From an optimization exercise on the open Yosys and OpenROAD flow, aimed at small area; shortcuts taken in it are not production practice. Function was checked by simulation only, so behaviour that the tests miss may differ from the original. The series may have gaps, and a smaller design here may also do less where the tests do not look.

==> design.v <==
module quad_logic (
    input signed [31:0] angle_in,
    output [27:0] za_out,
    output [3:0] zsel_out,
    output reg s1_out,
    output reg sin_sign, cos_sign
);
reg [1:0] quad;
localparam signed [31:0] PI = 32'h1921FB54;
localparam signed [31:0] PI_2 = 32'h0C90FDAA;
localparam signed [31:0] TWO_PI = 32'h3243F6A9;
localparam signed [31:0] THREE_PI_2 = 32'h25B2F8FE;
localparam signed [31:0] AT0 = 32'h06487ED5;
wire fl_p = angle_in < 0;
wire fl_m = angle_in >= TWO_PI;
wire q1 = fl_p ? (angle_in <= PI_2 - TWO_PI) : fl_m ? (angle_in <= PI_2 + TWO_PI) : (angle_in <= PI_2);
wire q2 = fl_p ? (angle_in <= PI - TWO_PI) : fl_m ? (angle_in <= PI + TWO_PI) : (angle_in <= PI);
wire q3 = fl_p ? (angle_in <= THREE_PI_2 - TWO_PI) : fl_m ? (angle_in <= THREE_PI_2 + TWO_PI) : (angle_in <= THREE_PI_2);
wire t0 = fl_p ? (angle_in >= AT0 - TWO_PI) : fl_m ? (angle_in >= AT0 + TWO_PI) : (angle_in >= AT0);
wire t1 = fl_p ? (angle_in <= PI - AT0 - TWO_PI) : fl_m ? (angle_in <= PI - AT0 + TWO_PI) : (angle_in <= PI - AT0);
wire t2 = fl_p ? (angle_in >= AT0 + PI - TWO_PI) : fl_m ? (angle_in >= AT0 + PI + TWO_PI) : (angle_in >= AT0 + PI);
wire t3 = fl_p ? (angle_in <= -AT0) : fl_m ? (angle_in <= TWO_PI + TWO_PI - AT0) : (angle_in <= TWO_PI - AT0);
always @(*) begin
    if (q1) begin
        quad = 2'd0; sin_sign = 1'b0; cos_sign = 1'b0; s1_out = t0;
    end else if (q2) begin
        quad = 2'd1; sin_sign = 1'b0; cos_sign = 1'b1; s1_out = t1;
    end else if (q3) begin
        quad = 2'd2; sin_sign = 1'b1; cos_sign = 1'b1; s1_out = t2;
    end else begin
        quad = 2'd3; sin_sign = 1'b1; cos_sign = 1'b0; s1_out = t3;
    end
end
assign za_out = angle_in[27:0] ^ {28{quad[0]}};
assign zsel_out = {fl_m, fl_p, quad};
endmodule
module CORDIC (
    input clk,
    input signed [15:0] x_start,
    input signed [15:0] y_start,
    input [27:0] za_in,       
    input [3:0] zsel_in,      
    input s1_in,              
    input sin_sign, cos_sign,
    output [15:0] sine,
    output [15:0] cosine
);
function [31:0] add32;   
    input [31:0] a, b;
    input cin;
    integer k, j;
    reg c, cb, G, P;
    reg [31:0] p, g;
    begin
        p = a ^ b; g = a & b; c = cin;
        for (k = 0; k < 32; k = k + 2) begin
            cb = c;
            for (j = k; j < k + 2 && j < 32; j = j + 1) begin
                add32[j] = p[j] ^ cb; cb = g[j] | (p[j] & cb);
            end
            G = 1'b0; P = 1'b1;
            for (j = k; j < k + 2 && j < 32; j = j + 1) begin
                G = g[j] | (p[j] & G); P = P & p[j];
            end
            c = G | (P & c);
        end
    end
endfunction
function [27:0] quad_offset;
    input [3:0] sel;
    input s1;
    reg [31:0] f, c;
    begin
        case (sel[3:2])
            2'd1: f = 32'h3243F6A9;
            2'd2: f = -32'h3243F6A9;
            default: f = 32'h0;
        endcase
        case (sel[1:0])
            2'd0: c = f - 32'h06487ED5;
            2'd1: c = 32'h1921FB54 - f - 32'h06487ED5 + 1;
            2'd2: c = f - 32'h1921FB54 - 32'h06487ED5;
            default: c = 32'h3243F6A9 - f - 32'h06487ED5 + 1;
        endcase
        if (s1) c = c - 32'h03B58CE1;
        else c = c + 32'h03B58CE1;
        quad_offset = c[27:0];
    end
endfunction
wire signed [31:0] x0 = {x_start[15], x_start, 15'b0};
wire signed [31:0] y0 = {y_start[15], y_start, 15'b0};
reg [31:15] x1, y1;
reg [27:0] za;
reg [3:0] zsel;
reg s1r;         
wire [31:0] x1_n = add32(x0, ~y0, 1'b1);
wire [31:0] y1_n = add32(y0, x0, 1'b0);
reg [31:0] sgn_s, sgn_c;   
always @(posedge clk) begin
    x1 <= x1_n[31:15]; y1 <= y1_n[31:15]; za <= za_in; zsel <= zsel_in; s1r <= s1_in;
    sgn_s <= {sgn_s[30:0], sin_sign}; sgn_c <= {sgn_c[30:0], cos_sign};
end
wire s1 = s1r;
wire [27:0] z2_n = za + quad_offset(zsel, s1r);
reg signed [26:0] z2;
always @(posedge clk) z2 <= z2_n[26:0];
wire signed [31:0] xk1 = {x1, 15'b0};
wire signed [31:0] yk1 = {y1, 15'b0};
wire [31:0] xsh1 = xk1 >>> 1;
wire [31:0] ysh1 = yk1 >>> 1;
wire [31:0] x2_n = add32(xk1, ysh1 ^ {32{s1}}, s1);
wire [31:0] y2_n = add32(yk1, xsh1 ^ {32{~s1}}, ~s1);
reg [31:14] x2, y2;
always @(posedge clk) begin x2 <= x2_n[31:14]; y2 <= y2_n[31:14]; end
wire s2 = ~z2[26];
wire [26:0] z3_n = s2 ? z2 - 27'd32880480 : z2 + 27'd32880480;
reg signed [25:0] z3;
always @(posedge clk) z3 <= z3_n[25:0];
wire signed [31:0] xk2 = {x2, 14'b0};
wire signed [31:0] yk2 = {y2, 14'b0};
wire [31:0] xsh2 = xk2 >>> 2;
wire [31:0] ysh2 = yk2 >>> 2;
wire [31:0] x3_n = add32(xk2, ysh2 ^ {32{s2}}, s2);
wire [31:0] y3_n = add32(yk2, xsh2 ^ {32{~s2}}, ~s2);
reg [31:12] x3, y3;
always @(posedge clk) begin x3 <= x3_n[31:12]; y3 <= y3_n[31:12]; end
wire s3 = ~z3[25];
wire [25:0] z4_n = s3 ? z3 - 26'd16690645 : z3 + 26'd16690645;
reg signed [24:0] z4;
always @(posedge clk) z4 <= z4_n[24:0];
wire signed [31:0] xk3 = {x3, 12'b0};
wire signed [31:0] yk3 = {y3, 12'b0};
wire [31:0] xsh3 = xk3 >>> 3;
wire [31:0] ysh3 = yk3 >>> 3;
wire [31:0] x4_n = add32(xk3, ysh3 ^ {32{s3}}, s3);
wire [31:0] y4_n = add32(yk3, xsh3 ^ {32{~s3}}, ~s3);
reg [31:9] x4, y4;
always @(posedge clk) begin x4 <= x4_n[31:9]; y4 <= y4_n[31:9]; end
wire s4 = ~z4[24];
wire [24:0] z5_n = s4 ? z4 - 25'd8377711 : z4 + 25'd8377711;
reg signed [23:0] z5;
always @(posedge clk) z5 <= z5_n[23:0];
wire signed [31:0] xk4 = {x4, 9'b0};
wire signed [31:0] yk4 = {y4, 9'b0};
wire [31:0] xsh4 = xk4 >>> 4;
wire [31:0] ysh4 = yk4 >>> 4;
wire [31:0] x5_n = add32(xk4, ysh4 ^ {32{s4}}, s4);
wire [31:0] y5_n = add32(yk4, xsh4 ^ {32{~s4}}, ~s4);
reg [31:5] x5, y5;
always @(posedge clk) begin x5 <= x5_n[31:5]; y5 <= y5_n[31:5]; end
wire s5 = ~z5[23];
wire [23:0] z6_n = s5 ? z5 - 24'd4192939 : z5 + 24'd4192939;
reg signed [22:0] z6;
always @(posedge clk) z6 <= z6_n[22:0];
wire signed [31:0] xk5 = {x5, 5'b0};
wire signed [31:0] yk5 = {y5, 5'b0};
wire [31:0] xsh5 = xk5 >>> 5;
wire [31:0] ysh5 = yk5 >>> 5;
wire [31:0] x6_n = add32(xk5, ysh5 ^ {32{s5}}, s5);
wire [31:0] y6_n = add32(yk5, xsh5 ^ {32{~s5}}, ~s5);
reg [31:0] x6, y6;
always @(posedge clk) begin x6 <= x6_n[31:0]; y6 <= y6_n[31:0]; end
wire s6 = ~z6[22];
wire [22:0] z7_n = s6 ? z6 - 23'd2096981 : z6 + 23'd2096981;
reg signed [21:0] z7;
always @(posedge clk) z7 <= z7_n[21:0];
wire signed [31:0] xk6 = x6;
wire signed [31:0] yk6 = y6;
wire [31:0] xsh6 = xk6 >>> 6;
wire [31:0] ysh6 = yk6 >>> 6;
wire [31:0] x7_n = add32(xk6, ysh6 ^ {32{s6}}, s6);
wire [31:0] y7_n = add32(yk6, xsh6 ^ {32{~s6}}, ~s6);
reg [31:0] x7, y7;
always @(posedge clk) begin x7 <= x7_n[31:0]; y7 <= y7_n[31:0]; end
wire s7 = ~z7[21];
wire [21:0] z8_n = s7 ? z7 - 22'd1048555 : z7 + 22'd1048555;
reg signed [20:0] z8;
always @(posedge clk) z8 <= z8_n[20:0];
wire signed [31:0] xk7 = x7;
wire signed [31:0] yk7 = y7;
wire [31:0] xsh7 = xk7 >>> 7;
wire [31:0] ysh7 = yk7 >>> 7;
wire [31:0] x8_n = add32(xk7, ysh7 ^ {32{s7}}, s7);
wire [31:0] y8_n = add32(yk7, xsh7 ^ {32{~s7}}, ~s7);
reg [31:0] x8, y8;
always @(posedge clk) begin x8 <= x8_n[31:0]; y8 <= y8_n[31:0]; end
wire s8 = ~z8[20];
wire [20:0] z9_n = s8 ? z8 - 21'd524285 : z8 + 21'd524285;
reg [19:0] u9;
always @(posedge clk) u9 <= {~z9_n[19], z9_n[18:0]};
wire signed [31:0] xk8 = x8;
wire signed [31:0] yk8 = y8;
wire [31:0] xsh8 = xk8 >>> 8;
wire [31:0] ysh8 = yk8 >>> 8;
wire [31:0] x9_n = add32(xk8, ysh8 ^ {32{s8}}, s8);
wire [31:0] y9_n = add32(yk8, xsh8 ^ {32{~s8}}, ~s8);
reg [31:0] x9, y9;
always @(posedge clk) begin x9 <= x9_n[31:0]; y9 <= y9_n[31:0]; end
wire s9 = u9[19];
reg [18:0] u10;
always @(posedge clk) u10 <= u9[18:0];
wire signed [31:0] xk9 = x9;
wire signed [31:0] yk9 = y9;
wire [31:0] xsh9 = xk9 >>> 9;
wire [31:0] ysh9 = yk9 >>> 9;
wire [31:0] x10_n = add32(xk9, ysh9 ^ {32{s9}}, s9);
wire [31:0] y10_n = add32(yk9, xsh9 ^ {32{~s9}}, ~s9);
reg [31:0] x10, y10;
always @(posedge clk) begin x10 <= x10_n[31:0]; y10 <= y10_n[31:0]; end
wire s10 = u10[18];
reg [17:0] u11;
always @(posedge clk) u11 <= u10[17:0];
wire signed [31:0] xk10 = x10;
wire signed [31:0] yk10 = y10;
wire [31:0] xsh10 = xk10 >>> 10;
wire [31:0] ysh10 = yk10 >>> 10;
wire [31:0] x11_n = add32(xk10, ysh10 ^ {32{s10}}, s10);
wire [31:0] y11_n = add32(yk10, xsh10 ^ {32{~s10}}, ~s10);
reg [31:0] x11, y11;
always @(posedge clk) begin x11 <= x11_n[31:0]; y11 <= y11_n[31:0]; end
wire s11 = u11[17];
reg [16:0] u12;
always @(posedge clk) u12 <= u11[16:0];
wire signed [31:0] xk11 = x11;
wire signed [31:0] yk11 = y11;
wire [31:0] xsh11 = xk11 >>> 11;
wire [31:0] ysh11 = yk11 >>> 11;
wire [31:0] x12_n = add32(xk11, ysh11 ^ {32{s11}}, s11);
wire [31:0] y12_n = add32(yk11, xsh11 ^ {32{~s11}}, ~s11);
reg [31:0] x12, y12;
always @(posedge clk) begin x12 <= x12_n[31:0]; y12 <= y12_n[31:0]; end
wire s12 = u12[16];
reg [15:0] u13;
always @(posedge clk) u13 <= u12[15:0];
wire signed [31:0] xk12 = x12;
wire signed [31:0] yk12 = y12;
wire [31:0] xsh12 = xk12 >>> 12;
wire [31:0] ysh12 = yk12 >>> 12;
wire [31:0] x13_n = add32(xk12, ysh12 ^ {32{s12}}, s12);
wire [31:0] y13_n = add32(yk12, xsh12 ^ {32{~s12}}, ~s12);
reg [31:0] x13, y13;
always @(posedge clk) begin x13 <= x13_n[31:0]; y13 <= y13_n[31:0]; end
wire s13 = u13[15];
reg [14:0] u14;
always @(posedge clk) u14 <= u13[14:0];
wire signed [31:0] xk13 = x13;
wire signed [31:0] yk13 = y13;
wire [31:0] xsh13 = xk13 >>> 13;
wire [31:0] ysh13 = yk13 >>> 13;
wire [31:0] x14_n = add32(xk13, ysh13 ^ {32{s13}}, s13);
wire [31:0] y14_n = add32(yk13, xsh13 ^ {32{~s13}}, ~s13);
reg [31:0] x14, y14;
always @(posedge clk) begin x14 <= x14_n[31:0]; y14 <= y14_n[31:0]; end
wire s14 = u14[14];
reg [13:0] u15;
always @(posedge clk) u15 <= u14[13:0];
wire signed [31:0] xk14 = x14;
wire signed [31:0] yk14 = y14;
wire [31:0] xsh14 = xk14 >>> 14;
wire [31:0] ysh14 = yk14 >>> 14;
wire [31:0] x15_n = add32(xk14, ysh14 ^ {32{s14}}, s14);
wire [31:0] y15_n = add32(yk14, xsh14 ^ {32{~s14}}, ~s14);
reg [31:0] x15, y15;
always @(posedge clk) begin x15 <= x15_n[31:0]; y15 <= y15_n[31:0]; end
wire s15 = u15[13];
reg [12:0] u16;
always @(posedge clk) u16 <= u15[12:0];
wire signed [31:0] xk15 = x15;
wire signed [31:0] yk15 = y15;
wire [31:0] xsh15 = xk15 >>> 15;
wire [31:0] ysh15 = yk15 >>> 15;
wire [31:0] x16_n = add32(xk15, ysh15 ^ {32{s15}}, s15);
wire [31:0] y16_n = add32(yk15, xsh15 ^ {32{~s15}}, ~s15);
reg [31:0] x16, y16;
always @(posedge clk) begin x16 <= x16_n[31:0]; y16 <= y16_n[31:0]; end
wire s16 = u16[12];
reg [11:0] u17;
always @(posedge clk) u17 <= u16[11:0];
wire signed [31:0] xk16 = x16;
wire signed [31:0] yk16 = y16;
wire [31:0] xsh16 = xk16 >>> 16;
wire [31:0] ysh16 = yk16 >>> 16;
wire [31:0] x17_n = add32(xk16, ysh16 ^ {32{s16}}, s16);
wire [31:0] y17_n = add32(yk16, xsh16 ^ {32{~s16}}, ~s16);
reg [31:0] x17, y17;
always @(posedge clk) begin x17 <= x17_n[31:0]; y17 <= y17_n[31:0]; end
wire s17 = u17[11];
reg [10:0] u18;
always @(posedge clk) u18 <= u17[10:0];
wire signed [31:0] xk17 = x17;
wire signed [31:0] yk17 = y17;
wire [31:0] xsh17 = xk17 >>> 17;
wire [31:0] ysh17 = yk17 >>> 17;
wire [31:0] x18_n = add32(xk17, ysh17 ^ {32{s17}}, s17);
wire [31:0] y18_n = add32(yk17, xsh17 ^ {32{~s17}}, ~s17);
reg [31:0] x18, y18;
always @(posedge clk) begin x18 <= x18_n[31:0]; y18 <= y18_n[31:0]; end
wire s18 = u18[10];
reg [9:0] u19;
always @(posedge clk) u19 <= u18[9:0];
wire signed [31:0] xk18 = x18;
wire signed [31:0] yk18 = y18;
wire [31:0] xsh18 = xk18 >>> 18;
wire [31:0] ysh18 = yk18 >>> 18;
wire [31:0] x19_n = add32(xk18, ysh18 ^ {32{s18}}, s18);
wire [31:0] y19_n = add32(yk18, xsh18 ^ {32{~s18}}, ~s18);
reg [31:0] x19, y19;
always @(posedge clk) begin x19 <= x19_n[31:0]; y19 <= y19_n[31:0]; end
wire s19 = u19[9];
reg [8:0] u20;
always @(posedge clk) u20 <= u19[8:0];
wire signed [31:0] xk19 = x19;
wire signed [31:0] yk19 = y19;
wire [31:0] xsh19 = xk19 >>> 19;
wire [31:0] ysh19 = yk19 >>> 19;
wire [31:0] x20_n = add32(xk19, ysh19 ^ {32{s19}}, s19);
wire [31:0] y20_n = add32(yk19, xsh19 ^ {32{~s19}}, ~s19);
reg [16:0] xh20;         
reg [11:0] xl20;         
reg xz20, xa20;         
always @(posedge clk) begin
    xh20 <= x20_n[31:15]; xl20 <= x20_n[11:0];
    xz20 <= ~|x20_n[14:12]; xa20 <= &x20_n[14:12];
end
reg [16:0] yh20;         
reg [11:0] yl20;         
reg yz20, ya20;         
always @(posedge clk) begin
    yh20 <= y20_n[31:15]; yl20 <= y20_n[11:0];
    yz20 <= ~|y20_n[14:12]; ya20 <= &y20_n[14:12];
end
wire s20 = u20[8];
reg [7:0] u21;
always @(posedge clk) u21 <= u20[7:0];
wire signed [16:0] yq20 = yh20;
wire signed [13:0] ysh20 = yq20 >>> 5;    
wire signed [13:0] xt20 = s20 ? -ysh20 : ysh20;
wire [13:0] xS20 = {2'b00, xl20} + xt20;
wire xcp20 = xS20[13:12] == 2'b01;    
wire xcm20 = xS20[13:12] == 2'b11;    
wire xop20 = xa20 & xcp20;    
wire xom20 = xz20 & xcm20;    
wire xz20_c = (xz20 & ~xcp20 & ~xcm20) | xop20;
wire xa20_c = (xa20 & ~xcp20 & ~xcm20) | xom20;
wire [16:0] xh21_n = xh20 + {{16{xom20}}, xop20 | xom20};
reg [16:0] xh21;
reg [10:0] xl21;
reg xz21, xa21;
always @(posedge clk) begin
    xh21 <= xh21_n;
    xl21 <= xS20[10:0];
    xz21 <= xz20_c & ~xS20[11];
    xa21 <= xa20_c & xS20[11];
end
wire signed [16:0] xq20 = xh20;
wire signed [13:0] xsh20 = xq20 >>> 5;    
wire signed [13:0] yt20 = ~s20 ? -xsh20 : xsh20;
wire [13:0] yS20 = {2'b00, yl20} + yt20;
wire ycp20 = yS20[13:12] == 2'b01;    
wire ycm20 = yS20[13:12] == 2'b11;    
wire yop20 = ya20 & ycp20;    
wire yom20 = yz20 & ycm20;    
wire yz20_c = (yz20 & ~ycp20 & ~ycm20) | yop20;
wire ya20_c = (ya20 & ~ycp20 & ~ycm20) | yom20;
wire [16:0] yh21_n = yh20 + {{16{yom20}}, yop20 | yom20};
reg [16:0] yh21;
reg [10:0] yl21;
reg yz21, ya21;
always @(posedge clk) begin
    yh21 <= yh21_n;
    yl21 <= yS20[10:0];
    yz21 <= yz20_c & ~yS20[11];
    ya21 <= ya20_c & yS20[11];
end
wire s21 = u21[7];
reg [6:0] u22;
always @(posedge clk) u22 <= u21[6:0];
wire signed [16:0] yq21 = yh21;
wire signed [12:0] ysh21 = yq21 >>> 6;    
wire signed [12:0] xt21 = s21 ? -ysh21 : ysh21;
wire [12:0] xS21 = {2'b00, xl21} + xt21;
wire xcp21 = xS21[12:11] == 2'b01;    
wire xcm21 = xS21[12:11] == 2'b11;    
wire xop21 = xa21 & xcp21;    
wire xom21 = xz21 & xcm21;    
wire xz21_c = (xz21 & ~xcp21 & ~xcm21) | xop21;
wire xa21_c = (xa21 & ~xcp21 & ~xcm21) | xom21;
wire [16:0] xh22_n = xh21 + {{16{xom21}}, xop21 | xom21};
reg [16:0] xh22;
reg [9:0] xl22;
reg xz22, xa22;
always @(posedge clk) begin
    xh22 <= xh22_n;
    xl22 <= xS21[9:0];
    xz22 <= xz21_c & ~xS21[10];
    xa22 <= xa21_c & xS21[10];
end
wire signed [16:0] xq21 = xh21;
wire signed [12:0] xsh21 = xq21 >>> 6;    
wire signed [12:0] yt21 = ~s21 ? -xsh21 : xsh21;
wire [12:0] yS21 = {2'b00, yl21} + yt21;
wire ycp21 = yS21[12:11] == 2'b01;    
wire ycm21 = yS21[12:11] == 2'b11;    
wire yop21 = ya21 & ycp21;    
wire yom21 = yz21 & ycm21;    
wire yz21_c = (yz21 & ~ycp21 & ~ycm21) | yop21;
wire ya21_c = (ya21 & ~ycp21 & ~ycm21) | yom21;
wire [16:0] yh22_n = yh21 + {{16{yom21}}, yop21 | yom21};
reg [16:0] yh22;
reg [9:0] yl22;
reg yz22, ya22;
always @(posedge clk) begin
    yh22 <= yh22_n;
    yl22 <= yS21[9:0];
    yz22 <= yz21_c & ~yS21[10];
    ya22 <= ya21_c & yS21[10];
end
wire s22 = u22[6];
reg [5:0] u23;
always @(posedge clk) u23 <= u22[5:0];
wire signed [16:0] yq22 = yh22;
wire signed [11:0] ysh22 = yq22 >>> 7;    
wire signed [11:0] xt22 = s22 ? -ysh22 : ysh22;
wire [11:0] xS22 = {2'b00, xl22} + xt22;
wire xcp22 = xS22[11:10] == 2'b01;    
wire xcm22 = xS22[11:10] == 2'b11;    
wire xop22 = xa22 & xcp22;    
wire xom22 = xz22 & xcm22;    
wire xz22_c = (xz22 & ~xcp22 & ~xcm22) | xop22;
wire xa22_c = (xa22 & ~xcp22 & ~xcm22) | xom22;
wire [16:0] xh23_n = xh22 + {{16{xom22}}, xop22 | xom22};
reg [16:0] xh23;
reg [8:0] xl23;
reg xz23, xa23;
always @(posedge clk) begin
    xh23 <= xh23_n;
    xl23 <= xS22[8:0];
    xz23 <= xz22_c & ~xS22[9];
    xa23 <= xa22_c & xS22[9];
end
wire signed [16:0] xq22 = xh22;
wire signed [11:0] xsh22 = xq22 >>> 7;    
wire signed [11:0] yt22 = ~s22 ? -xsh22 : xsh22;
wire [11:0] yS22 = {2'b00, yl22} + yt22;
wire ycp22 = yS22[11:10] == 2'b01;    
wire ycm22 = yS22[11:10] == 2'b11;    
wire yop22 = ya22 & ycp22;    
wire yom22 = yz22 & ycm22;    
wire yz22_c = (yz22 & ~ycp22 & ~ycm22) | yop22;
wire ya22_c = (ya22 & ~ycp22 & ~ycm22) | yom22;
wire [16:0] yh23_n = yh22 + {{16{yom22}}, yop22 | yom22};
reg [16:0] yh23;
reg [8:0] yl23;
reg yz23, ya23;
always @(posedge clk) begin
    yh23 <= yh23_n;
    yl23 <= yS22[8:0];
    yz23 <= yz22_c & ~yS22[9];
    ya23 <= ya22_c & yS22[9];
end
wire s23 = u23[5];
reg [4:0] u24;
always @(posedge clk) u24 <= u23[4:0];
wire signed [16:0] yq23 = yh23;
wire signed [10:0] ysh23 = yq23 >>> 8;    
wire signed [10:0] xt23 = s23 ? -ysh23 : ysh23;
wire [10:0] xS23 = {2'b00, xl23} + xt23;
wire xcp23 = xS23[10:9] == 2'b01;    
wire xcm23 = xS23[10:9] == 2'b11;    
wire xop23 = xa23 & xcp23;    
wire xom23 = xz23 & xcm23;    
wire xz23_c = (xz23 & ~xcp23 & ~xcm23) | xop23;
wire xa23_c = (xa23 & ~xcp23 & ~xcm23) | xom23;
wire [16:0] xh24_n = xh23 + {{16{xom23}}, xop23 | xom23};
reg [16:0] xh24;
reg [7:0] xl24;
reg xz24, xa24;
always @(posedge clk) begin
    xh24 <= xh24_n;
    xl24 <= xS23[7:0];
    xz24 <= xz23_c & ~xS23[8];
    xa24 <= xa23_c & xS23[8];
end
wire signed [16:0] xq23 = xh23;
wire signed [10:0] xsh23 = xq23 >>> 8;    
wire signed [10:0] yt23 = ~s23 ? -xsh23 : xsh23;
wire [10:0] yS23 = {2'b00, yl23} + yt23;
wire ycp23 = yS23[10:9] == 2'b01;    
wire ycm23 = yS23[10:9] == 2'b11;    
wire yop23 = ya23 & ycp23;    
wire yom23 = yz23 & ycm23;    
wire yz23_c = (yz23 & ~ycp23 & ~ycm23) | yop23;
wire ya23_c = (ya23 & ~ycp23 & ~ycm23) | yom23;
wire [16:0] yh24_n = yh23 + {{16{yom23}}, yop23 | yom23};
reg [16:0] yh24;
reg [7:0] yl24;
reg yz24, ya24;
always @(posedge clk) begin
    yh24 <= yh24_n;
    yl24 <= yS23[7:0];
    yz24 <= yz23_c & ~yS23[8];
    ya24 <= ya23_c & yS23[8];
end
wire s24 = u24[4];
reg [3:0] u25;
always @(posedge clk) u25 <= u24[3:0];
wire signed [16:0] yq24 = yh24;
wire signed [9:0] ysh24 = yq24 >>> 9;    
wire signed [9:0] xt24 = s24 ? -ysh24 : ysh24;
wire [9:0] xS24 = {2'b00, xl24} + xt24;
wire xcp24 = xS24[9:8] == 2'b01;    
wire xcm24 = xS24[9:8] == 2'b11;    
wire xop24 = xa24 & xcp24;    
wire xom24 = xz24 & xcm24;    
wire xz24_c = (xz24 & ~xcp24 & ~xcm24) | xop24;
wire xa24_c = (xa24 & ~xcp24 & ~xcm24) | xom24;
wire [16:0] xh25_n = xh24 + {{16{xom24}}, xop24 | xom24};
reg [16:0] xh25;
reg [6:0] xl25;
reg xz25, xa25;
always @(posedge clk) begin
    xh25 <= xh25_n;
    xl25 <= xS24[6:0];
    xz25 <= xz24_c & ~xS24[7];
    xa25 <= xa24_c & xS24[7];
end
wire signed [16:0] xq24 = xh24;
wire signed [9:0] xsh24 = xq24 >>> 9;    
wire signed [9:0] yt24 = ~s24 ? -xsh24 : xsh24;
wire [9:0] yS24 = {2'b00, yl24} + yt24;
wire ycp24 = yS24[9:8] == 2'b01;    
wire ycm24 = yS24[9:8] == 2'b11;    
wire yop24 = ya24 & ycp24;    
wire yom24 = yz24 & ycm24;    
wire yz24_c = (yz24 & ~ycp24 & ~ycm24) | yop24;
wire ya24_c = (ya24 & ~ycp24 & ~ycm24) | yom24;
wire [16:0] yh25_n = yh24 + {{16{yom24}}, yop24 | yom24};
reg [16:0] yh25;
reg [6:0] yl25;
reg yz25, ya25;
always @(posedge clk) begin
    yh25 <= yh25_n;
    yl25 <= yS24[6:0];
    yz25 <= yz24_c & ~yS24[7];
    ya25 <= ya24_c & yS24[7];
end
wire s25 = u25[3];
reg [2:0] u26;
always @(posedge clk) u26 <= u25[2:0];
wire signed [16:0] yq25 = yh25;
wire signed [8:0] ysh25 = yq25 >>> 10;    
wire signed [8:0] xt25 = s25 ? -ysh25 : ysh25;
wire [8:0] xS25 = {2'b00, xl25} + xt25;
wire xcp25 = xS25[8:7] == 2'b01;    
wire xcm25 = xS25[8:7] == 2'b11;    
wire xop25 = xa25 & xcp25;    
wire xom25 = xz25 & xcm25;    
wire xz25_c = (xz25 & ~xcp25 & ~xcm25) | xop25;
wire xa25_c = (xa25 & ~xcp25 & ~xcm25) | xom25;
wire [16:0] xh26_n = xh25 + {{16{xom25}}, xop25 | xom25};
reg [16:0] xh26;
reg [5:0] xl26;
reg xz26, xa26;
always @(posedge clk) begin
    xh26 <= xh26_n;
    xl26 <= xS25[5:0];
    xz26 <= xz25_c & ~xS25[6];
    xa26 <= xa25_c & xS25[6];
end
wire signed [16:0] xq25 = xh25;
wire signed [8:0] xsh25 = xq25 >>> 10;    
wire signed [8:0] yt25 = ~s25 ? -xsh25 : xsh25;
wire [8:0] yS25 = {2'b00, yl25} + yt25;
wire ycp25 = yS25[8:7] == 2'b01;    
wire ycm25 = yS25[8:7] == 2'b11;    
wire yop25 = ya25 & ycp25;    
wire yom25 = yz25 & ycm25;    
wire yz25_c = (yz25 & ~ycp25 & ~ycm25) | yop25;
wire ya25_c = (ya25 & ~ycp25 & ~ycm25) | yom25;
wire [16:0] yh26_n = yh25 + {{16{yom25}}, yop25 | yom25};
reg [16:0] yh26;
reg [5:0] yl26;
reg yz26, ya26;
always @(posedge clk) begin
    yh26 <= yh26_n;
    yl26 <= yS25[5:0];
    yz26 <= yz25_c & ~yS25[6];
    ya26 <= ya25_c & yS25[6];
end
wire s26 = u26[2];
reg [1:0] u27;
always @(posedge clk) u27 <= u26[1:0];
wire signed [16:0] yq26 = yh26;
wire signed [7:0] ysh26 = yq26 >>> 11;    
wire signed [7:0] xt26 = s26 ? -ysh26 : ysh26;
wire [7:0] xS26 = {2'b00, xl26} + xt26;
wire xcp26 = xS26[7:6] == 2'b01;    
wire xcm26 = xS26[7:6] == 2'b11;    
wire xop26 = xa26 & xcp26;    
wire xom26 = xz26 & xcm26;    
wire xz26_c = (xz26 & ~xcp26 & ~xcm26) | xop26;
wire xa26_c = (xa26 & ~xcp26 & ~xcm26) | xom26;
wire [16:0] xh27_n = xh26 + {{16{xom26}}, xop26 | xom26};
reg [16:0] xh27;
reg [4:0] xl27;
reg xz27, xa27;
always @(posedge clk) begin
    xh27 <= xh27_n;
    xl27 <= xS26[4:0];
    xz27 <= xz26_c & ~xS26[5];
    xa27 <= xa26_c & xS26[5];
end
wire signed [16:0] xq26 = xh26;
wire signed [7:0] xsh26 = xq26 >>> 11;    
wire signed [7:0] yt26 = ~s26 ? -xsh26 : xsh26;
wire [7:0] yS26 = {2'b00, yl26} + yt26;
wire ycp26 = yS26[7:6] == 2'b01;    
wire ycm26 = yS26[7:6] == 2'b11;    
wire yop26 = ya26 & ycp26;    
wire yom26 = yz26 & ycm26;    
wire yz26_c = (yz26 & ~ycp26 & ~ycm26) | yop26;
wire ya26_c = (ya26 & ~ycp26 & ~ycm26) | yom26;
wire [16:0] yh27_n = yh26 + {{16{yom26}}, yop26 | yom26};
reg [16:0] yh27;
reg [4:0] yl27;
reg yz27, ya27;
always @(posedge clk) begin
    yh27 <= yh27_n;
    yl27 <= yS26[4:0];
    yz27 <= yz26_c & ~yS26[5];
    ya27 <= ya26_c & yS26[5];
end
wire s27 = u27[1];
reg [0:0] u28;
always @(posedge clk) u28 <= u27[0:0];
wire signed [16:0] yq27 = yh27;
wire signed [6:0] ysh27 = yq27 >>> 12;    
wire signed [6:0] xt27 = s27 ? -ysh27 : ysh27;
wire [6:0] xS27 = {2'b00, xl27} + xt27;
wire xcp27 = xS27[6:5] == 2'b01;    
wire xcm27 = xS27[6:5] == 2'b11;    
wire xop27 = xa27 & xcp27;    
wire xom27 = xz27 & xcm27;    
wire xz27_c = (xz27 & ~xcp27 & ~xcm27) | xop27;
wire xa27_c = (xa27 & ~xcp27 & ~xcm27) | xom27;
wire [16:0] xh28_n = xh27 + {{16{xom27}}, xop27 | xom27};
reg [16:0] xh28;
reg [3:0] xl28;
reg xz28, xa28;
always @(posedge clk) begin
    xh28 <= xh28_n;
    xl28 <= xS27[3:0];
    xz28 <= xz27_c & ~xS27[4];
    xa28 <= xa27_c & xS27[4];
end
wire signed [16:0] xq27 = xh27;
wire signed [6:0] xsh27 = xq27 >>> 12;    
wire signed [6:0] yt27 = ~s27 ? -xsh27 : xsh27;
wire [6:0] yS27 = {2'b00, yl27} + yt27;
wire ycp27 = yS27[6:5] == 2'b01;    
wire ycm27 = yS27[6:5] == 2'b11;    
wire yop27 = ya27 & ycp27;    
wire yom27 = yz27 & ycm27;    
wire yz27_c = (yz27 & ~ycp27 & ~ycm27) | yop27;
wire ya27_c = (ya27 & ~ycp27 & ~ycm27) | yom27;
wire [16:0] yh28_n = yh27 + {{16{yom27}}, yop27 | yom27};
reg [16:0] yh28;
reg [3:0] yl28;
reg yz28, ya28;
always @(posedge clk) begin
    yh28 <= yh28_n;
    yl28 <= yS27[3:0];
    yz28 <= yz27_c & ~yS27[4];
    ya28 <= ya27_c & yS27[4];
end
wire s28 = u28[0];
reg [0:0] u29;
always @(posedge clk) u29 <= u28[0:0];
wire signed [16:0] yq28 = yh28;
wire signed [5:0] ysh28 = yq28 >>> 13;    
wire signed [5:0] xt28 = s28 ? -ysh28 : ysh28;
wire [5:0] xS28 = {2'b00, xl28} + xt28;
wire xcp28 = xS28[5:4] == 2'b01;    
wire xcm28 = xS28[5:4] == 2'b11;    
wire xop28 = xa28 & xcp28;    
wire xom28 = xz28 & xcm28;    
wire xz28_c = (xz28 & ~xcp28 & ~xcm28) | xop28;
wire xa28_c = (xa28 & ~xcp28 & ~xcm28) | xom28;
wire [16:0] xh29_n = xh28 + {{16{xom28}}, xop28 | xom28};
reg [16:0] xh29;
reg [2:0] xl29;
reg xz29, xa29;
always @(posedge clk) begin
    xh29 <= xh29_n;
    xl29 <= xS28[2:0];
    xz29 <= xz28_c & ~xS28[3];
    xa29 <= xa28_c & xS28[3];
end
wire signed [16:0] xq28 = xh28;
wire signed [5:0] xsh28 = xq28 >>> 13;    
wire signed [5:0] yt28 = ~s28 ? -xsh28 : xsh28;
wire [5:0] yS28 = {2'b00, yl28} + yt28;
wire ycp28 = yS28[5:4] == 2'b01;    
wire ycm28 = yS28[5:4] == 2'b11;    
wire yop28 = ya28 & ycp28;    
wire yom28 = yz28 & ycm28;    
wire yz28_c = (yz28 & ~ycp28 & ~ycm28) | yop28;
wire ya28_c = (ya28 & ~ycp28 & ~ycm28) | yom28;
wire [16:0] yh29_n = yh28 + {{16{yom28}}, yop28 | yom28};
reg [16:0] yh29;
reg [2:0] yl29;
reg yz29, ya29;
always @(posedge clk) begin
    yh29 <= yh29_n;
    yl29 <= yS28[2:0];
    yz29 <= yz28_c & ~yS28[3];
    ya29 <= ya28_c & yS28[3];
end
wire s29 = u29[0];
reg [0:0] u30;
always @(posedge clk) u30 <= u29[0:0];
wire signed [16:0] yq29 = yh29;
wire signed [4:0] ysh29 = yq29 >>> 14;    
wire signed [4:0] xt29 = s29 ? -ysh29 : ysh29;
wire [4:0] xS29 = {2'b00, xl29} + xt29;
wire xcp29 = xS29[4:3] == 2'b01;    
wire xcm29 = xS29[4:3] == 2'b11;    
wire xop29 = xa29 & xcp29;    
wire xom29 = xz29 & xcm29;    
wire xz29_c = (xz29 & ~xcp29 & ~xcm29) | xop29;
wire xa29_c = (xa29 & ~xcp29 & ~xcm29) | xom29;
wire [16:0] xh30_n = xh29 + {{16{xom29}}, xop29 | xom29};
reg [16:0] xh30;
reg [1:0] xl30;
reg xz30, xa30;
always @(posedge clk) begin
    xh30 <= xh30_n;
    xl30 <= xS29[1:0];
    xz30 <= xz29_c & ~xS29[2];
    xa30 <= xa29_c & xS29[2];
end
wire signed [16:0] xq29 = xh29;
wire signed [4:0] xsh29 = xq29 >>> 14;    
wire signed [4:0] yt29 = ~s29 ? -xsh29 : xsh29;
wire [4:0] yS29 = {2'b00, yl29} + yt29;
wire ycp29 = yS29[4:3] == 2'b01;    
wire ycm29 = yS29[4:3] == 2'b11;    
wire yop29 = ya29 & ycp29;    
wire yom29 = yz29 & ycm29;    
wire yz29_c = (yz29 & ~ycp29 & ~ycm29) | yop29;
wire ya29_c = (ya29 & ~ycp29 & ~ycm29) | yom29;
wire [16:0] yh30_n = yh29 + {{16{yom29}}, yop29 | yom29};
reg [16:0] yh30;
reg [1:0] yl30;
reg yz30, ya30;
always @(posedge clk) begin
    yh30 <= yh30_n;
    yl30 <= yS29[1:0];
    yz30 <= yz29_c & ~yS29[2];
    ya30 <= ya29_c & yS29[2];
end
wire s30 = u30[0];
reg [0:0] u31;
always @(posedge clk) u31 <= u30[0:0];
wire signed [16:0] yq30 = yh30;
wire signed [3:0] ysh30 = yq30 >>> 15;    
wire signed [3:0] xt30 = s30 ? -ysh30 : ysh30;
wire [3:0] xS30 = {2'b00, xl30} + xt30;
wire xcp30 = xS30[3:2] == 2'b01;    
wire xcm30 = xS30[3:2] == 2'b11;    
wire xop30 = xa30 & xcp30;    
wire xom30 = xz30 & xcm30;    
wire xz30_c = (xz30 & ~xcp30 & ~xcm30) | xop30;
wire xa30_c = (xa30 & ~xcp30 & ~xcm30) | xom30;
wire [16:0] xh31_n = xh30 + {{16{xom30}}, xop30 | xom30};
reg [16:0] xh31;
reg [0:0] xl31;
reg xz31, xa31;
always @(posedge clk) begin
    xh31 <= xh31_n;
    xl31 <= xS30[0:0];
    xz31 <= xz30_c & ~xS30[1];
    xa31 <= xa30_c & xS30[1];
end
wire signed [16:0] xq30 = xh30;
wire signed [3:0] xsh30 = xq30 >>> 15;    
wire signed [3:0] yt30 = ~s30 ? -xsh30 : xsh30;
wire [3:0] yS30 = {2'b00, yl30} + yt30;
wire ycp30 = yS30[3:2] == 2'b01;    
wire ycm30 = yS30[3:2] == 2'b11;    
wire yop30 = ya30 & ycp30;    
wire yom30 = yz30 & ycm30;    
wire yz30_c = (yz30 & ~ycp30 & ~ycm30) | yop30;
wire ya30_c = (ya30 & ~ycp30 & ~ycm30) | yom30;
wire [16:0] yh31_n = yh30 + {{16{yom30}}, yop30 | yom30};
reg [16:0] yh31;
reg [0:0] yl31;
reg yz31, ya31;
always @(posedge clk) begin
    yh31 <= yh31_n;
    yl31 <= yS30[0:0];
    yz31 <= yz30_c & ~yS30[1];
    ya31 <= ya30_c & yS30[1];
end
wire s31 = u31[0];
wire signed [16:0] yq31 = yh31;
wire signed [2:0] ysh31 = yq31 >>> 16;    
wire signed [2:0] xt31 = s31 ? -ysh31 : ysh31;
wire [2:0] xS31 = {2'b00, xl31} + xt31;
wire xcp31 = xS31[2:1] == 2'b01;    
wire xcm31 = xS31[2:1] == 2'b11;    
wire xop31 = xa31 & xcp31;    
wire xom31 = xz31 & xcm31;    
wire xz31_c = (xz31 & ~xcp31 & ~xcm31) | xop31;
wire xa31_c = (xa31 & ~xcp31 & ~xcm31) | xom31;
wire [16:0] xh32_n = xh31 + {{16{xom31}}, xop31 | xom31};
wire signed [16:0] xq31 = xh31;
wire signed [2:0] xsh31 = xq31 >>> 16;    
wire signed [2:0] yt31 = ~s31 ? -xsh31 : xsh31;
wire [2:0] yS31 = {2'b00, yl31} + yt31;
wire ycp31 = yS31[2:1] == 2'b01;    
wire ycm31 = yS31[2:1] == 2'b11;    
wire yop31 = ya31 & ycp31;    
wire yom31 = yz31 & ycm31;    
wire yz31_c = (yz31 & ~ycp31 & ~ycm31) | yop31;
wire ya31_c = (ya31 & ~ycp31 & ~ycm31) | yom31;
wire [16:0] yh32_n = yh31 + {{16{yom31}}, yop31 | yom31};
wire [15:0] c32 = xh32_n[15:0], s32 = yh32_n[15:0];
reg [15:0] r31s, r31c, r32s, r32c, r33s, r33c;
always @(posedge clk) begin
    r31s <= sgn_s[30] ? -s32 : s32;
    r31c <= sgn_c[30] ? -c32 : c32;
    r32s <= r31s; r32c <= r31c;
    r33s <= r32s; r33c <= r32c;
end
assign sine = r33s;
assign cosine = r33c;
endmodule
module CORDIC_top #(parameter WIDTH = 16 , parameter ITERATIONS = 32) (
    input clk,
    input signed [WIDTH-1:0] x_start,
    input signed [WIDTH-1:0] y_start,
    input signed [31:0] angle_in,
    output signed [WIDTH-1:0] sine,
    output signed [WIDTH-1:0] cosine
);
wire [27:0] za;
wire [3:0] zsel;
wire s1;
wire sin_sign, cos_sign;
quad_logic quad_logic_DUT(
    .angle_in(angle_in),
    .za_out(za),
    .zsel_out(zsel),
    .s1_out(s1),
    .sin_sign(sin_sign),
    .cos_sign(cos_sign)
);
CORDIC CORDIC_DUT(
    .clk(clk),
    .x_start(x_start),
    .y_start(y_start),
    .za_in(za),
    .zsel_in(zsel),
    .s1_in(s1),
    .sin_sign(sin_sign),
    .cos_sign(cos_sign),
    .sine(sine),
    .cosine(cosine)
);
endmodule
==> flow/run.sh <==
#!/bin/bash
# Own flow: the standard layout, with synthesis run through flow/my_synth.tcl
# (a different ABC script and no full-adder extraction) and clock tree
# synthesis without dummy loads and with small clock buffers; ports get the smallest buffer. Registers and
# their names are those of the standard synthesis.
set -euo pipefail
W=$(pwd)
export MY_WORK=$W
export MY_ABC_SCRIPT=$W/flow/abc_area.script
# synthesis only, with our script; the remaining steps are standard.sh
make -C "$FLOW_HOME" DESIGN_CONFIG="$W/config.mk" WORK_HOME="$W/orfs" CLKGATE_MAP_FILE= \
  SYNTH_SCRIPT="$W/flow/my_synth.tcl" synth > "$W/own_synth.log" 2>&1
export CTS_ARGS="-sink_clustering_enable -repair_clock_nets -dont_use_dummy_load -buf_list {sky130_fd_sc_hd__clkbuf_8} -sink_clustering_size 14 -sink_clustering_max_diameter 70"
export BUFFER_PORTS_ARGS="-buffer_cell sky130_fd_sc_hd__buf_1"
bash "$W/standard.sh" > "$W/own_standard.log" 2>&1
==> flow/abc_area.script <==
&get -n
&st
&dch
&nf -R 20
&put
topo
buffer -N 10
upsize -D 4500
dnsize -D 4500
stime -p
==> flow/my_synth.tcl <==
# The standard synthesis (synth_recipe.tcl) with two changes for area:
# Yosys's abc calls use this flow's ABC script, and full/half adders are not
# extracted into fa/ha cells (ABC maps the adder logic itself).
proc abc {args} {
  set i [lsearch -exact $args -script]
  if {$i >= 0} { lset args [expr {$i + 1}] $::env(MY_ABC_SCRIPT) }
  puts "flow/my_synth.tcl: abc $args"
  yosys abc {*}$args
}
proc extract_fa {args} { puts "flow/my_synth.tcl: extract_fa skipped" }
source $::env(MY_WORK)/synth_recipe.tcl
==> standard.sh <==
#!/bin/bash
# synth_recipe.tcl (not shown) runs the flow's synth.tcl, then flattens the netlist and writes it again
# the make line also repeats each setting of config.mk as NAME=value (left out here)
make -C /OpenROAD-flow-scripts/flow DESIGN_CONFIG=/design/flow/config.mk WORK_HOME=/design/flow/orfs CLKGATE_MAP_FILE= SYNTH_SCRIPT=/design/flow/synth_recipe.tcl "${@:-finish}"
==> config.mk <==
export PLATFORM = sky130hd
export DESIGN_NAME = CORDIC_top
export DESIGN_NICKNAME = CORDIC_top
export VERILOG_FILES = /design/flow/design.v
export SDC_FILE = /design/flow/constraint.sdc
export NUM_CORES = 4
export LEC_CHECK = 0
export CAP_MARGIN = 20
export CORE_MARGIN = 2
export CORE_UTILIZATION = 40
export SLEW_MARGIN = 20
==> constraint.sdc <==
create_clock -name core_clock -period 6.0 [get_ports {clk}]
set_input_delay 1.2000 -clock core_clock [delete_from_list [all_inputs] [get_ports {clk}]]
set_output_delay 1.2000 -clock core_clock [all_outputs]
set_load 0.01 [all_outputs]
==> impl_metrics.yaml, run 1 <==
outcome:
  outcome: "finished clean"
worst_setup_path:
  path_max_fanout: 6
  cp.buffers_inverters: 2
  cp.arrival_ns: 6.69
  r2r_slack_ns: 0.23
  r2r_start: "CORDIC_DUT.u18[10]"
  end_kind: "flop"
  crit_path_frequent_cell: "o311a_1"
  path_cells: "buf_4, buf_4, nor2_1, a21oi_1, o21ai_1, nand2_1, a31oi_4, a31oi_4, nor2_2, a211oi_1, o211a_1, o211a_1, nor2_1, a211oi_1, o311a_1, o311a_1, o311a_1, o311a_1, o311a_1, o311a_1, o311a_4, o311ai_4, maj3_2, xor2_1"
synthesis:
  syn_inst: 13200
  synthAdderAreaFrac_pct: 2.33
  synth_xor_area_share_pct: 33.0
  ys_warn_count: 2
  async_flop_share_pct: 0
  synthSimpleGateAreaFrac_pct: 12.0
  synth_edf_count: 0
  synth_top_family_by_area: "XOR/XNOR gates"
  synthesis.area_sq_um: 119000
clock_network:
  root_buffer: "clkbuf_8"
  clk_pin_slew_ns: 0.09
min_path:
  hp-class: "reg2reg"
drt:
  drtAntennaViolNets: 0
  route.detailed.drc: 0
  drtIter0Drc: 3781
  firstDrtPassIters: 5
placement:
  place.gp.congestion: 0.909
  place_area_sq_um: 126000
die:
  die_x_um: 549
  die_h_um: 549
  core_area_sq_um: 296000
timing:
  drv_slew: 0
  slew_headroom_pct: 31.9
  setup_tns_ns: 0
  holdWs_ns: 0.255
  worst_pin_slew_ns: 1.02
  hold_viol_final: 0
  fin_crit_ns: 5.77
global_route:
  grt_max_degree: 63
  met2_usage_pct: 30.0
run:
  maxCapViolCount: 0
finish:
  nets: 13600
run 1: per-layer routing:
layer / wire length, um / vias to the layer above / share of wire (%)
li1: - / 44300 / -
met1: 114000 / 38100 / 45
met2: 126000 / 1073 / 49
met3: 7540 / 411 / 3.0
met4: 8000 / 2 / 3.1
met5: 13 / - / 0.0051
run 1: Yosys cell counts (23+ instances only):
master	number	area share, %
xnor2_1	2563	19
dfxtp_1	2288	39
xor2_1	1910	14
nand2_1	1551	4.9
nor2_1	842	2.7
o21ai_0	818	3.4
a21oi_1	391	1.6
clkbuf_1	294	0.93
inv_1	283	0.89
maj3_1	271	2.3
nand3_1	205	0.86
a31oi_1	180	0.95
nand2b_1	141	0.74
o21a_1	139	0.88
o31ai_1	107	0.68
nor2b_1	104	0.55
nor3_1	94	0.40
buf_1	77	0.24
o41ai_1	74	0.54
nor4_1	73	0.38
and2_1	64	0.34
a21boi_0	49	0.31
or2_2	49	0.26
o211ai_1	46	0.29
a211oi_1	39	0.25
and3_1	38	0.20
o311a_1	37	0.31
o31a_1	35	0.26
o22ai_1	34	0.18
o311ai_0	31	0.23
o211a_1	29	0.24
o311ai_1	29	0.21
buf_2	25	0.11
or4_1	23	0.15
run 1: cells by family after synthesis:
family | count (synthesis)
xor+xnor | 4475
simple gates | 3283
flops | 2288
compound gates | 2211
buf+inv | 690
fa+ha+maj | 276
mux | 21
run 1: placed cells by master (no fill, tap or decap), drive strengths merged, types with 198 or more instances in the layout:
cell type,n
a21oi,392
buf,522
clkbuf,198
dfxtp,2288
inv,283
maj3,276
nand2,1551
nand3,205
nor2,842
o21ai,831
xnor2,2563
xor2,1911
run 1: layout make-up:
class | count | area (sq um)
diodes | 8 | 20.0
clock buffers | 197 | 2710
fillers | 29300 | 167000
inverters | 283 | 1060
multi-input cells | 10300 | 71500
flip-flops and latches | 2288 | 45900
well taps | 3939 | 4930
repair buffers | 523 | 3660
run 1: how the worst max path moves through the flow:
stage | depth (start not counted) | slack (ns) | end
2_1_floorplan | 20 | 0.11 | CORDIC_DUT.y14[31]
6_report | 24 | 0.23 | CORDIC_DUT.y19[31]
3_5_place_dp | 22 | -0.06 | CORDIC_DUT.yh20[16]
3_3_place_gp | 22 | 0.02 | CORDIC_DUT.y19[31]
4_1_cts | 23 | 0.02 | CORDIC_DUT.x11[31]
5_1_grt | 23 | -0.11 | CORDIC_DUT.y8[31]
run 1: stage by stage:
stage | util, % | setup slack [ns] | std cells
after floorplan | - | 0.106 | 13200
after global placement | 42.5 | 0.0178 | 17300
after detailed placement | 42.5 | -0.0579 | 17300
after CTS | 43.4 | 0.0157 | 17500
after global routing | 43.8 | -0.111 | 17500
final | 43.8 | 0.234 | 17500
run 1: repair_timing:
action                     4_1_cts  5_1_grt
pin swaps                        0       71
resized for setup                3      165
hold buffers                     0        0
cloned                           0        1
setup buffers                    0       29
setup endpoints to repair        4       78
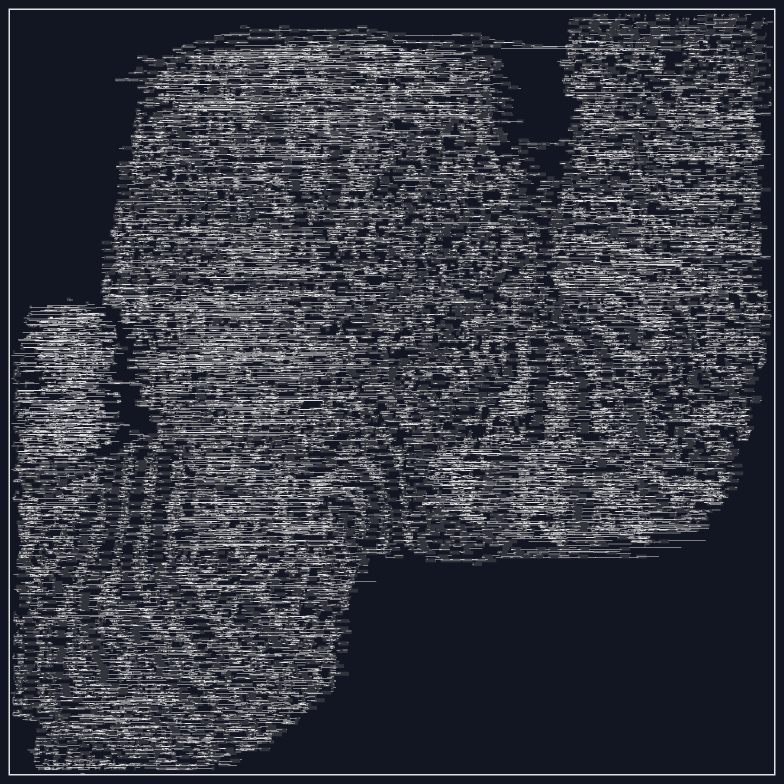
*Metal 1, run 1*
Cells faint in the background.
share of all routed wire: 45%
nets with wire on the layer: 13,241
met1 Use GR: 20.0%
detailed-route via count: 83,800
final WL: 255,000 um

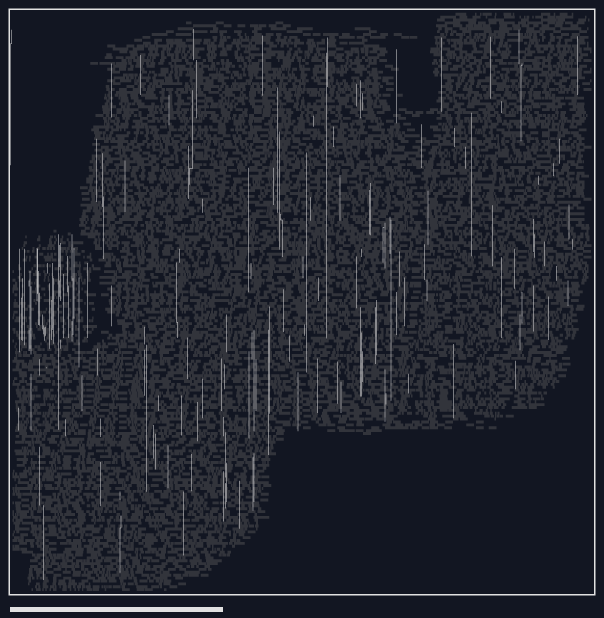
*Metal 4, run 1*
Scale bar: 200 um. Cells faint in the background.
longest straight run: 269 um
wire length on this layer: 8,000 um
share of all routed wire: 3.1%
nets with wire on the layer: 102
main direction: vertical

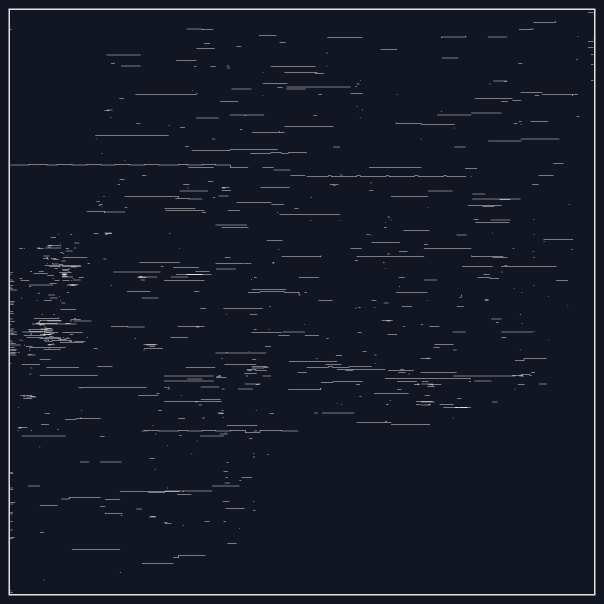
*Met3 routing, run 1*
main direction: horizontal
nets with wire on the layer: 418
share of all routed wire: 3.0%
wire length on this layer: 7,550 um
met3 Use GR: 1.78%

==> inputs of run 2 (changes only) <==
==> flow/abc_area.script (replaced) <==
&get -n
&st
&dch
&nf -R 20 -p -F 8 -A 4
&put
topo
buffer -N 10
upsize -D 4500
dnsize -D 4500
stime -p
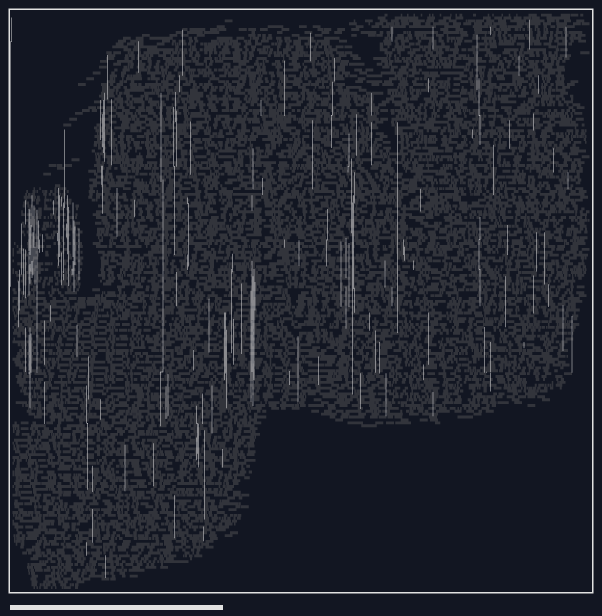
*Metal 4, run 2*
Scale bar: 200 um. Cells faint in the background.
longest straight run: 230 um
share of all routed wire: 3.0%
wire length on this layer: 7,570 um
nets with wire on the layer: 107
main direction: vertical
detailed-route via count: 82,900
final WL: 253,000 um

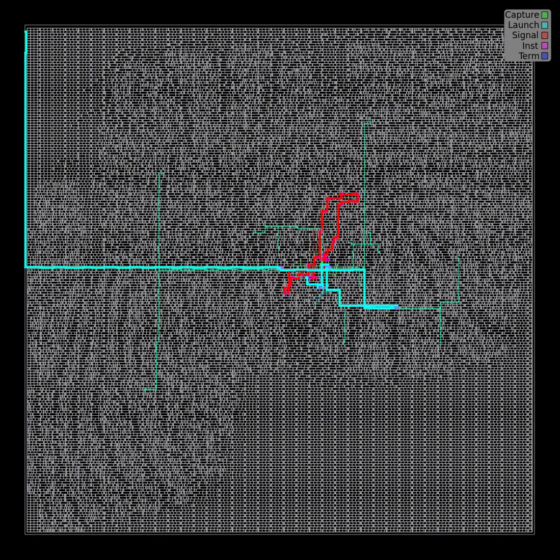
*Path with the least slack, run 2*
Final WS setup: 0.225 ns
Final min period: 5.78 ns
non-filler cells, final: 17,300
Final Core Density: 43.7%

==> impl_metrics.yaml, run 2 <==
outcome:
  outcome: "finished clean"
timing:
  holdWs_ns: 0.260
  slew_headroom_pct: 29.0
  drv_slew: 0
finish:
  nets: 13500
  final_cell_mix: "xnor2_1 (2,546), dfxtp_1 (2,263), xor2_1 (1,632)"
  final_common_cell: "xnor2_1"
  nFillCells: 28900
  multiInputGateArea_sq_um: 70900
synthesis:
  synth_top_cell_by_area: "dfxtp_1"
  ys_warn_count: 2
  yosys.area.top_type_share_pct: 38.8
  synthesis.area_sq_um: 118000
  syn_inst: 13100
  async_flop_share_pct: 0
  synth.top_cells.by_count: "xnor2_1 (2,564), dfxtp_1 (2,288), xor2_1 (1,652), nand2_1 (1,504), o21ai_0 (858)"
  synth_edf_count: 0
  synth.area.top_cells: "dfxtp_1 (39%), xnor2_1 (19%), xor2_1 (12%), nand2_1 (4.8%), o21ai_0 (3.6%)"
worst_setup_path:
  r2r_slack_ns: 0.22
  crit_path_frequent_cell: "o311a_1"
  path_cells: "clkbuf_4, o21ai_4, maj3_2, nand2_1, a31oi_2, a31oi_1, nor2_1, a211oi_1, o221a_2, o221a_2, o221a_2, o311a_1, o311a_1, o311a_1, o311a_1, o311a_1, o311a_1, o311a_1, o311ai_2, maj3_2, xor2_1"
  cp.arrival_ns: 6.67
  end_kind: "flop"
  cp.buffers_inverters: 1
  path_max_fanout: 4
die:
  die_h_um: 547
  core_area_sq_um: 294000
placement:
  place.gp.congestion: 0.886
  post-place-ws_ns: -0.105
clock_network:
  clk_pin_slew_ns: 0.09
  root_buffer: "clkbuf_8"
drt:
  drtIter0Drc: 3731
  drtAntennaViolNets: 0
  firstDrtPassIters: 8
min_path:
  hp-class: "reg2reg"
run:
  maxCapViolCount: 0
global_route:
  grt_max_degree: 78
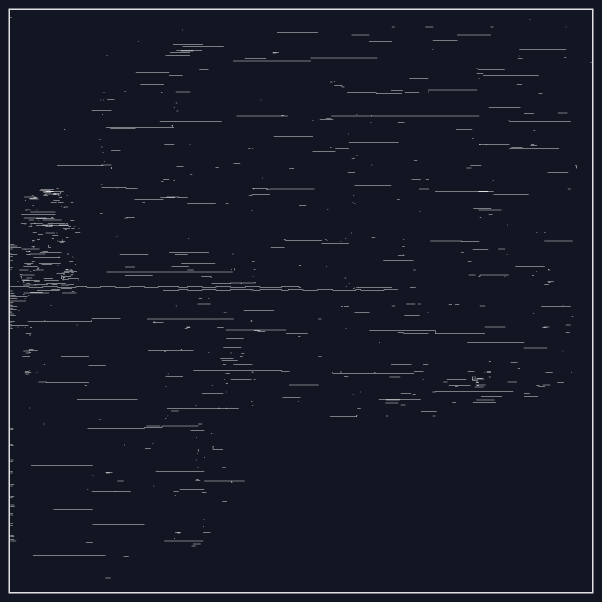
*Met3 routing, run 2*
longest straight run: 139 um
nets with wire on the layer: 367
main direction: horizontal
met3 Use GR: 1.79%

run 2: changes by cell type in the layout (fill, tap and decap cells not counted), sizes merged, moves of 38 or more:
| cell | previous run | this run |
|---|---|---|
| xor2 | 1911 | 1653 |
| nor2b | 104 | 347 |
| nand3 | 205 | 131 |
| nand2b | 141 | 205 |
| inv | 283 | 228 |
| buf | 522 | 471 |
| nand2 | 1551 | 1505 |
| o21ai | 831 | 869 |
run 2: layout make-up:
cell class,instances,share of cell area [%]
diodes,2,0.00389
clock buffers,194,2.08
inverters,229,0.669
multi-input cells,10200,55.2
flip-flops and latches,2288,35.7
well taps,3919,3.82
repair buffers,472,2.55
run 2: kinds of logic (layout without fill, tap and decap cells):
kind of cell             Yosys count  count (layout)  share of synthesized area [%]
AO/OA/AOI/OAI                   2224            2224                           11.8
XOR/XNOR                        4219            4219                           31.3
adder cells (fa/ha/maj)          294             294                           2.49
buffers and inverters            617             895                           2.05
flip-flops                      2288            2288                           38.8
multiplexers                      20              20                          0.182
other                              0               2                              0
AND/OR/NAND/NOR                 3461            3461                           13.4
run 2: worst register-to-register path, delay by kind of cell (launching register included):
family | cells | cell delay [ns]
compound gates | 15 | 4.35
buf+inv | 1 | 0.19
flops | 1 | 0.37
simple gates | 2 | 0.20
fa+ha+maj | 2 | 0.48
xor+xnor | 1 | 0.13
run 2: what timing repair did:
action	4_1_cts	5_1_grt
pin swaps	0	25
gates resized for setup	9	166
hold buffers	0	0
endpoints found under the setup margin	8	100
buffers inserted	0	22
run 2: worst max path at each step:
stage / from / end / slack [ns] / depth (start not counted)
2_1_floorplan: CORDIC_DUT.u31 / CORDIC_DUT.r31c[15] / 0.04 / 18
3_3_place_gp: CORDIC_DUT.u15[13] / CORDIC_DUT.y16[31] / -0.05 / 22
3_5_place_dp: CORDIC_DUT.u13[15] / CORDIC_DUT.y14[31] / -0.10 / 23
4_1_cts: CORDIC_DUT.u12[16] / CORDIC_DUT.x13[31] / 0.001 / 22
5_1_grt: CORDIC_DUT.x7[8] / CORDIC_DUT.y8[31] / -0.14 / 23
6_report: CORDIC_DUT.u18[10] / CORDIC_DUT.y19[31] / 0.22 / 21
run 2: per-layer routing:
layer  vias to the layer above  global-route usage [%]  part of all wire (%)
met5                         -                       0                     0
met1                     37600                    20.0                    45
met4                         0                    5.00                   3.0
met2                       963                    30.0                    49
li1                      43900                       -                     -
met3                       414                    1.79                   2.7
run 2: through the flow:
| step | util (%) | TNS (ns) | instances |
|---|---|---|---|
| 6_report | 43.7 | 0 | 17300 |
| 5_1_grt | 43.7 | -0.235 | 17300 |
| 4_1_cts | 43.4 | 0 | 17300 |
| 3_5_place_dp | 42.5 | -0.184 | 17100 |
| 3_3_place_gp | 42.5 | -0.0535 | 17100 |
| 2_1_floorplan | - | 0 | 13100 |
==> inputs of run 3 (changes only) <==
--- a/flow/run.sh
+++ b/flow/run.sh
@@ -13,3 +13,5 @@
 export CTS_ARGS="-sink_clustering_enable -repair_clock_nets -dont_use_dummy_load -buf_list {sky130_fd_sc_hd__clkbuf_8} -sink_clustering_size 14 -sink_clustering_max_diameter 70"
 export BUFFER_PORTS_ARGS="-buffer_cell sky130_fd_sc_hd__buf_1"
+# timing-driven placement guides the placement but leaves no buffers behind
+export GPL_KEEP_OVERFLOW=0
 bash "$W/standard.sh" > "$W/own_standard.log" 2>&1
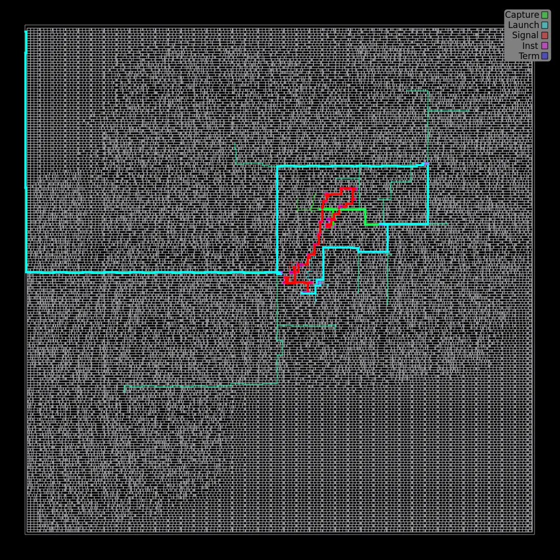
*Path with the least slack, run 3*
non-filler cells, final: 17,100
Final min period: 5.78 ns
Final Core Density: 43.9%
Final WS setup: 0.223 ns
total negative slack: 0 ns

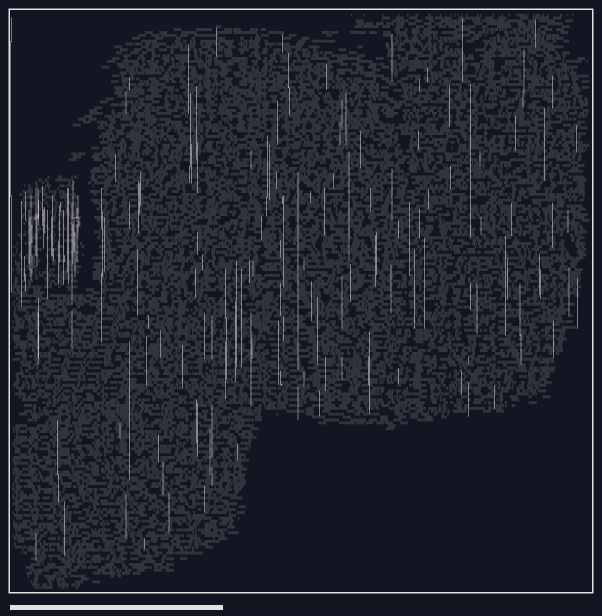
*Metal 4, run 3*
Scale bar: 200 um. Cells faint in the background.
share of all routed wire: 3.0%
wire length on this layer: 7,470 um
final WL: 252,000 um
detailed-route via count: 82,700

==> impl_metrics.yaml, run 3 <==
synthesis:
  synthesis.area_sq_um: 118000
  synthAdderAreaFrac_pct: 2.49
  synth_xor_area_share_pct: 31.3
  synthSimpleGateAreaFrac_pct: 13.4
  synth_top_cell_by_area: "dfxtp_1"
  post-synth-top-count-cell: "xnor2_1"
  synth_nets: 13200
  synth_edf_count: 0
  async_flop_share_pct: 0
  synth_top_family_by_area: "XOR/XNOR gates"
  synth.area.top_cells: "dfxtp_1 (39%), xnor2_1 (19%), xor2_1 (12%), nand2_1 (4.8%), o21ai_0 (3.6%)"
  yosys.area.top_type_share_pct: 38.8
  synth.area.mux_share_pct: 0.182
  syn_inst: 13100
  ys_warn_count: 2
  synth_compound_area_share_pct: 11.8
clock_network:
  root_buffer: "clkbuf_8"
  clk_pin_slew_ns: 0.09
  clk_latency_ns: 1.03
  ctsHoldBuffers: 0
timing:
  worst_pin_slew_ns: 1.12
  drv_slew: 0
  holdWs_ns: 0.197
  slew_headroom_pct: 25.0
  skew_ns: 0.153
worst_setup_path:
  path_max_fanout: 7
  slowest_stage: "o311a_1"
  r2r_start: "CORDIC_DUT.u18[10]"
  cp.buffers_inverters: 1
  startpoint: "CORDIC_DUT.u18[10]"
  crit_path_frequent_cell: "o311a_1"
  end_kind: "flop"
  worstSetupPathType: "reg2reg"
drt:
  drtIter0Drc: 3965
  drtAntennaViolNets: 0
  firstDrtPassIters: 6
finish:
  final_cell_mix: "xnor2_1 (2,543), dfxtp_1 (2,259), xor2_1 (1,627)"
  final_common_cell: "xnor2_1"
  nets: 13300
  drive_gt1_share_pct: 6.26
global_route:
  grt_max_degree: 50
die:
  core_area_sq_um: 294000
  die_h_um: 547
placement:
  dp_hpwl_um: 192000
  place.gp.congestion: 0.875
  post-place-ws_ns: -1.54
  place_area_sq_um: 123000
min_path:
  hp-class: "reg2reg"
outcome:
  outcome: "finished clean"
run:
  maxCapViolCount: 0
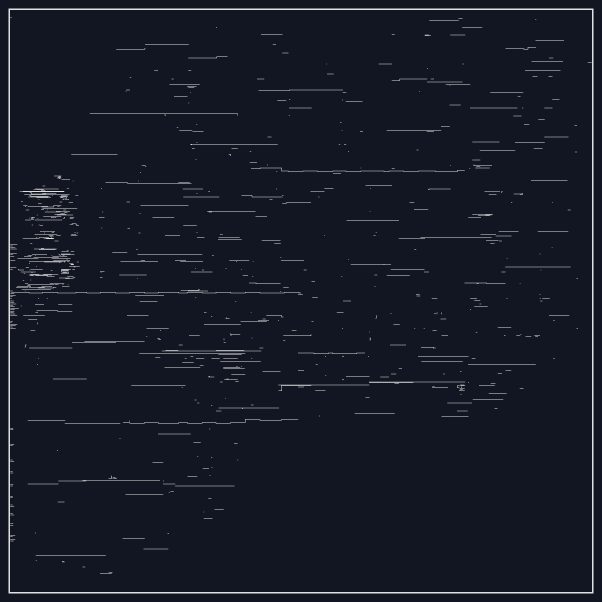
*Met3 routing, run 3*
met3 Use GR: 1.87%

## run 3: path summary, 6_finish.rpt
path | cells after the start | slack (ns) | end
max | 21 | 0.22 | CORDIC_DUT.y19[31]
min reg2reg | 0 | 0.20 | CORDIC_DUT.sgn_c[2]
min | 0 | 0.20 | CORDIC_DUT.sgn_c[2]
max reg2reg | 21 | 0.22 | CORDIC_DUT.y19[31]
## run 3: per-layer routing
layer	vias to the layer above	routed length [um]	part of all wire (%)	GRT usage, %
met1	37600	111000	44	19.4
li1	43600	-	-	-
met3	418	7460	3.0	1.87
met2	1045	126000	50	30.0
met4	2	7470	3.0	4.75
met5	-	13	0.0052	0
## run 3: kinds of logic after synthesis
kind of cell / after synthesis
xor gates and xnor gates: 4219
and+or+nand+nor: 3461
DFF: 2288
AOI/OAI and AO/OA: 2224
buffers and inverters: 617
adders and majority gates: 294
muxes: 20
## run 3: metrics by stage
step	std cells	utilization (%)
finish	17100	43.9
global route	17100	43.9
CTS	17000	43.3
detailed placement	16800	41.8
global placement	16800	41.5
floorplan	13100	-
## run 3: repair_timing
item	in CTS	in global routing
buffers inserted	43	81
gates resized for setup	168	190
cloned	5	4
pin swaps	35	101
endpoints found under the setup margin	167	161
## run 3: final cells by class
type                       instances  area, sq um
multi-input combinational      10200        72100
inverter                         229          866
antenna                            7         17.5
clock buffer                     195         2680
fill                           28800       165000
timing repair buffer             267         2490
tap                             3919         4900
sequential                      2288        45900
## run 3: worst register-to-register path, delay by kind of cell (launching register included)
kind	cells	cell delay (ns)
xor gates and xnor gates	1	0.13
adders and majority gates	2	0.49
DFF	1	0.37
buffers and inverters	1	0.16
and+or+nand+nor	2	0.24
AOI/OAI and AO/OA	15	4.32
==> inputs of run 4 (changes only) <==
--- a/flow/run.sh
+++ b/flow/run.sh
@@ -13,5 +13,3 @@
 export CTS_ARGS="-sink_clustering_enable -repair_clock_nets -dont_use_dummy_load -buf_list {sky130_fd_sc_hd__clkbuf_8} -sink_clustering_size 14 -sink_clustering_max_diameter 70"
 export BUFFER_PORTS_ARGS="-buffer_cell sky130_fd_sc_hd__buf_1"
-# timing-driven placement guides the placement but leaves no buffers behind
-export GPL_KEEP_OVERFLOW=0
 bash "$W/standard.sh" > "$W/own_standard.log" 2>&1
--- a/config.mk
+++ b/config.mk
@@ -8,4 +8,5 @@
 export CAP_MARGIN = 20
 export CORE_MARGIN = 2
-export CORE_UTILIZATION = 40
+export CORE_UTILIZATION = 60
+export PLACE_DENSITY = 0.72
 export SLEW_MARGIN = 20
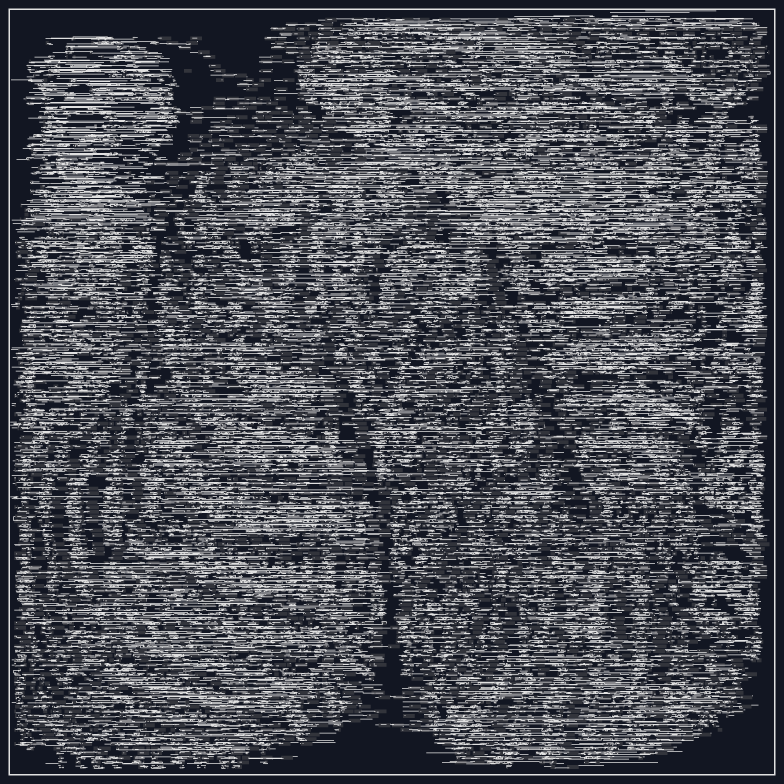
*Metal 1, run 4*
Cells faint in the background.
wire length on this layer: 116 mm
main direction: horizontal
nets with wire on the layer: 13,132
met1 Use GR: 32.0%
detailed-route via count: 87,300
final WL: 276,000 um

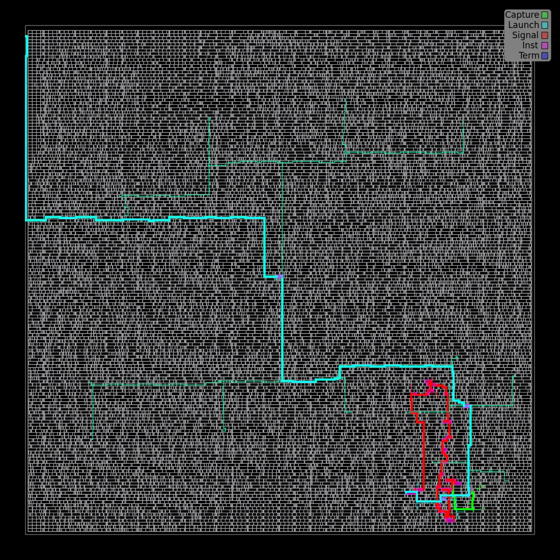
*Path with the least slack, run 4*
Final min period: 5.83 ns
Final Core Density: 65.0%

==> impl_metrics.yaml, run 4 <==
timing:
  skew_ns: 0.109
  hold_viol_final: 0
  holdWs_ns: 0.254
  drv_slew: 0
  slew_headroom_pct: 29.1
  worst_pin_slew_ns: 1.06
drt:
  firstDrtPassIters: 6
  route.detailed.drc: 0
  drtIter0Drc: 5021
synthesis:
  ys_warn_count: 2
  synth_nets: 13200
  synth.area.top_cells: "dfxtp_1 (39%), xnor2_1 (19%), xor2_1 (12%), nand2_1 (4.8%), o21ai_0 (3.6%)"
  synth_edf_count: 0
  yosys.area.top_type_share_pct: 38.8
  synthAdderAreaFrac_pct: 2.49
  synth_top_cell_by_area: "dfxtp_1"
  syn_inst: 13100
worst_setup_path:
  path_max_fanout: 5
  r2r_slack_ns: 0.17
  startpoint: "CORDIC_DUT.u18[10]"
  end_kind: "flop"
  r2r_start: "CORDIC_DUT.u18[10]"
  worstSetupPathType: "reg2reg"
  reg2reg_to: "CORDIC_DUT.x19[31]"
die:
  die_h_um: 448
  die_x_um: 448
  core_area_sq_um: 195000
min_path:
  hp-class: "reg2reg"
  hold_end: "CORDIC_DUT.sgn_c[2]"
finish:
  multiInputGateArea_sq_um: 71100
  nFillCells: 16100
  nets: 13500
  final_cell_mix: "xnor2_1 (2,541), dfxtp_1 (2,258), xor2_1 (1,631)"
  ff_latch_area_sq_um: 45900
run:
  maxCapViolCount: 0
outcome:
  outcome: "finished clean"
clock_network:
  clk_latency_ns: 0.97
  ctsHoldBuffers: 0
  root_buffer: "clkbuf_8"
placement:
  place.gp.congestion: 0.926
  dp_hpwl_um: 217000
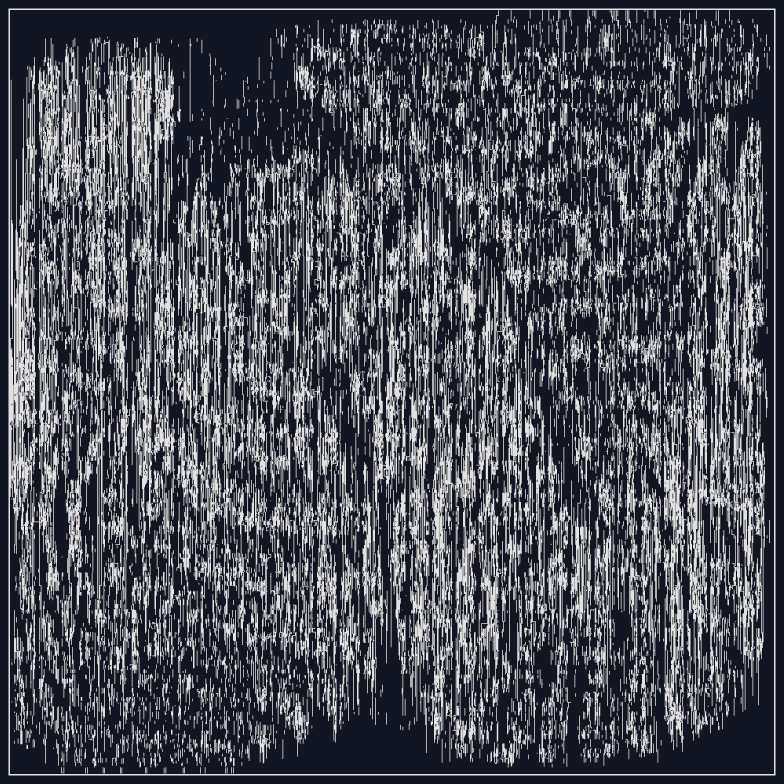
*The metal 2 layer, run 4*
share of all routed wire: 49%
longest straight run: 172 um
GR met2 Demand/Resource: 48.1%

run 4: per-layer routing:
layer | global-route usage [%] | wire length, um | up-vias
li1 | - | - | 43900
met1 | 32.0 | 116000 | 41100
met5 | 0 | 25 | -
met2 | 48.1 | 136000 | 1657
met4 | 12.6 | 13400 | 4
met3 | 3.21 | 10200 | 607
run 4: logic make-up (layout without fill, tap and decap cells):
group / after synthesis / count (layout)
xor+xnor: 4219 / 4219
simple gates: 3461 / 3461
flops: 2288 / 2288
compound gates: 2224 / 2224
buf+inv: 617 / 878
fa+ha+maj: 294 / 294
mux: 20 / 20
other cells: 0 / 5
run 4: how the worst max path moves through the flow:
stage,cells after the start,end
3_3_place_gp,22,CORDIC_DUT.x15[31]
2_1_floorplan,18,CORDIC_DUT.r31c[15]
5_1_grt,21,CORDIC_DUT.y13[31]
6_report,22,CORDIC_DUT.x19[31]
3_5_place_dp,22,CORDIC_DUT.x15[31]
4_1_cts,21,CORDIC_DUT.y16[31]
run 4: worst max-delay path: stages, from the launching register on:
cell      delay (ns)
dfxtp_4         0.37
buf_12          0.14
buf_4           0.13
buf_4           0.16
xor2_2          0.19
xnor2_2         0.18
o31ai_4         0.29
a21oi_2         0.12
o31ai_4         0.26
nor3b_2         0.19
a211oi_1        0.09
nor3b_2         0.19
a211oi_1        0.08
o311a_1         0.40
o311a_1         0.38
o311a_1         0.40
o311a_1         0.34
o311a_1         0.40
o311a_1         0.36
o311a_4         0.42
o311ai_4        0.32
maj3_2          0.24
xnor2_1         0.06
run 4: cell type report:
class                           count  area share [%]
Multi-Input combinational cell  10200            56.0
Sequential cell                  2288            36.1
Tap cell                         2624            2.59
Timing Repair Buffer              461            2.53
Clock buffer                      188            2.04
Inverter                          229           0.677
Antenna cell                        5         0.00986
run 4: stage by stage:
step	setup slack (ns)	setup TNS [ns]	cells	utilization (%)
2_1_floorplan	0.0368	0	13100	-
3_3_place_gp	-0.0940	-0.138	15800	63.0
3_5_place_dp	-0.184	-0.567	15800	63.0
4_1_cts	0.00423	0	16000	64.4
5_1_grt	-0.0806	-0.377	16000	65.0
6_report	0.174	0	16000	65.0
run 4: repair_timing:
| action | CTS | global route |
|---|---|---|
| pin swaps | 4 | 37 |
| endpoints found under the setup margin | 10 | 115 |
| setup buffers | 3 | 22 |
| resized for setup | 20 | 194 |
==> inputs of run 5 (changes only) <==
==> flow/abc_area.script (replaced) <==
&get -n
&st
&dch
&nf -R 20 -p -F 8 -A 4
&put
topo
buffer -N 16
upsize -D 5000
dnsize -D 5000
stime -p
--- a/config.mk
+++ b/config.mk
@@ -8,5 +8,4 @@
 export CAP_MARGIN = 20
 export CORE_MARGIN = 2
-export CORE_UTILIZATION = 60
-export PLACE_DENSITY = 0.72
+export CORE_UTILIZATION = 40
 export SLEW_MARGIN = 20
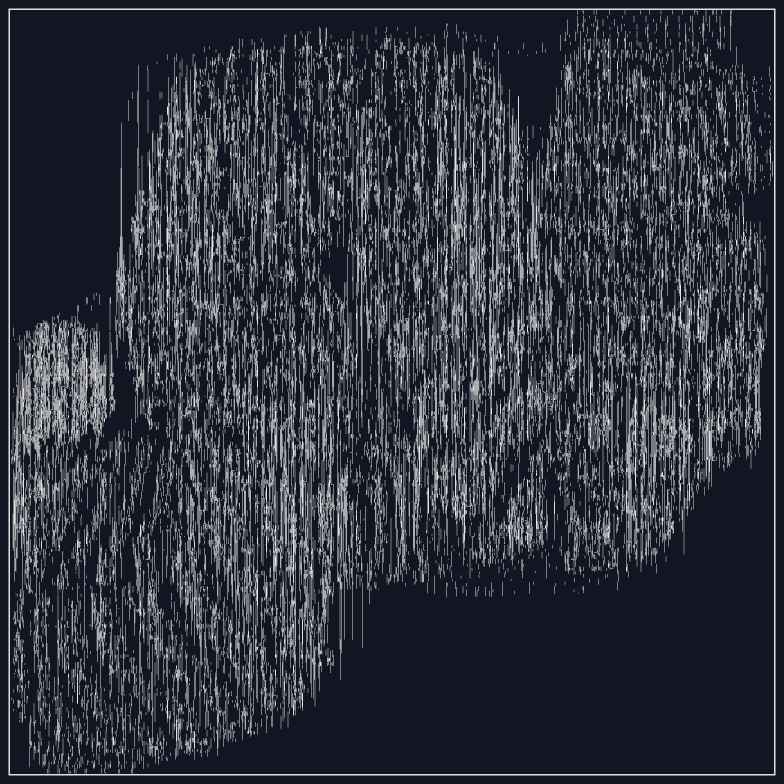
*The metal 2 layer, run 5*
nets with wire on the layer: 11,402
share of all routed wire: 50%
wire length on this layer: 125 mm
GR met2 Demand/Resource: 29.9%
final WL: 251,000 um
detailed-route via count: 83,100

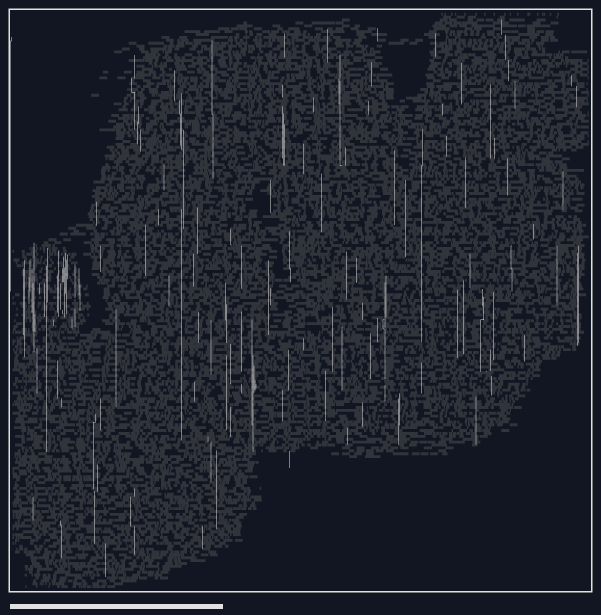
*Metal 4, run 5*
Scale bar: 200 um. Cells faint in the background.
wire length on this layer: 6,410 um
nets with wire on the layer: 86
main direction: vertical
share of all routed wire: 2.6%
longest straight run: 236 um

==> impl_metrics.yaml, run 5 <==
outcome:
  outcome: "finished clean"
die:
  core_area_sq_um: 294000
  dieArea_sq_um: 299000
  die_x_um: 547
finish:
  drive_gt1_share_pct: 6.30
  final_common_cell: "xnor2_1"
  nFillCells: 28700
  multiInputGateArea_sq_um: 71000
  ff_latch_area_sq_um: 45900
  final_cell_mix: "xnor2_1 (2,547), dfxtp_1 (2,266), xor2_1 (1,631)"
worst_setup_path:
  slowest_stage: "o311a_4"
  end_kind: "flop"
  r2r_cells: 22
  path_cells: "buf_4, buf_4, xnor2_2, maj3_2, nand2_1, a31oi_4, a31oi_2, nor2_1, a211oi_1, o221a_2, o221a_2, o221a_2, o311a_1, o311a_1, o311a_1, o311a_1, o311a_1, o311a_1, o311a_4, o311ai_4, maj3_2, xor2_1"
  r2r_slack_ns: 0.12
  slowest_delay_ns: 0.41
  r2r_start: "CORDIC_DUT.u18[10]"
  reg2reg_to: "CORDIC_DUT.y19[31]"
  crit_path_frequent_cell: "o311a_1"
  cp.arrival_ns: 6.77
synthesis:
  yosys.area.top_type_share_pct: 38.9
  synth_top_cell_by_area: "dfxtp_1"
  post-synth-top-count-cell: "xnor2_1"
  synth_nets: 13100
  synth.area.top_cells: "dfxtp_1 (39%), xnor2_1 (19%), xor2_1 (12%), nand2_1 (4.8%), o21ai_0 (3.6%)"
  async_flop_share_pct: 0
  synth.top_cells.by_count: "xnor2_1 (2,561), dfxtp_1 (2,288), xor2_1 (1,650), nand2_1 (1,505), o21ai_0 (850)"
  synth_edf_count: 0
  ys_warn_count: 2
  syn_inst: 13000
min_path:
  hold_depth: 0
  hold_end: "CORDIC_DUT.u14[10]"
  hp-class: "reg2reg"
drt:
  route.detailed.drc: 0
  dr_wl_met2_um: 125000
  wl_per_cell_um: 14.5
  drtAntennaViolNets: 0
  drt-met1-wl_um: 113000
  routed.top_layer: "met4"
  firstDrtPassIters: 8
timing:
  skew_ns: 0.146
  drv_slew: 0
  slew_headroom_pct: 30.1
  worst_pin_slew_ns: 1.04
  hold_viol_final: 0
placement:
  port_buffers: 96
  place.gp.congestion: 0.878
  dp_hpwl_um: 199000
clock_network:
  clk_pin_slew_ns: 0.09
global_route:
  grt_max_degree: 58
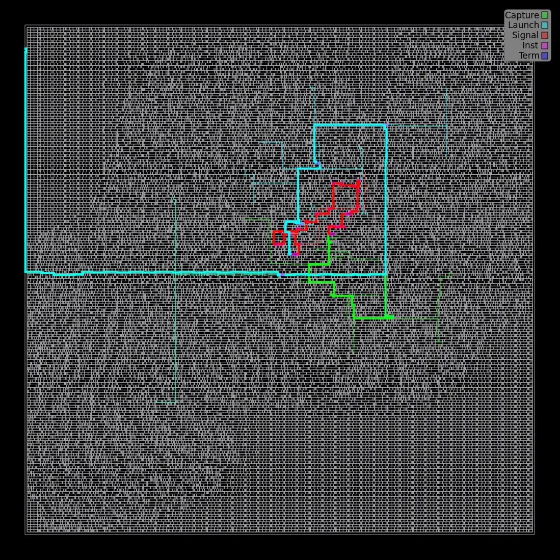
*Path with the least slack, run 5*
Final WS setup: 0.124 ns
non-filler cells, final: 17,300
Final Core Density: 43.7%
Final min period: 5.88 ns

==> run 5: cell types whose count changed in the layout (fill, tap and decap cells not counted), moves of 5 or more <==
cell      change
o31ai_2       -5
clkbuf_8      +9
xnor2_1       +6
buf_4        -15
dfxtp_1       +8
dfxtp_2       -8
xnor2_2       -6
==> run 5: what timing repair did <==
item,in CTS,in global routing
hold buffers,0,0
setup endpoints to repair,6,84
cloned,0,0
pin swaps,1,30
gates resized for setup,4,153
setup buffers,0,12
==> run 5: worst max-delay path by stage <==
stage / start / end / slack, ns / cells past startpoint
floorplan: CORDIC_DUT.z2[26] / CORDIC_DUT.y3[31] / 0.11 / 22
CTS: CORDIC_DUT.u18[10] / CORDIC_DUT.x19[31] / -0.007 / 23
global placement: CORDIC_DUT.u19[9] / CORDIC_DUT.yh20[16] / -0.02 / 23
detailed placement: CORDIC_DUT.u19[9] / CORDIC_DUT.yh20[16] / -0.08 / 23
global route: CORDIC_DUT.u18[10] / CORDIC_DUT.y19[31] / -0.10 / 22
finish: CORDIC_DUT.u18[10] / CORDIC_DUT.y19[31] / 0.12 / 22
==> run 5: final cells by class <==
class	count	share of cell area, %
Timing Repair Buffer	443	2.37
Multi-Input combinational cell	10200	55.3
Inverter	229	0.670
Clock buffer	197	2.11
Sequential cell	2288	35.7
Antenna cell	4	0.00780
Tap cell	3919	3.82
==> run 5: cell families after synthesis <==
group	Yosys count	share of synthesized area [%]
buffers and inverters	506	1.72
flip-flops	2288	38.9
XOR/XNOR	4219	31.5
AND/OR/NAND/NOR	3461	13.4
adder cells (fa/ha/maj)	294	2.50
multiplexers	20	0.183
AO/OA/AOI/OAI	2224	11.9
==> run 5: metal layers <==
layer,up-vias,track usage (%)
met2,1067,29.9
met1,37800,20.0
li1,43900,-
met5,-,0
met4,0,4.28
met3,375,1.67
==> run 5: through the flow <==
stage | util (%) | worst slack, ns | hold WS (ns) | instances
floorplan | - | 0.111 | 0.310 | 13000
global placement | 42.5 | -0.0246 | 0.310 | 17100
detailed placement | 42.5 | -0.0814 | 0.312 | 17100
CTS | 43.4 | -0.00719 | 0.181 | 17300
global route | 43.7 | -0.102 | 0.220 | 17300
finish | 43.7 | 0.124 | 0.200 | 17300
==> run 5: critical path, delay by kind of cell, from the launching register on <==
| kind | cells | cell delay [ns] |
|---|---|---|
| xor gates and xnor gates | 2 | 0.32 |
| buffers and inverters | 2 | 0.28 |
| adders and majority gates | 2 | 0.47 |
| DFF | 1 | 0.40 |
| AOI/OAI and AO/OA | 14 | 4.07 |
| and+or+nand+nor | 2 | 0.22 |
==> inputs of run 6 (changes only) <==
--- a/flow/run.sh
+++ b/flow/run.sh
@@ -11,5 +11,5 @@
 make -C "$FLOW_HOME" DESIGN_CONFIG="$W/config.mk" WORK_HOME="$W/orfs" CLKGATE_MAP_FILE= \
   SYNTH_SCRIPT="$W/flow/my_synth.tcl" synth > "$W/own_synth.log" 2>&1
-export CTS_ARGS="-sink_clustering_enable -repair_clock_nets -dont_use_dummy_load -buf_list {sky130_fd_sc_hd__clkbuf_8} -sink_clustering_size 14 -sink_clustering_max_diameter 70"
+export CTS_ARGS="-sink_clustering_enable -repair_clock_nets -dont_use_dummy_load -buf_list {sky130_fd_sc_hd__clkbuf_8 sky130_fd_sc_hd__clkbuf_16} -sink_clustering_size 30 -sink_clustering_max_diameter 100"
 export BUFFER_PORTS_ARGS="-buffer_cell sky130_fd_sc_hd__buf_1"
 bash "$W/standard.sh" > "$W/own_standard.log" 2>&1
==> flow/abc_area.script (replaced) <==
&get -n
&st
&dch
&nf -R 20
&put
topo
buffer -N 10
upsize -D 4500
dnsize -D 4500
stime -p
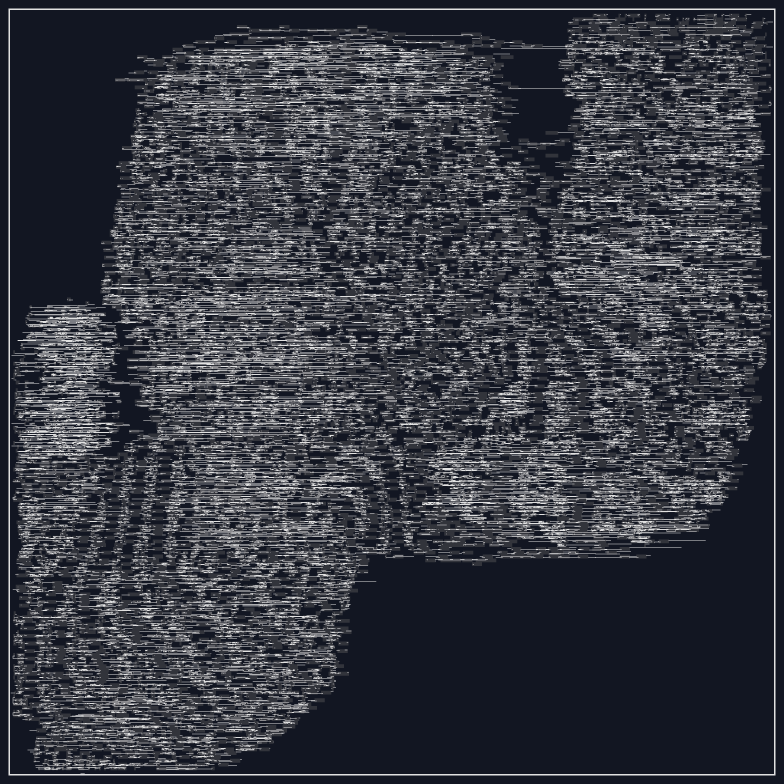
*Metal 1, run 6*
Cells faint in the background.
met1 Use GR: 20.0%
detailed-route via count: 83,200
final WL: 252,000 um

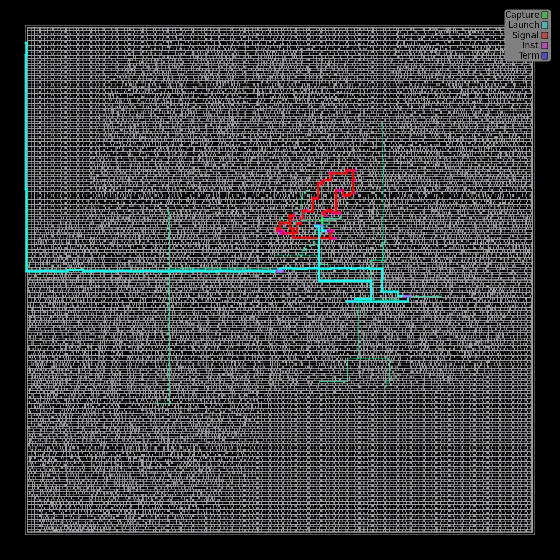
*Path with the least slack, run 6*
Final WS setup: 0.258 ns
non-filler cells, final: 17,400
Final min period: 5.74 ns
Final Core Density: 43.8%

==> impl_metrics.yaml, run 6 <==
finish:
  final_cell_mix: "xnor2_1 (2,532), dfxtp_1 (2,261), xor2_1 (1,891)"
  final_common_cell: "xnor2_1"
die:
  core_area_sq_um: 296000
  die_h_um: 549
  dieArea_sq_um: 302000
synthesis:
  synth.area.top_cells: "dfxtp_1 (39%), xnor2_1 (19%), xor2_1 (14%), nand2_1 (4.9%), o21ai_0 (3.4%)"
  syn_inst: 13200
  post-synth-top-count-cell: "xnor2_1"
  synthesis.area_sq_um: 119000
  synth_nets: 13300
  synth.top_cells.by_count: "xnor2_1 (2,563), dfxtp_1 (2,288), xor2_1 (1,910), nand2_1 (1,551), nor2_1 (842)"
  synth_edf_count: 0
  async_flop_share_pct: 0
  yosys.area.top_type_share_pct: 38.5
worst_setup_path:
  cp.buffers_inverters: 2
  r2r_slack_ns: 0.26
  slowest_delay_ns: 0.41
  end_kind: "flop"
  cp.arrival_ns: 6.53
  path_cells: "buf_12, buf_4, nor2_1, a21oi_1, o21ai_1, nand2_1, a31oi_4, a31oi_4, nor2_2, a211oi_1, o211a_1, o211a_1, nor2_1, a211oi_1, o311a_1, o311a_1, o311a_1, o311a_1, o311a_1, o311a_1, o311a_4, o311ai_4, maj3_2, xor2_1"
  critPathTopFamily: "compound AO/OA/AOI/OAI gates"
  path_max_fanout: 3
clock_network:
  clk_pin_slew_ns: 0.11
  clk_latency_ns: 0.88
  ctsHoldBuffers: 0
  root_buffer: "clkbuf_16"
outcome:
  outcome: "finished clean"
placement:
  post-place-ws_ns: -0.0579
  dp_hpwl_um: 201000
  place_area_sq_um: 126000
  port_buffers: 96
drt:
  wl_per_cell_um: 14.5
  route.detailed.drc: 0
timing:
  skew_ns: 0.122
  hold_viol_final: 0
min_path:
  hp-class: "reg2reg"
global_route:
  grt_max_degree: 63
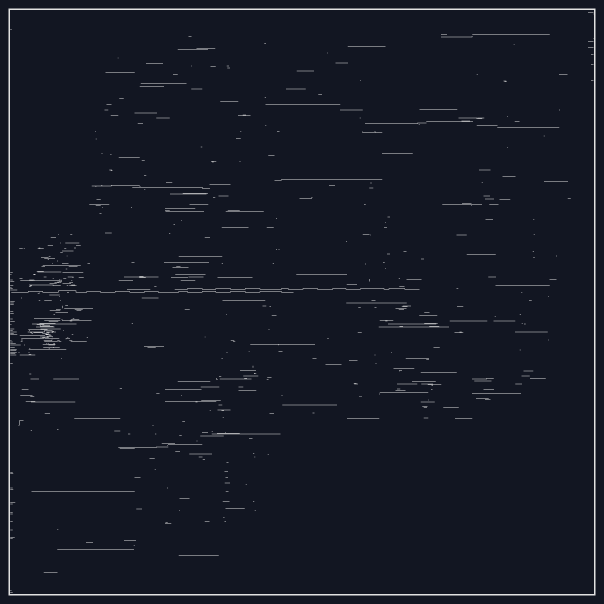
*Met3 routing, run 6*
longest straight run: 96.8 um
main direction: horizontal
nets with wire on the layer: 369
met3 Use GR: 1.29%

-- run 6: cell types whose count changed in the layout (fill, tap and decap cells not counted), moves of 22 or more --
cell	delta
buf_4	+81
clkbuf_16	+106
clkbuf_8	-196
inv_1	+55
nand2_1	+46
nand2b_1	-65
nand3_1	+74
nor2_1	+22
nor2b_1	-242
o211a_1	+28
o211ai_1	+25
o21ai_0	-35
o221a_2	-36
xor2_1	+260
-- run 6: metal layers --
layer | track usage, % | up-vias | routed length (um) | share of wire [%]
li1 | - | 44100 | - | -
met1 | 20.0 | 37900 | 114000 | 45
met2 | 29.9 | 868 | 125000 | 50
met3 | 1.29 | 304 | 5770 | 2.3
met4 | 4.33 | 2 | 6790 | 2.7
met5 | 0 | - | 13 | 0.0052
-- run 6: worst reg2reg max path: cells and delay by family, from the launching register on --
| kind | cells | cell delay (ns) |
|---|---|---|
| AOI/OAI and AO/OA | 16 | 4.19 |
| and+or+nand+nor | 4 | 0.45 |
| xor gates and xnor gates | 1 | 0.13 |
| adders and majority gates | 1 | 0.25 |
| buffers and inverters | 2 | 0.26 |
| DFF | 1 | 0.38 |
-- run 6: what timing repair did --
item                                    CTS  global route
resized for setup                         3           174
setup buffers                             0            32
endpoints found under the setup margin    4            85
gates cloned                              0             0
pin swaps                                 0            71
-- run 6: logic make-up after synthesis --
family          after synthesis  synth area share [%]
fa+ha+maj                   276                  2.33
buf+inv                     690                  2.24
compound gates             2211                  11.7
mux                          21                 0.190
xor+xnor                   4475                  33.0
simple gates               3283                  12.0
flops                      2288                  38.5
-- run 6: per-stage QoR --
stage                     setup TNS, ns  hold slack (ns)  instances  utilization [%]
after floorplan                       0            0.310      13200                -
after global placement                0            0.310      17300             42.5
after detailed placement        -0.0579            0.312      17300             42.5
after CTS                             0            0.259      17400             43.4
after global routing             -0.340            0.257      17400             43.8
final                                 0            0.273      17400             43.8
-- run 6: final cells by class --
type	count	area, sq um
Fill cell	29200	166000
Multi-Input combinational cell	10300	71600
Sequential cell	2288	45900
Tap cell	3939	4930
Timing Repair Buffer	525	3680
Clock buffer	106	2650
Inverter	283	1060
Antenna cell	7	17.5
-- run 6: path summary, 6_finish.rpt --
kind	start	end	cells after the start
worst max-delay path	CORDIC_DUT.u18[10]	CORDIC_DUT.y19[31]	24
worst min-delay path	CORDIC_DUT.sgn_s[15]	CORDIC_DUT.sgn_s[16]	0
worst max register to register	CORDIC_DUT.u18[10]	CORDIC_DUT.y19[31]	24
worst min register to register	CORDIC_DUT.sgn_s[15]	CORDIC_DUT.sgn_s[16]	0
==> inputs of run 7 (changes only) <==
--- a/design.v
+++ b/design.v
@@ -827,8 +827,10 @@
 wire [16:0] yh32_n = yh31 + {{16{yom31}}, yop31 | yom31};
 wire [15:0] c32 = xh32_n[15:0], s32 = yh32_n[15:0];
+wire [2:0] es = sgn_s[30] ? (yom31 ? 3'd2 : yop31 ? 3'd0 : 3'd1) : (yop31 ? 3'd1 : yom31 ? 3'b111 : 3'd0);
+wire [2:0] ec = sgn_c[30] ? (xom31 ? 3'd2 : xop31 ? 3'd0 : 3'd1) : (xop31 ? 3'd1 : xom31 ? 3'b111 : 3'd0);
 reg [15:0] r31s, r31c, r32s, r32c, r33s, r33c;
 always @(posedge clk) begin
-    r31s <= sgn_s[30] ? -s32 : s32;
-    r31c <= sgn_c[30] ? -c32 : c32;
+    r31s <= (yh31[15:0] ^ {16{sgn_s[30]}}) + {{13{es[2]}}, es};
+    r31c <= (xh31[15:0] ^ {16{sgn_c[30]}}) + {{13{ec[2]}}, ec};
     r32s <= r31s; r32c <= r31c;
     r33s <= r32s; r33c <= r32c;
--- a/flow/run.sh
+++ b/flow/run.sh
@@ -11,5 +11,5 @@
 make -C "$FLOW_HOME" DESIGN_CONFIG="$W/config.mk" WORK_HOME="$W/orfs" CLKGATE_MAP_FILE= \
   SYNTH_SCRIPT="$W/flow/my_synth.tcl" synth > "$W/own_synth.log" 2>&1
-export CTS_ARGS="-sink_clustering_enable -repair_clock_nets -dont_use_dummy_load -buf_list {sky130_fd_sc_hd__clkbuf_8 sky130_fd_sc_hd__clkbuf_16} -sink_clustering_size 30 -sink_clustering_max_diameter 100"
+export CTS_ARGS="-sink_clustering_enable -repair_clock_nets -dont_use_dummy_load -buf_list {sky130_fd_sc_hd__clkbuf_8} -sink_clustering_size 14 -sink_clustering_max_diameter 70"
 export BUFFER_PORTS_ARGS="-buffer_cell sky130_fd_sc_hd__buf_1"
 bash "$W/standard.sh" > "$W/own_standard.log" 2>&1
==> flow/abc_area.script (replaced) <==
&get -n
&st
&dch
&nf -R 20 -p -F 8 -A 4
&put
topo
buffer -N 10
upsize -D 4500
dnsize -D 4500
stime -p
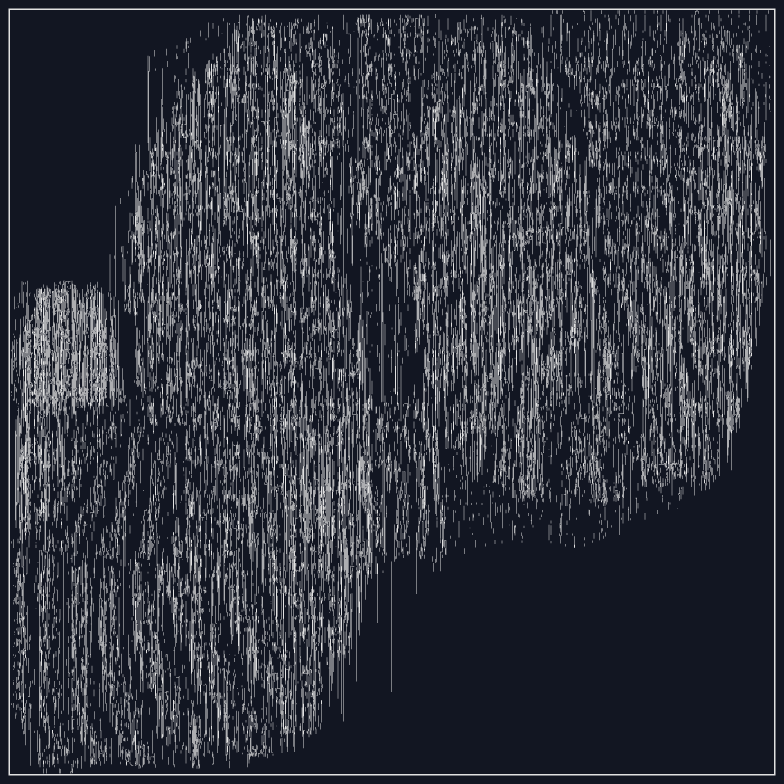
*The metal 2 layer, run 7*
wire length on this layer: 123 mm
nets with wire on the layer: 11,219
longest straight run: 222 um
detailed-route via count: 82,700
GR met2 Demand/Resource: 29.6%
final WL: 250,000 um

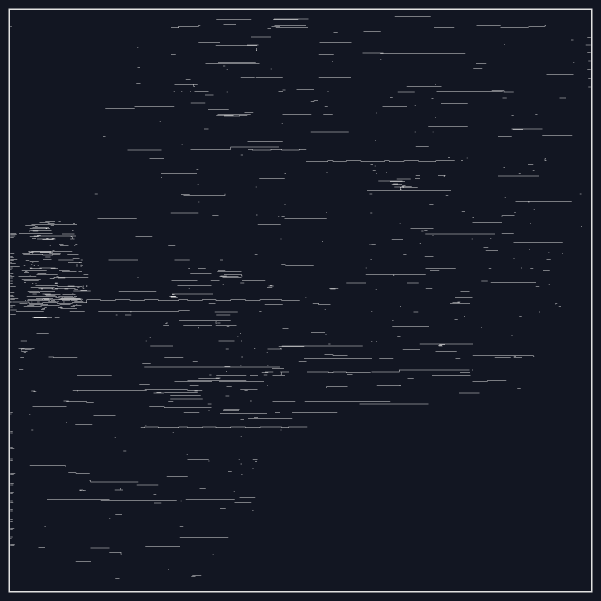
*Met3 routing, run 7*
met3 Use GR: 2.02%

==> impl_metrics.yaml, run 7 <==
synthesis:
  synth_top_cell_by_area: "dfxtp_1"
  synthesis.area_sq_um: 118000
  syn_inst: 13000
  yosys.area.top_type_share_pct: 39.0
  synth_edf_count: 0
  synth_nets: 13100
drt:
  wl_per_cell_um: 14.5
clock_network:
  clk_pin_slew_ns: 0.10
  clk_latency_ns: 0.99
worst_setup_path:
  end_kind: "flop"
  cp.arrival_ns: 6.69
  path_cells: "buf_12, o21ai_1, maj3_1, nand2_1, a31oi_4, a31oi_1, nor2_1, a211oi_1, o221a_2, o221a_2, o221a_2, o311a_1, o311a_1, o311a_1, o311a_1, o311a_1, o311a_1, o311a_1, o311ai_2, maj3_1, xor2_1"
  critPathTopFamily: "compound AO/OA/AOI/OAI gates"
finish:
  final_cell_mix: "xnor2_1 (2,567), dfxtp_1 (2,261), xor2_1 (1,604)"
  fin_cells: 17200
timing:
  skew_ns: 0.147
  drv_slew: 0
global_route:
  grt_max_degree: 60
placement:
  port_buffers: 96
  dp.cells: 17000
run:
  maxCapViolCount: 0
min_path:
  hp-class: "reg2reg"
outcome:
  outcome: "finished clean"
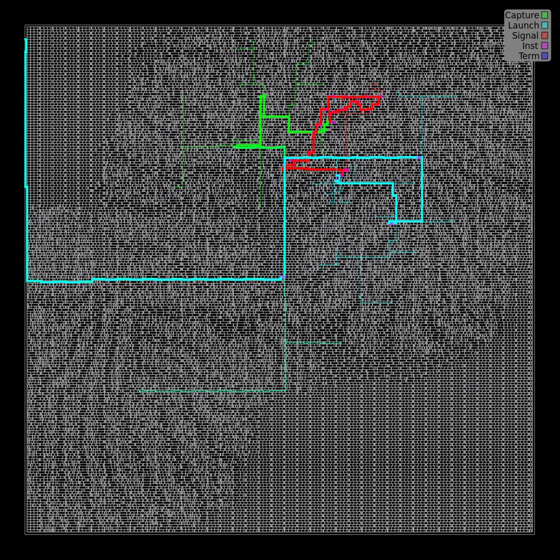
*Path with the least slack, run 7*
Final WS setup: 0.213 ns
Final min period: 5.79 ns

[run 7: what timing repair did]
item                       CTS  global route
buffers inserted             0            18
hold buffers                 0             0
resized for setup            5           184
setup endpoints to repair    5            88
pin swaps                    0            43
cloned                       0             1
[run 7: worst paths after layout]
path	depth (start not counted)	startpoint	to	slack [ns]
max	21	CORDIC_DUT.u18[10]	CORDIC_DUT.y19[31]	0.21
min	0	CORDIC_DUT.u16[8]	CORDIC_DUT.u17[8]	0.27
max reg2reg	21	CORDIC_DUT.u18[10]	CORDIC_DUT.y19[31]	0.21
min reg2reg	0	CORDIC_DUT.u16[8]	CORDIC_DUT.u17[8]	0.27
[run 7: cell families (layout without fill, tap and decap cells)]
family	after synthesis	after routing	synth area share, %
fa+ha+maj	268	268	2.28
buf+inv	602	905	2.00
other cells	0	3	0
mux	24	24	0.217
xor+xnor	4218	4218	31.4
flops	2288	2288	39.0
simple gates	3383	3383	13.0
compound gates	2230	2230	12.0
[run 7: routing by layer]
metal | global-route usage [%] | part of all wire (%) | up-vias
li1 | - | - | 43700
met1 | 19.9 | 45 | 37600
met2 | 29.6 | 49 | 1049
met3 | 2.02 | 3.3 | 377
met4 | 4.03 | 2.5 | 0
met5 | 0 | 0 | -
[run 7: cell type report]
cell class / instances / area [sq um]
antenna: 3 / 7.51
timing repair buffer: 490 / 3470
multi-input combinational: 10100 / 70500
fill: 28800 / 165000
inverter: 222 / 833
clock buffer: 193 / 2660
sequential: 2288 / 45900
tap: 3919 / 4900
[run 7: worst register-to-register path, stage by stage, from the launching register on]
cell and delay, ns:
dfxtp_1 0.34, buf_12 0.16, o21ai_1 0.21, maj3_1 0.23, nand2_1 0.10, a31oi_4 0.22
a31oi_1 0.15, nor2_1 0.13, a211oi_1 0.07, o221a_2 0.26, o221a_2 0.24, o221a_2 0.26
o311a_1 0.39, o311a_1 0.39, o311a_1 0.37, o311a_1 0.37, o311a_1 0.38, o311a_1 0.37
o311a_1 0.38, o311ai_2 0.28, maj3_1 0.25, xor2_1 0.15
[run 7: through the flow]
| step | setup TNS (ns) | worst slack (ns) | hold WS, ns |
|---|---|---|---|
| after floorplan | 0 | 0.188 | 0.310 |
| after CTS | 0 | 0.00770 | 0.276 |
| after detailed placement | -0.0439 | -0.0301 | 0.312 |
| final | 0 | 0.213 | 0.272 |
| after global placement | -0.00754 | -0.00754 | 0.310 |
| after global routing | -0.253 | -0.0657 | 0.275 |
==> inputs of run 8 (changes only) <==
==> flow/abc_area.script (replaced) <==
&get -n
&st
&dch
&nf -R 20 -p -F 8 -A 4
&put
topo
buffer -N 16
upsize -D 5000
dnsize -D 5000
stime -p
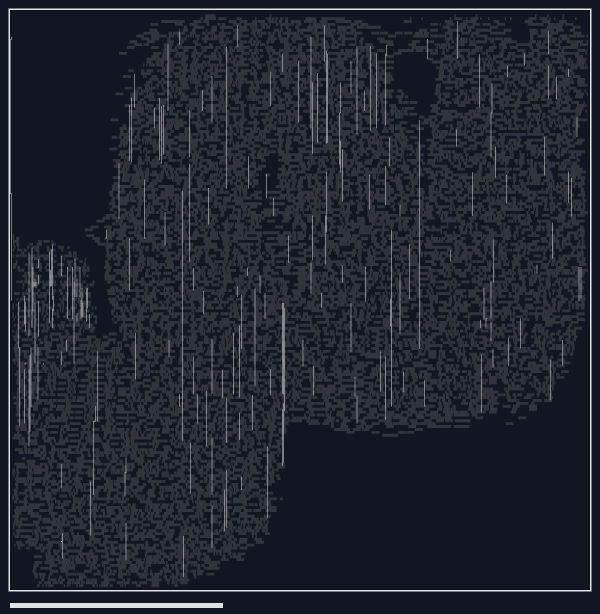
*Metal 4, run 8*
Scale bar: 200 um. Cells faint in the background.
wire length on this layer: 7,880 um
longest straight run: 235 um
nets with wire on the layer: 110
main direction: vertical
detailed-route via count: 82,700
final WL: 251,000 um

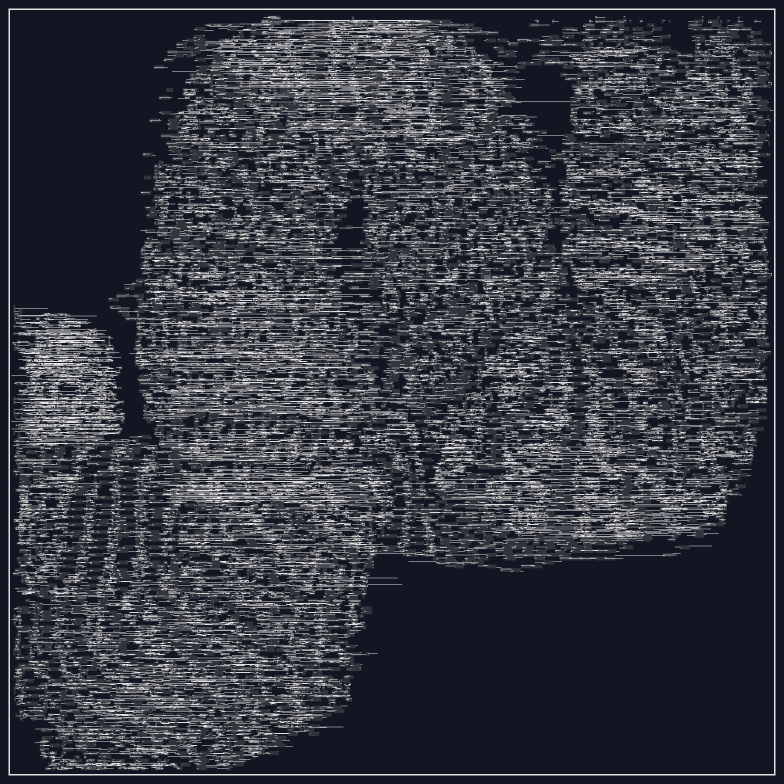
*Metal 1, run 8*
Cells faint in the background.
met1 Use GR: 20.0%

==> impl_metrics.yaml, run 8 <==
placement:
  dp_hpwl_um: 198000
  dp.cells: 17000
  port_buffers: 96
  place.gp.congestion: 0.904
timing:
  hold_viol_final: 0
  drv_slew: 0
  slew_headroom_pct: 34.1
  fin_crit_ns: 5.75
  skew_ns: 0.174
  worst_pin_slew_ns: 0.981
synthesis:
  syn_inst: 12900
  async_flop_share_pct: 0
  synth_nets: 13000
  synthesis.area_sq_um: 117000
  post-synth-top-count-cell: "xnor2_1"
  synth_top_cell_by_area: "dfxtp_1"
  yosys.area.top_type_share_pct: 39.1
  synth_edf_count: 0
  synth.area.top_cells: "dfxtp_1 (39%), xnor2_1 (19%), xor2_1 (12%), nand2_1 (4.7%), o21ai_0 (3.7%)"
  synth.top_cells.by_count: "xnor2_1 (2,589), dfxtp_1 (2,288), xor2_1 (1,626), nand2_1 (1,474), o21ai_0 (855)"
worst_setup_path:
  worstSetupPathType: "reg2reg"
  critPathTopFamily: "compound AO/OA/AOI/OAI gates"
  cp.buffers_inverters: 2
  end_kind: "flop"
  startpoint: "CORDIC_DUT.u11[17]"
  crit_path_frequent_cell: "o31a_1"
  path_cells: "buf_12, buf_12, xnor2_1, nor2_1, nor2b_2, a31oi_2, nor3_1, a211oi_1, o31a_1, o31a_1, o31a_1, o31a_1, o31a_1, o31a_1, o311a_1, o311a_1, o311ai_2, nand3b_1, nand2_1, a31o_2, maj3_1, xor2_1"
  r2r_start: "CORDIC_DUT.u11[17]"
  slowest_delay_ns: 0.42
  crit_cells: 22
drt:
  route.detailed.drc: 0
  drtAntennaViolNets: 0
  drtIter0Drc: 3795
  firstDrtPassIters: 6
outcome:
  outcome: "finished clean"
die:
  die_x_um: 545
  dieArea_sq_um: 297000
  die_h_um: 545
  core_area_sq_um: 291000
clock_network:
  clk_latency_ns: 1.03
  clk_pin_slew_ns: 0.09
  root_buffer: "clkbuf_8"
finish:
  drive_gt1_share_pct: 6.72
  nets: 13400
min_path:
  hold_end: "CORDIC_DUT.u24[4]"
  hold_start: "CORDIC_DUT.u23[4]"
global_route:
  grt_max_degree: 80
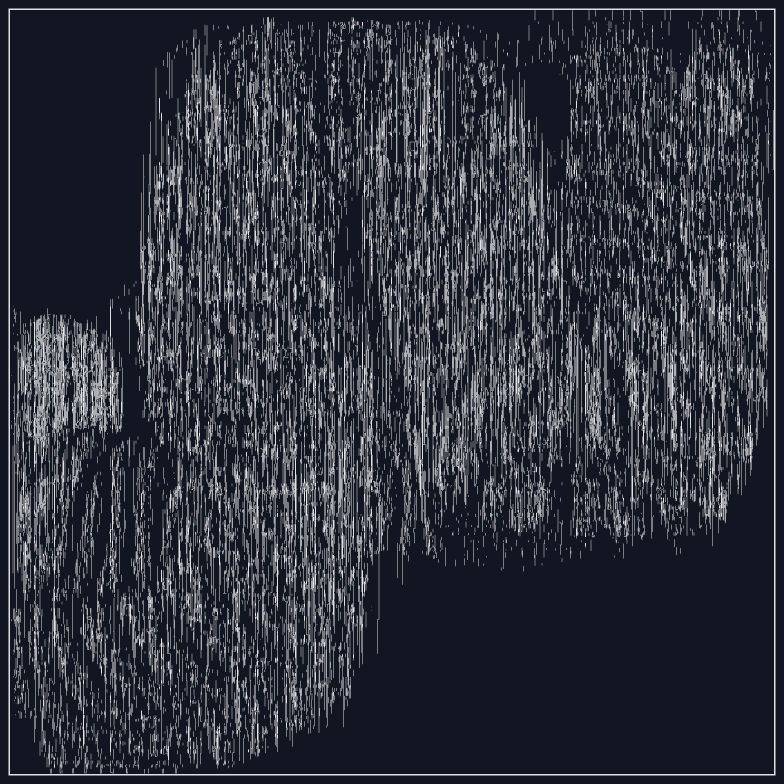
*The metal 2 layer, run 8*
nets with wire on the layer: 11,298
wire length on this layer: 123 mm
share of all routed wire: 49%
longest straight run: 263 um
main direction: vertical
GR met2 Demand/Resource: 29.7%

run 8: cell count changes in the layout (fill, tap and decap cells not counted), moves of 5 or more:
cell	change
maj3_2	+5
o21ai_0	-5
maj3_1	-5
buf_4	-7
run 8: final cells by class:
type	instances	area, sq um
flip-flops and latches	2288	45900
diodes	1	2.50
clock buffers	196	2700
inverters	222	833
fillers	28600	163000
well taps	3900	4880
multi-input cells	10100	70600
repair buffers	484	3450
run 8: worst max-delay path by stage:
| stage | to |
|---|---|
| floorplan | CORDIC_DUT.y19[31] |
| global placement | CORDIC_DUT.yh20[16] |
| detailed placement | CORDIC_DUT.x12[31] |
| CTS | CORDIC_DUT.y18[31] |
| global route | CORDIC_DUT.yh20[16] |
| finish | CORDIC_DUT.y12[31] |
run 8: kinds of logic after synthesis:
kind of cell | after synthesis | synth area share (%)
adder cells (fa/ha/maj) | 268 | 2.29
flip-flops | 2288 | 39.1
buffers and inverters | 494 | 1.70
AND/OR/NAND/NOR | 3383 | 13.1
AO/OA/AOI/OAI | 2230 | 12.1
multiplexers | 24 | 0.218
XOR/XNOR | 4218 | 31.5
run 8: per-stage QoR:
step                TNS [ns]  area, sq um
global route          -0.242       128000
floorplan                  0       117000
detailed placement    -0.415       124000
global placement      -0.110       124000
CTS                        0       127000
finish                     0       128000
run 8: timing repair:
action | 4_1_cts | 5_1_grt
setup buffers | 0 | 38
gates resized for setup | 16 | 197
pin swaps | 3 | 69
setup endpoints to repair | 11 | 93
run 8: metal layers:
layer  vias to the layer above  track usage (%)  routed length, um
li1                      43700                -                  -
met1                     37500             20.0             112000
met2                      1119             29.7             123000
met3                       439             1.80               8300
met4                         2             5.23               7880
met5                         -                0                 17

==> layout pictures side by side <==
Metal 4.
Plate I
Scale bar: 100 um. Cells faint in the background.
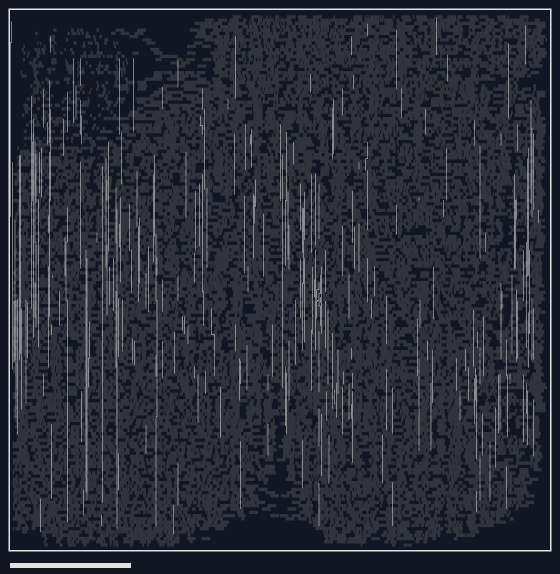
Plate II
Scale bar: 200 um. Cells faint in the background.
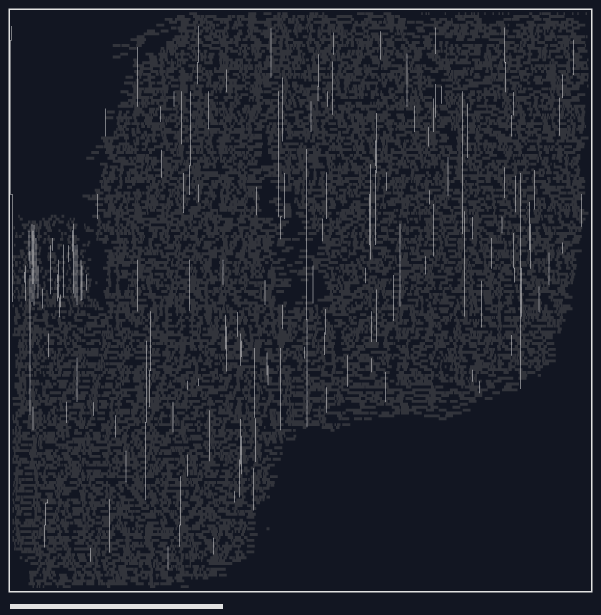
| from | picture |
|---|---|
| run 4 | Plate I |
| run 7 | Plate II |

Key to Plate II:
nets with wire on the layer: 93
longest straight run: 203 um


==> layout pictures side by side <==
The metal 2 layer.
(a)
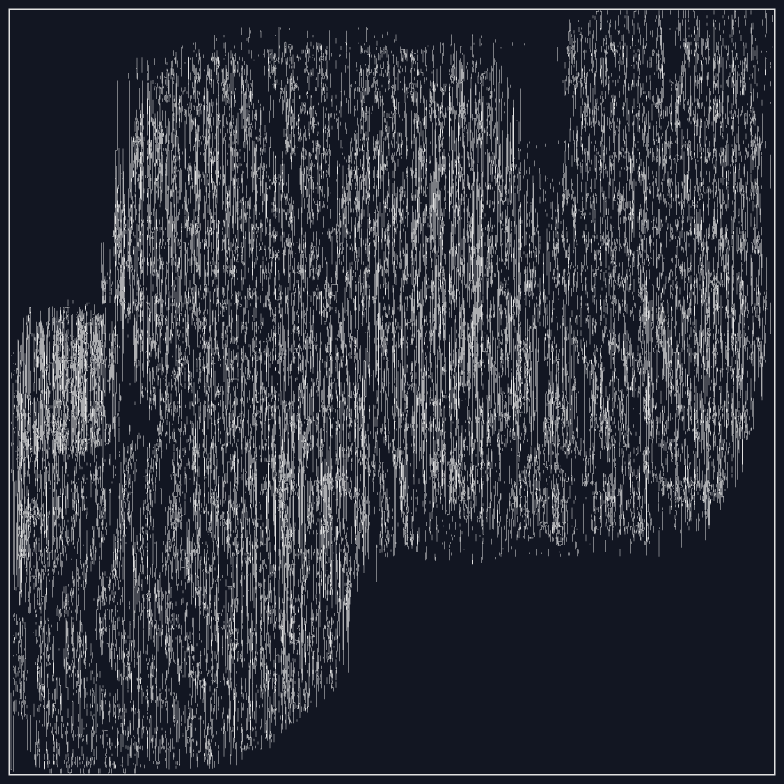
(b)
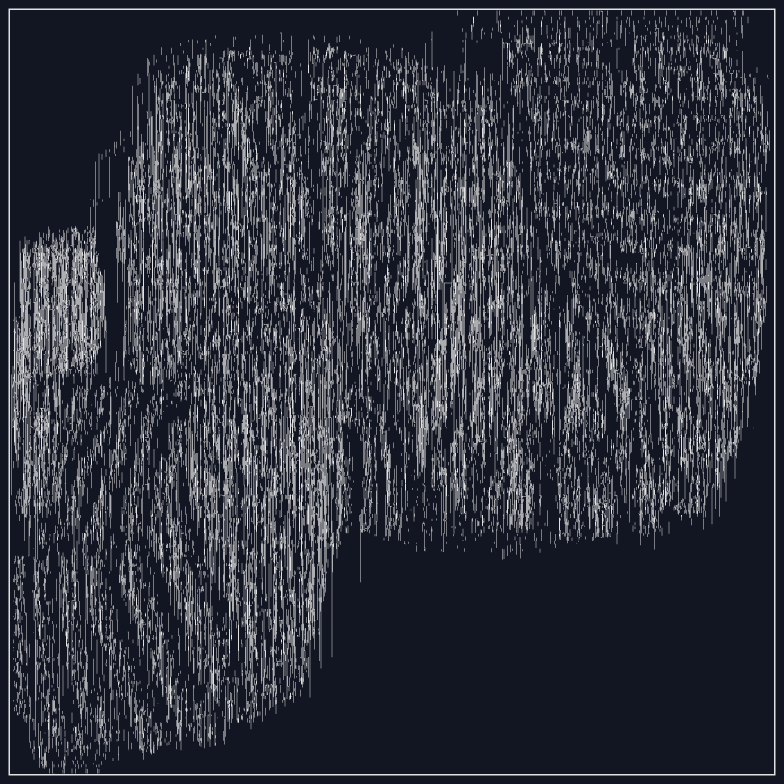
Run 1 is (a).
Run 3 is (b).

Key to (b):
wire length on this layer: 126 mm
nets with wire on the layer: 11,134
main direction: vertical
longest straight run: 291 um
share of all routed wire: 50%

-- afterwards: timing with drivers on the ports --
How much do the figures lean on ideal ports? The routed layouts below were timed once more, with nothing changed but the port constraints. Step 1: set_driving_cell puts a clkbuf_16 on clk and a buf_2 on each other input, an assumption about the parent block. Step 2 moves the port delays by t, midway between the first and last clock arrival at a register: inputs arrive t later, outputs are due t later. That takes back most of the time a late clock gives input paths. Three values: ideal, step 1, step 2; two values: the first two.
run | shift t [ns] | setup WS [ns] | hold slack, ns | pins driven straight from the clock port
run 1 | 1.038 | 0.234 / 0.234 / 0.234 | 0.255 / 0.255 / 0.255 | 1
run 2 | 1.048 | 0.225 / 0.225 / 0.225 | 0.260 / 0.260 / 0.260 | 1
run 3 | 1.053 | 0.223 / 0.223 / -0.117 | 0.197 / 0.197 / 0.197 | 1
run 4 | 1.014 | 0.174 / 0.174 / 0.174 | 0.254 / 0.254 / 0.254 | 1
run 5 | 1.040 | 0.124 / 0.124 / 0.124 | 0.200 / 0.200 / 0.200 | 1
run 6 | 0.922 | 0.258 / 0.258 / 0.258 | 0.273 / 0.273 / 0.273 | 1
run 7 | 1.016 | 0.213 / 0.213 / 0.213 | 0.272 / 0.272 / 0.272 | 1
run 8 | 1.042 | 0.249 / 0.249 / 0.249 | 0.270 / 0.270 / 0.270 | 1
With both steps, setup timing fails in run 3, where it was met with ideal ports. For run 3, which loses most, drivers alone change the setup slack by 0.000 ns; drivers and shift together by -0.340 ns.
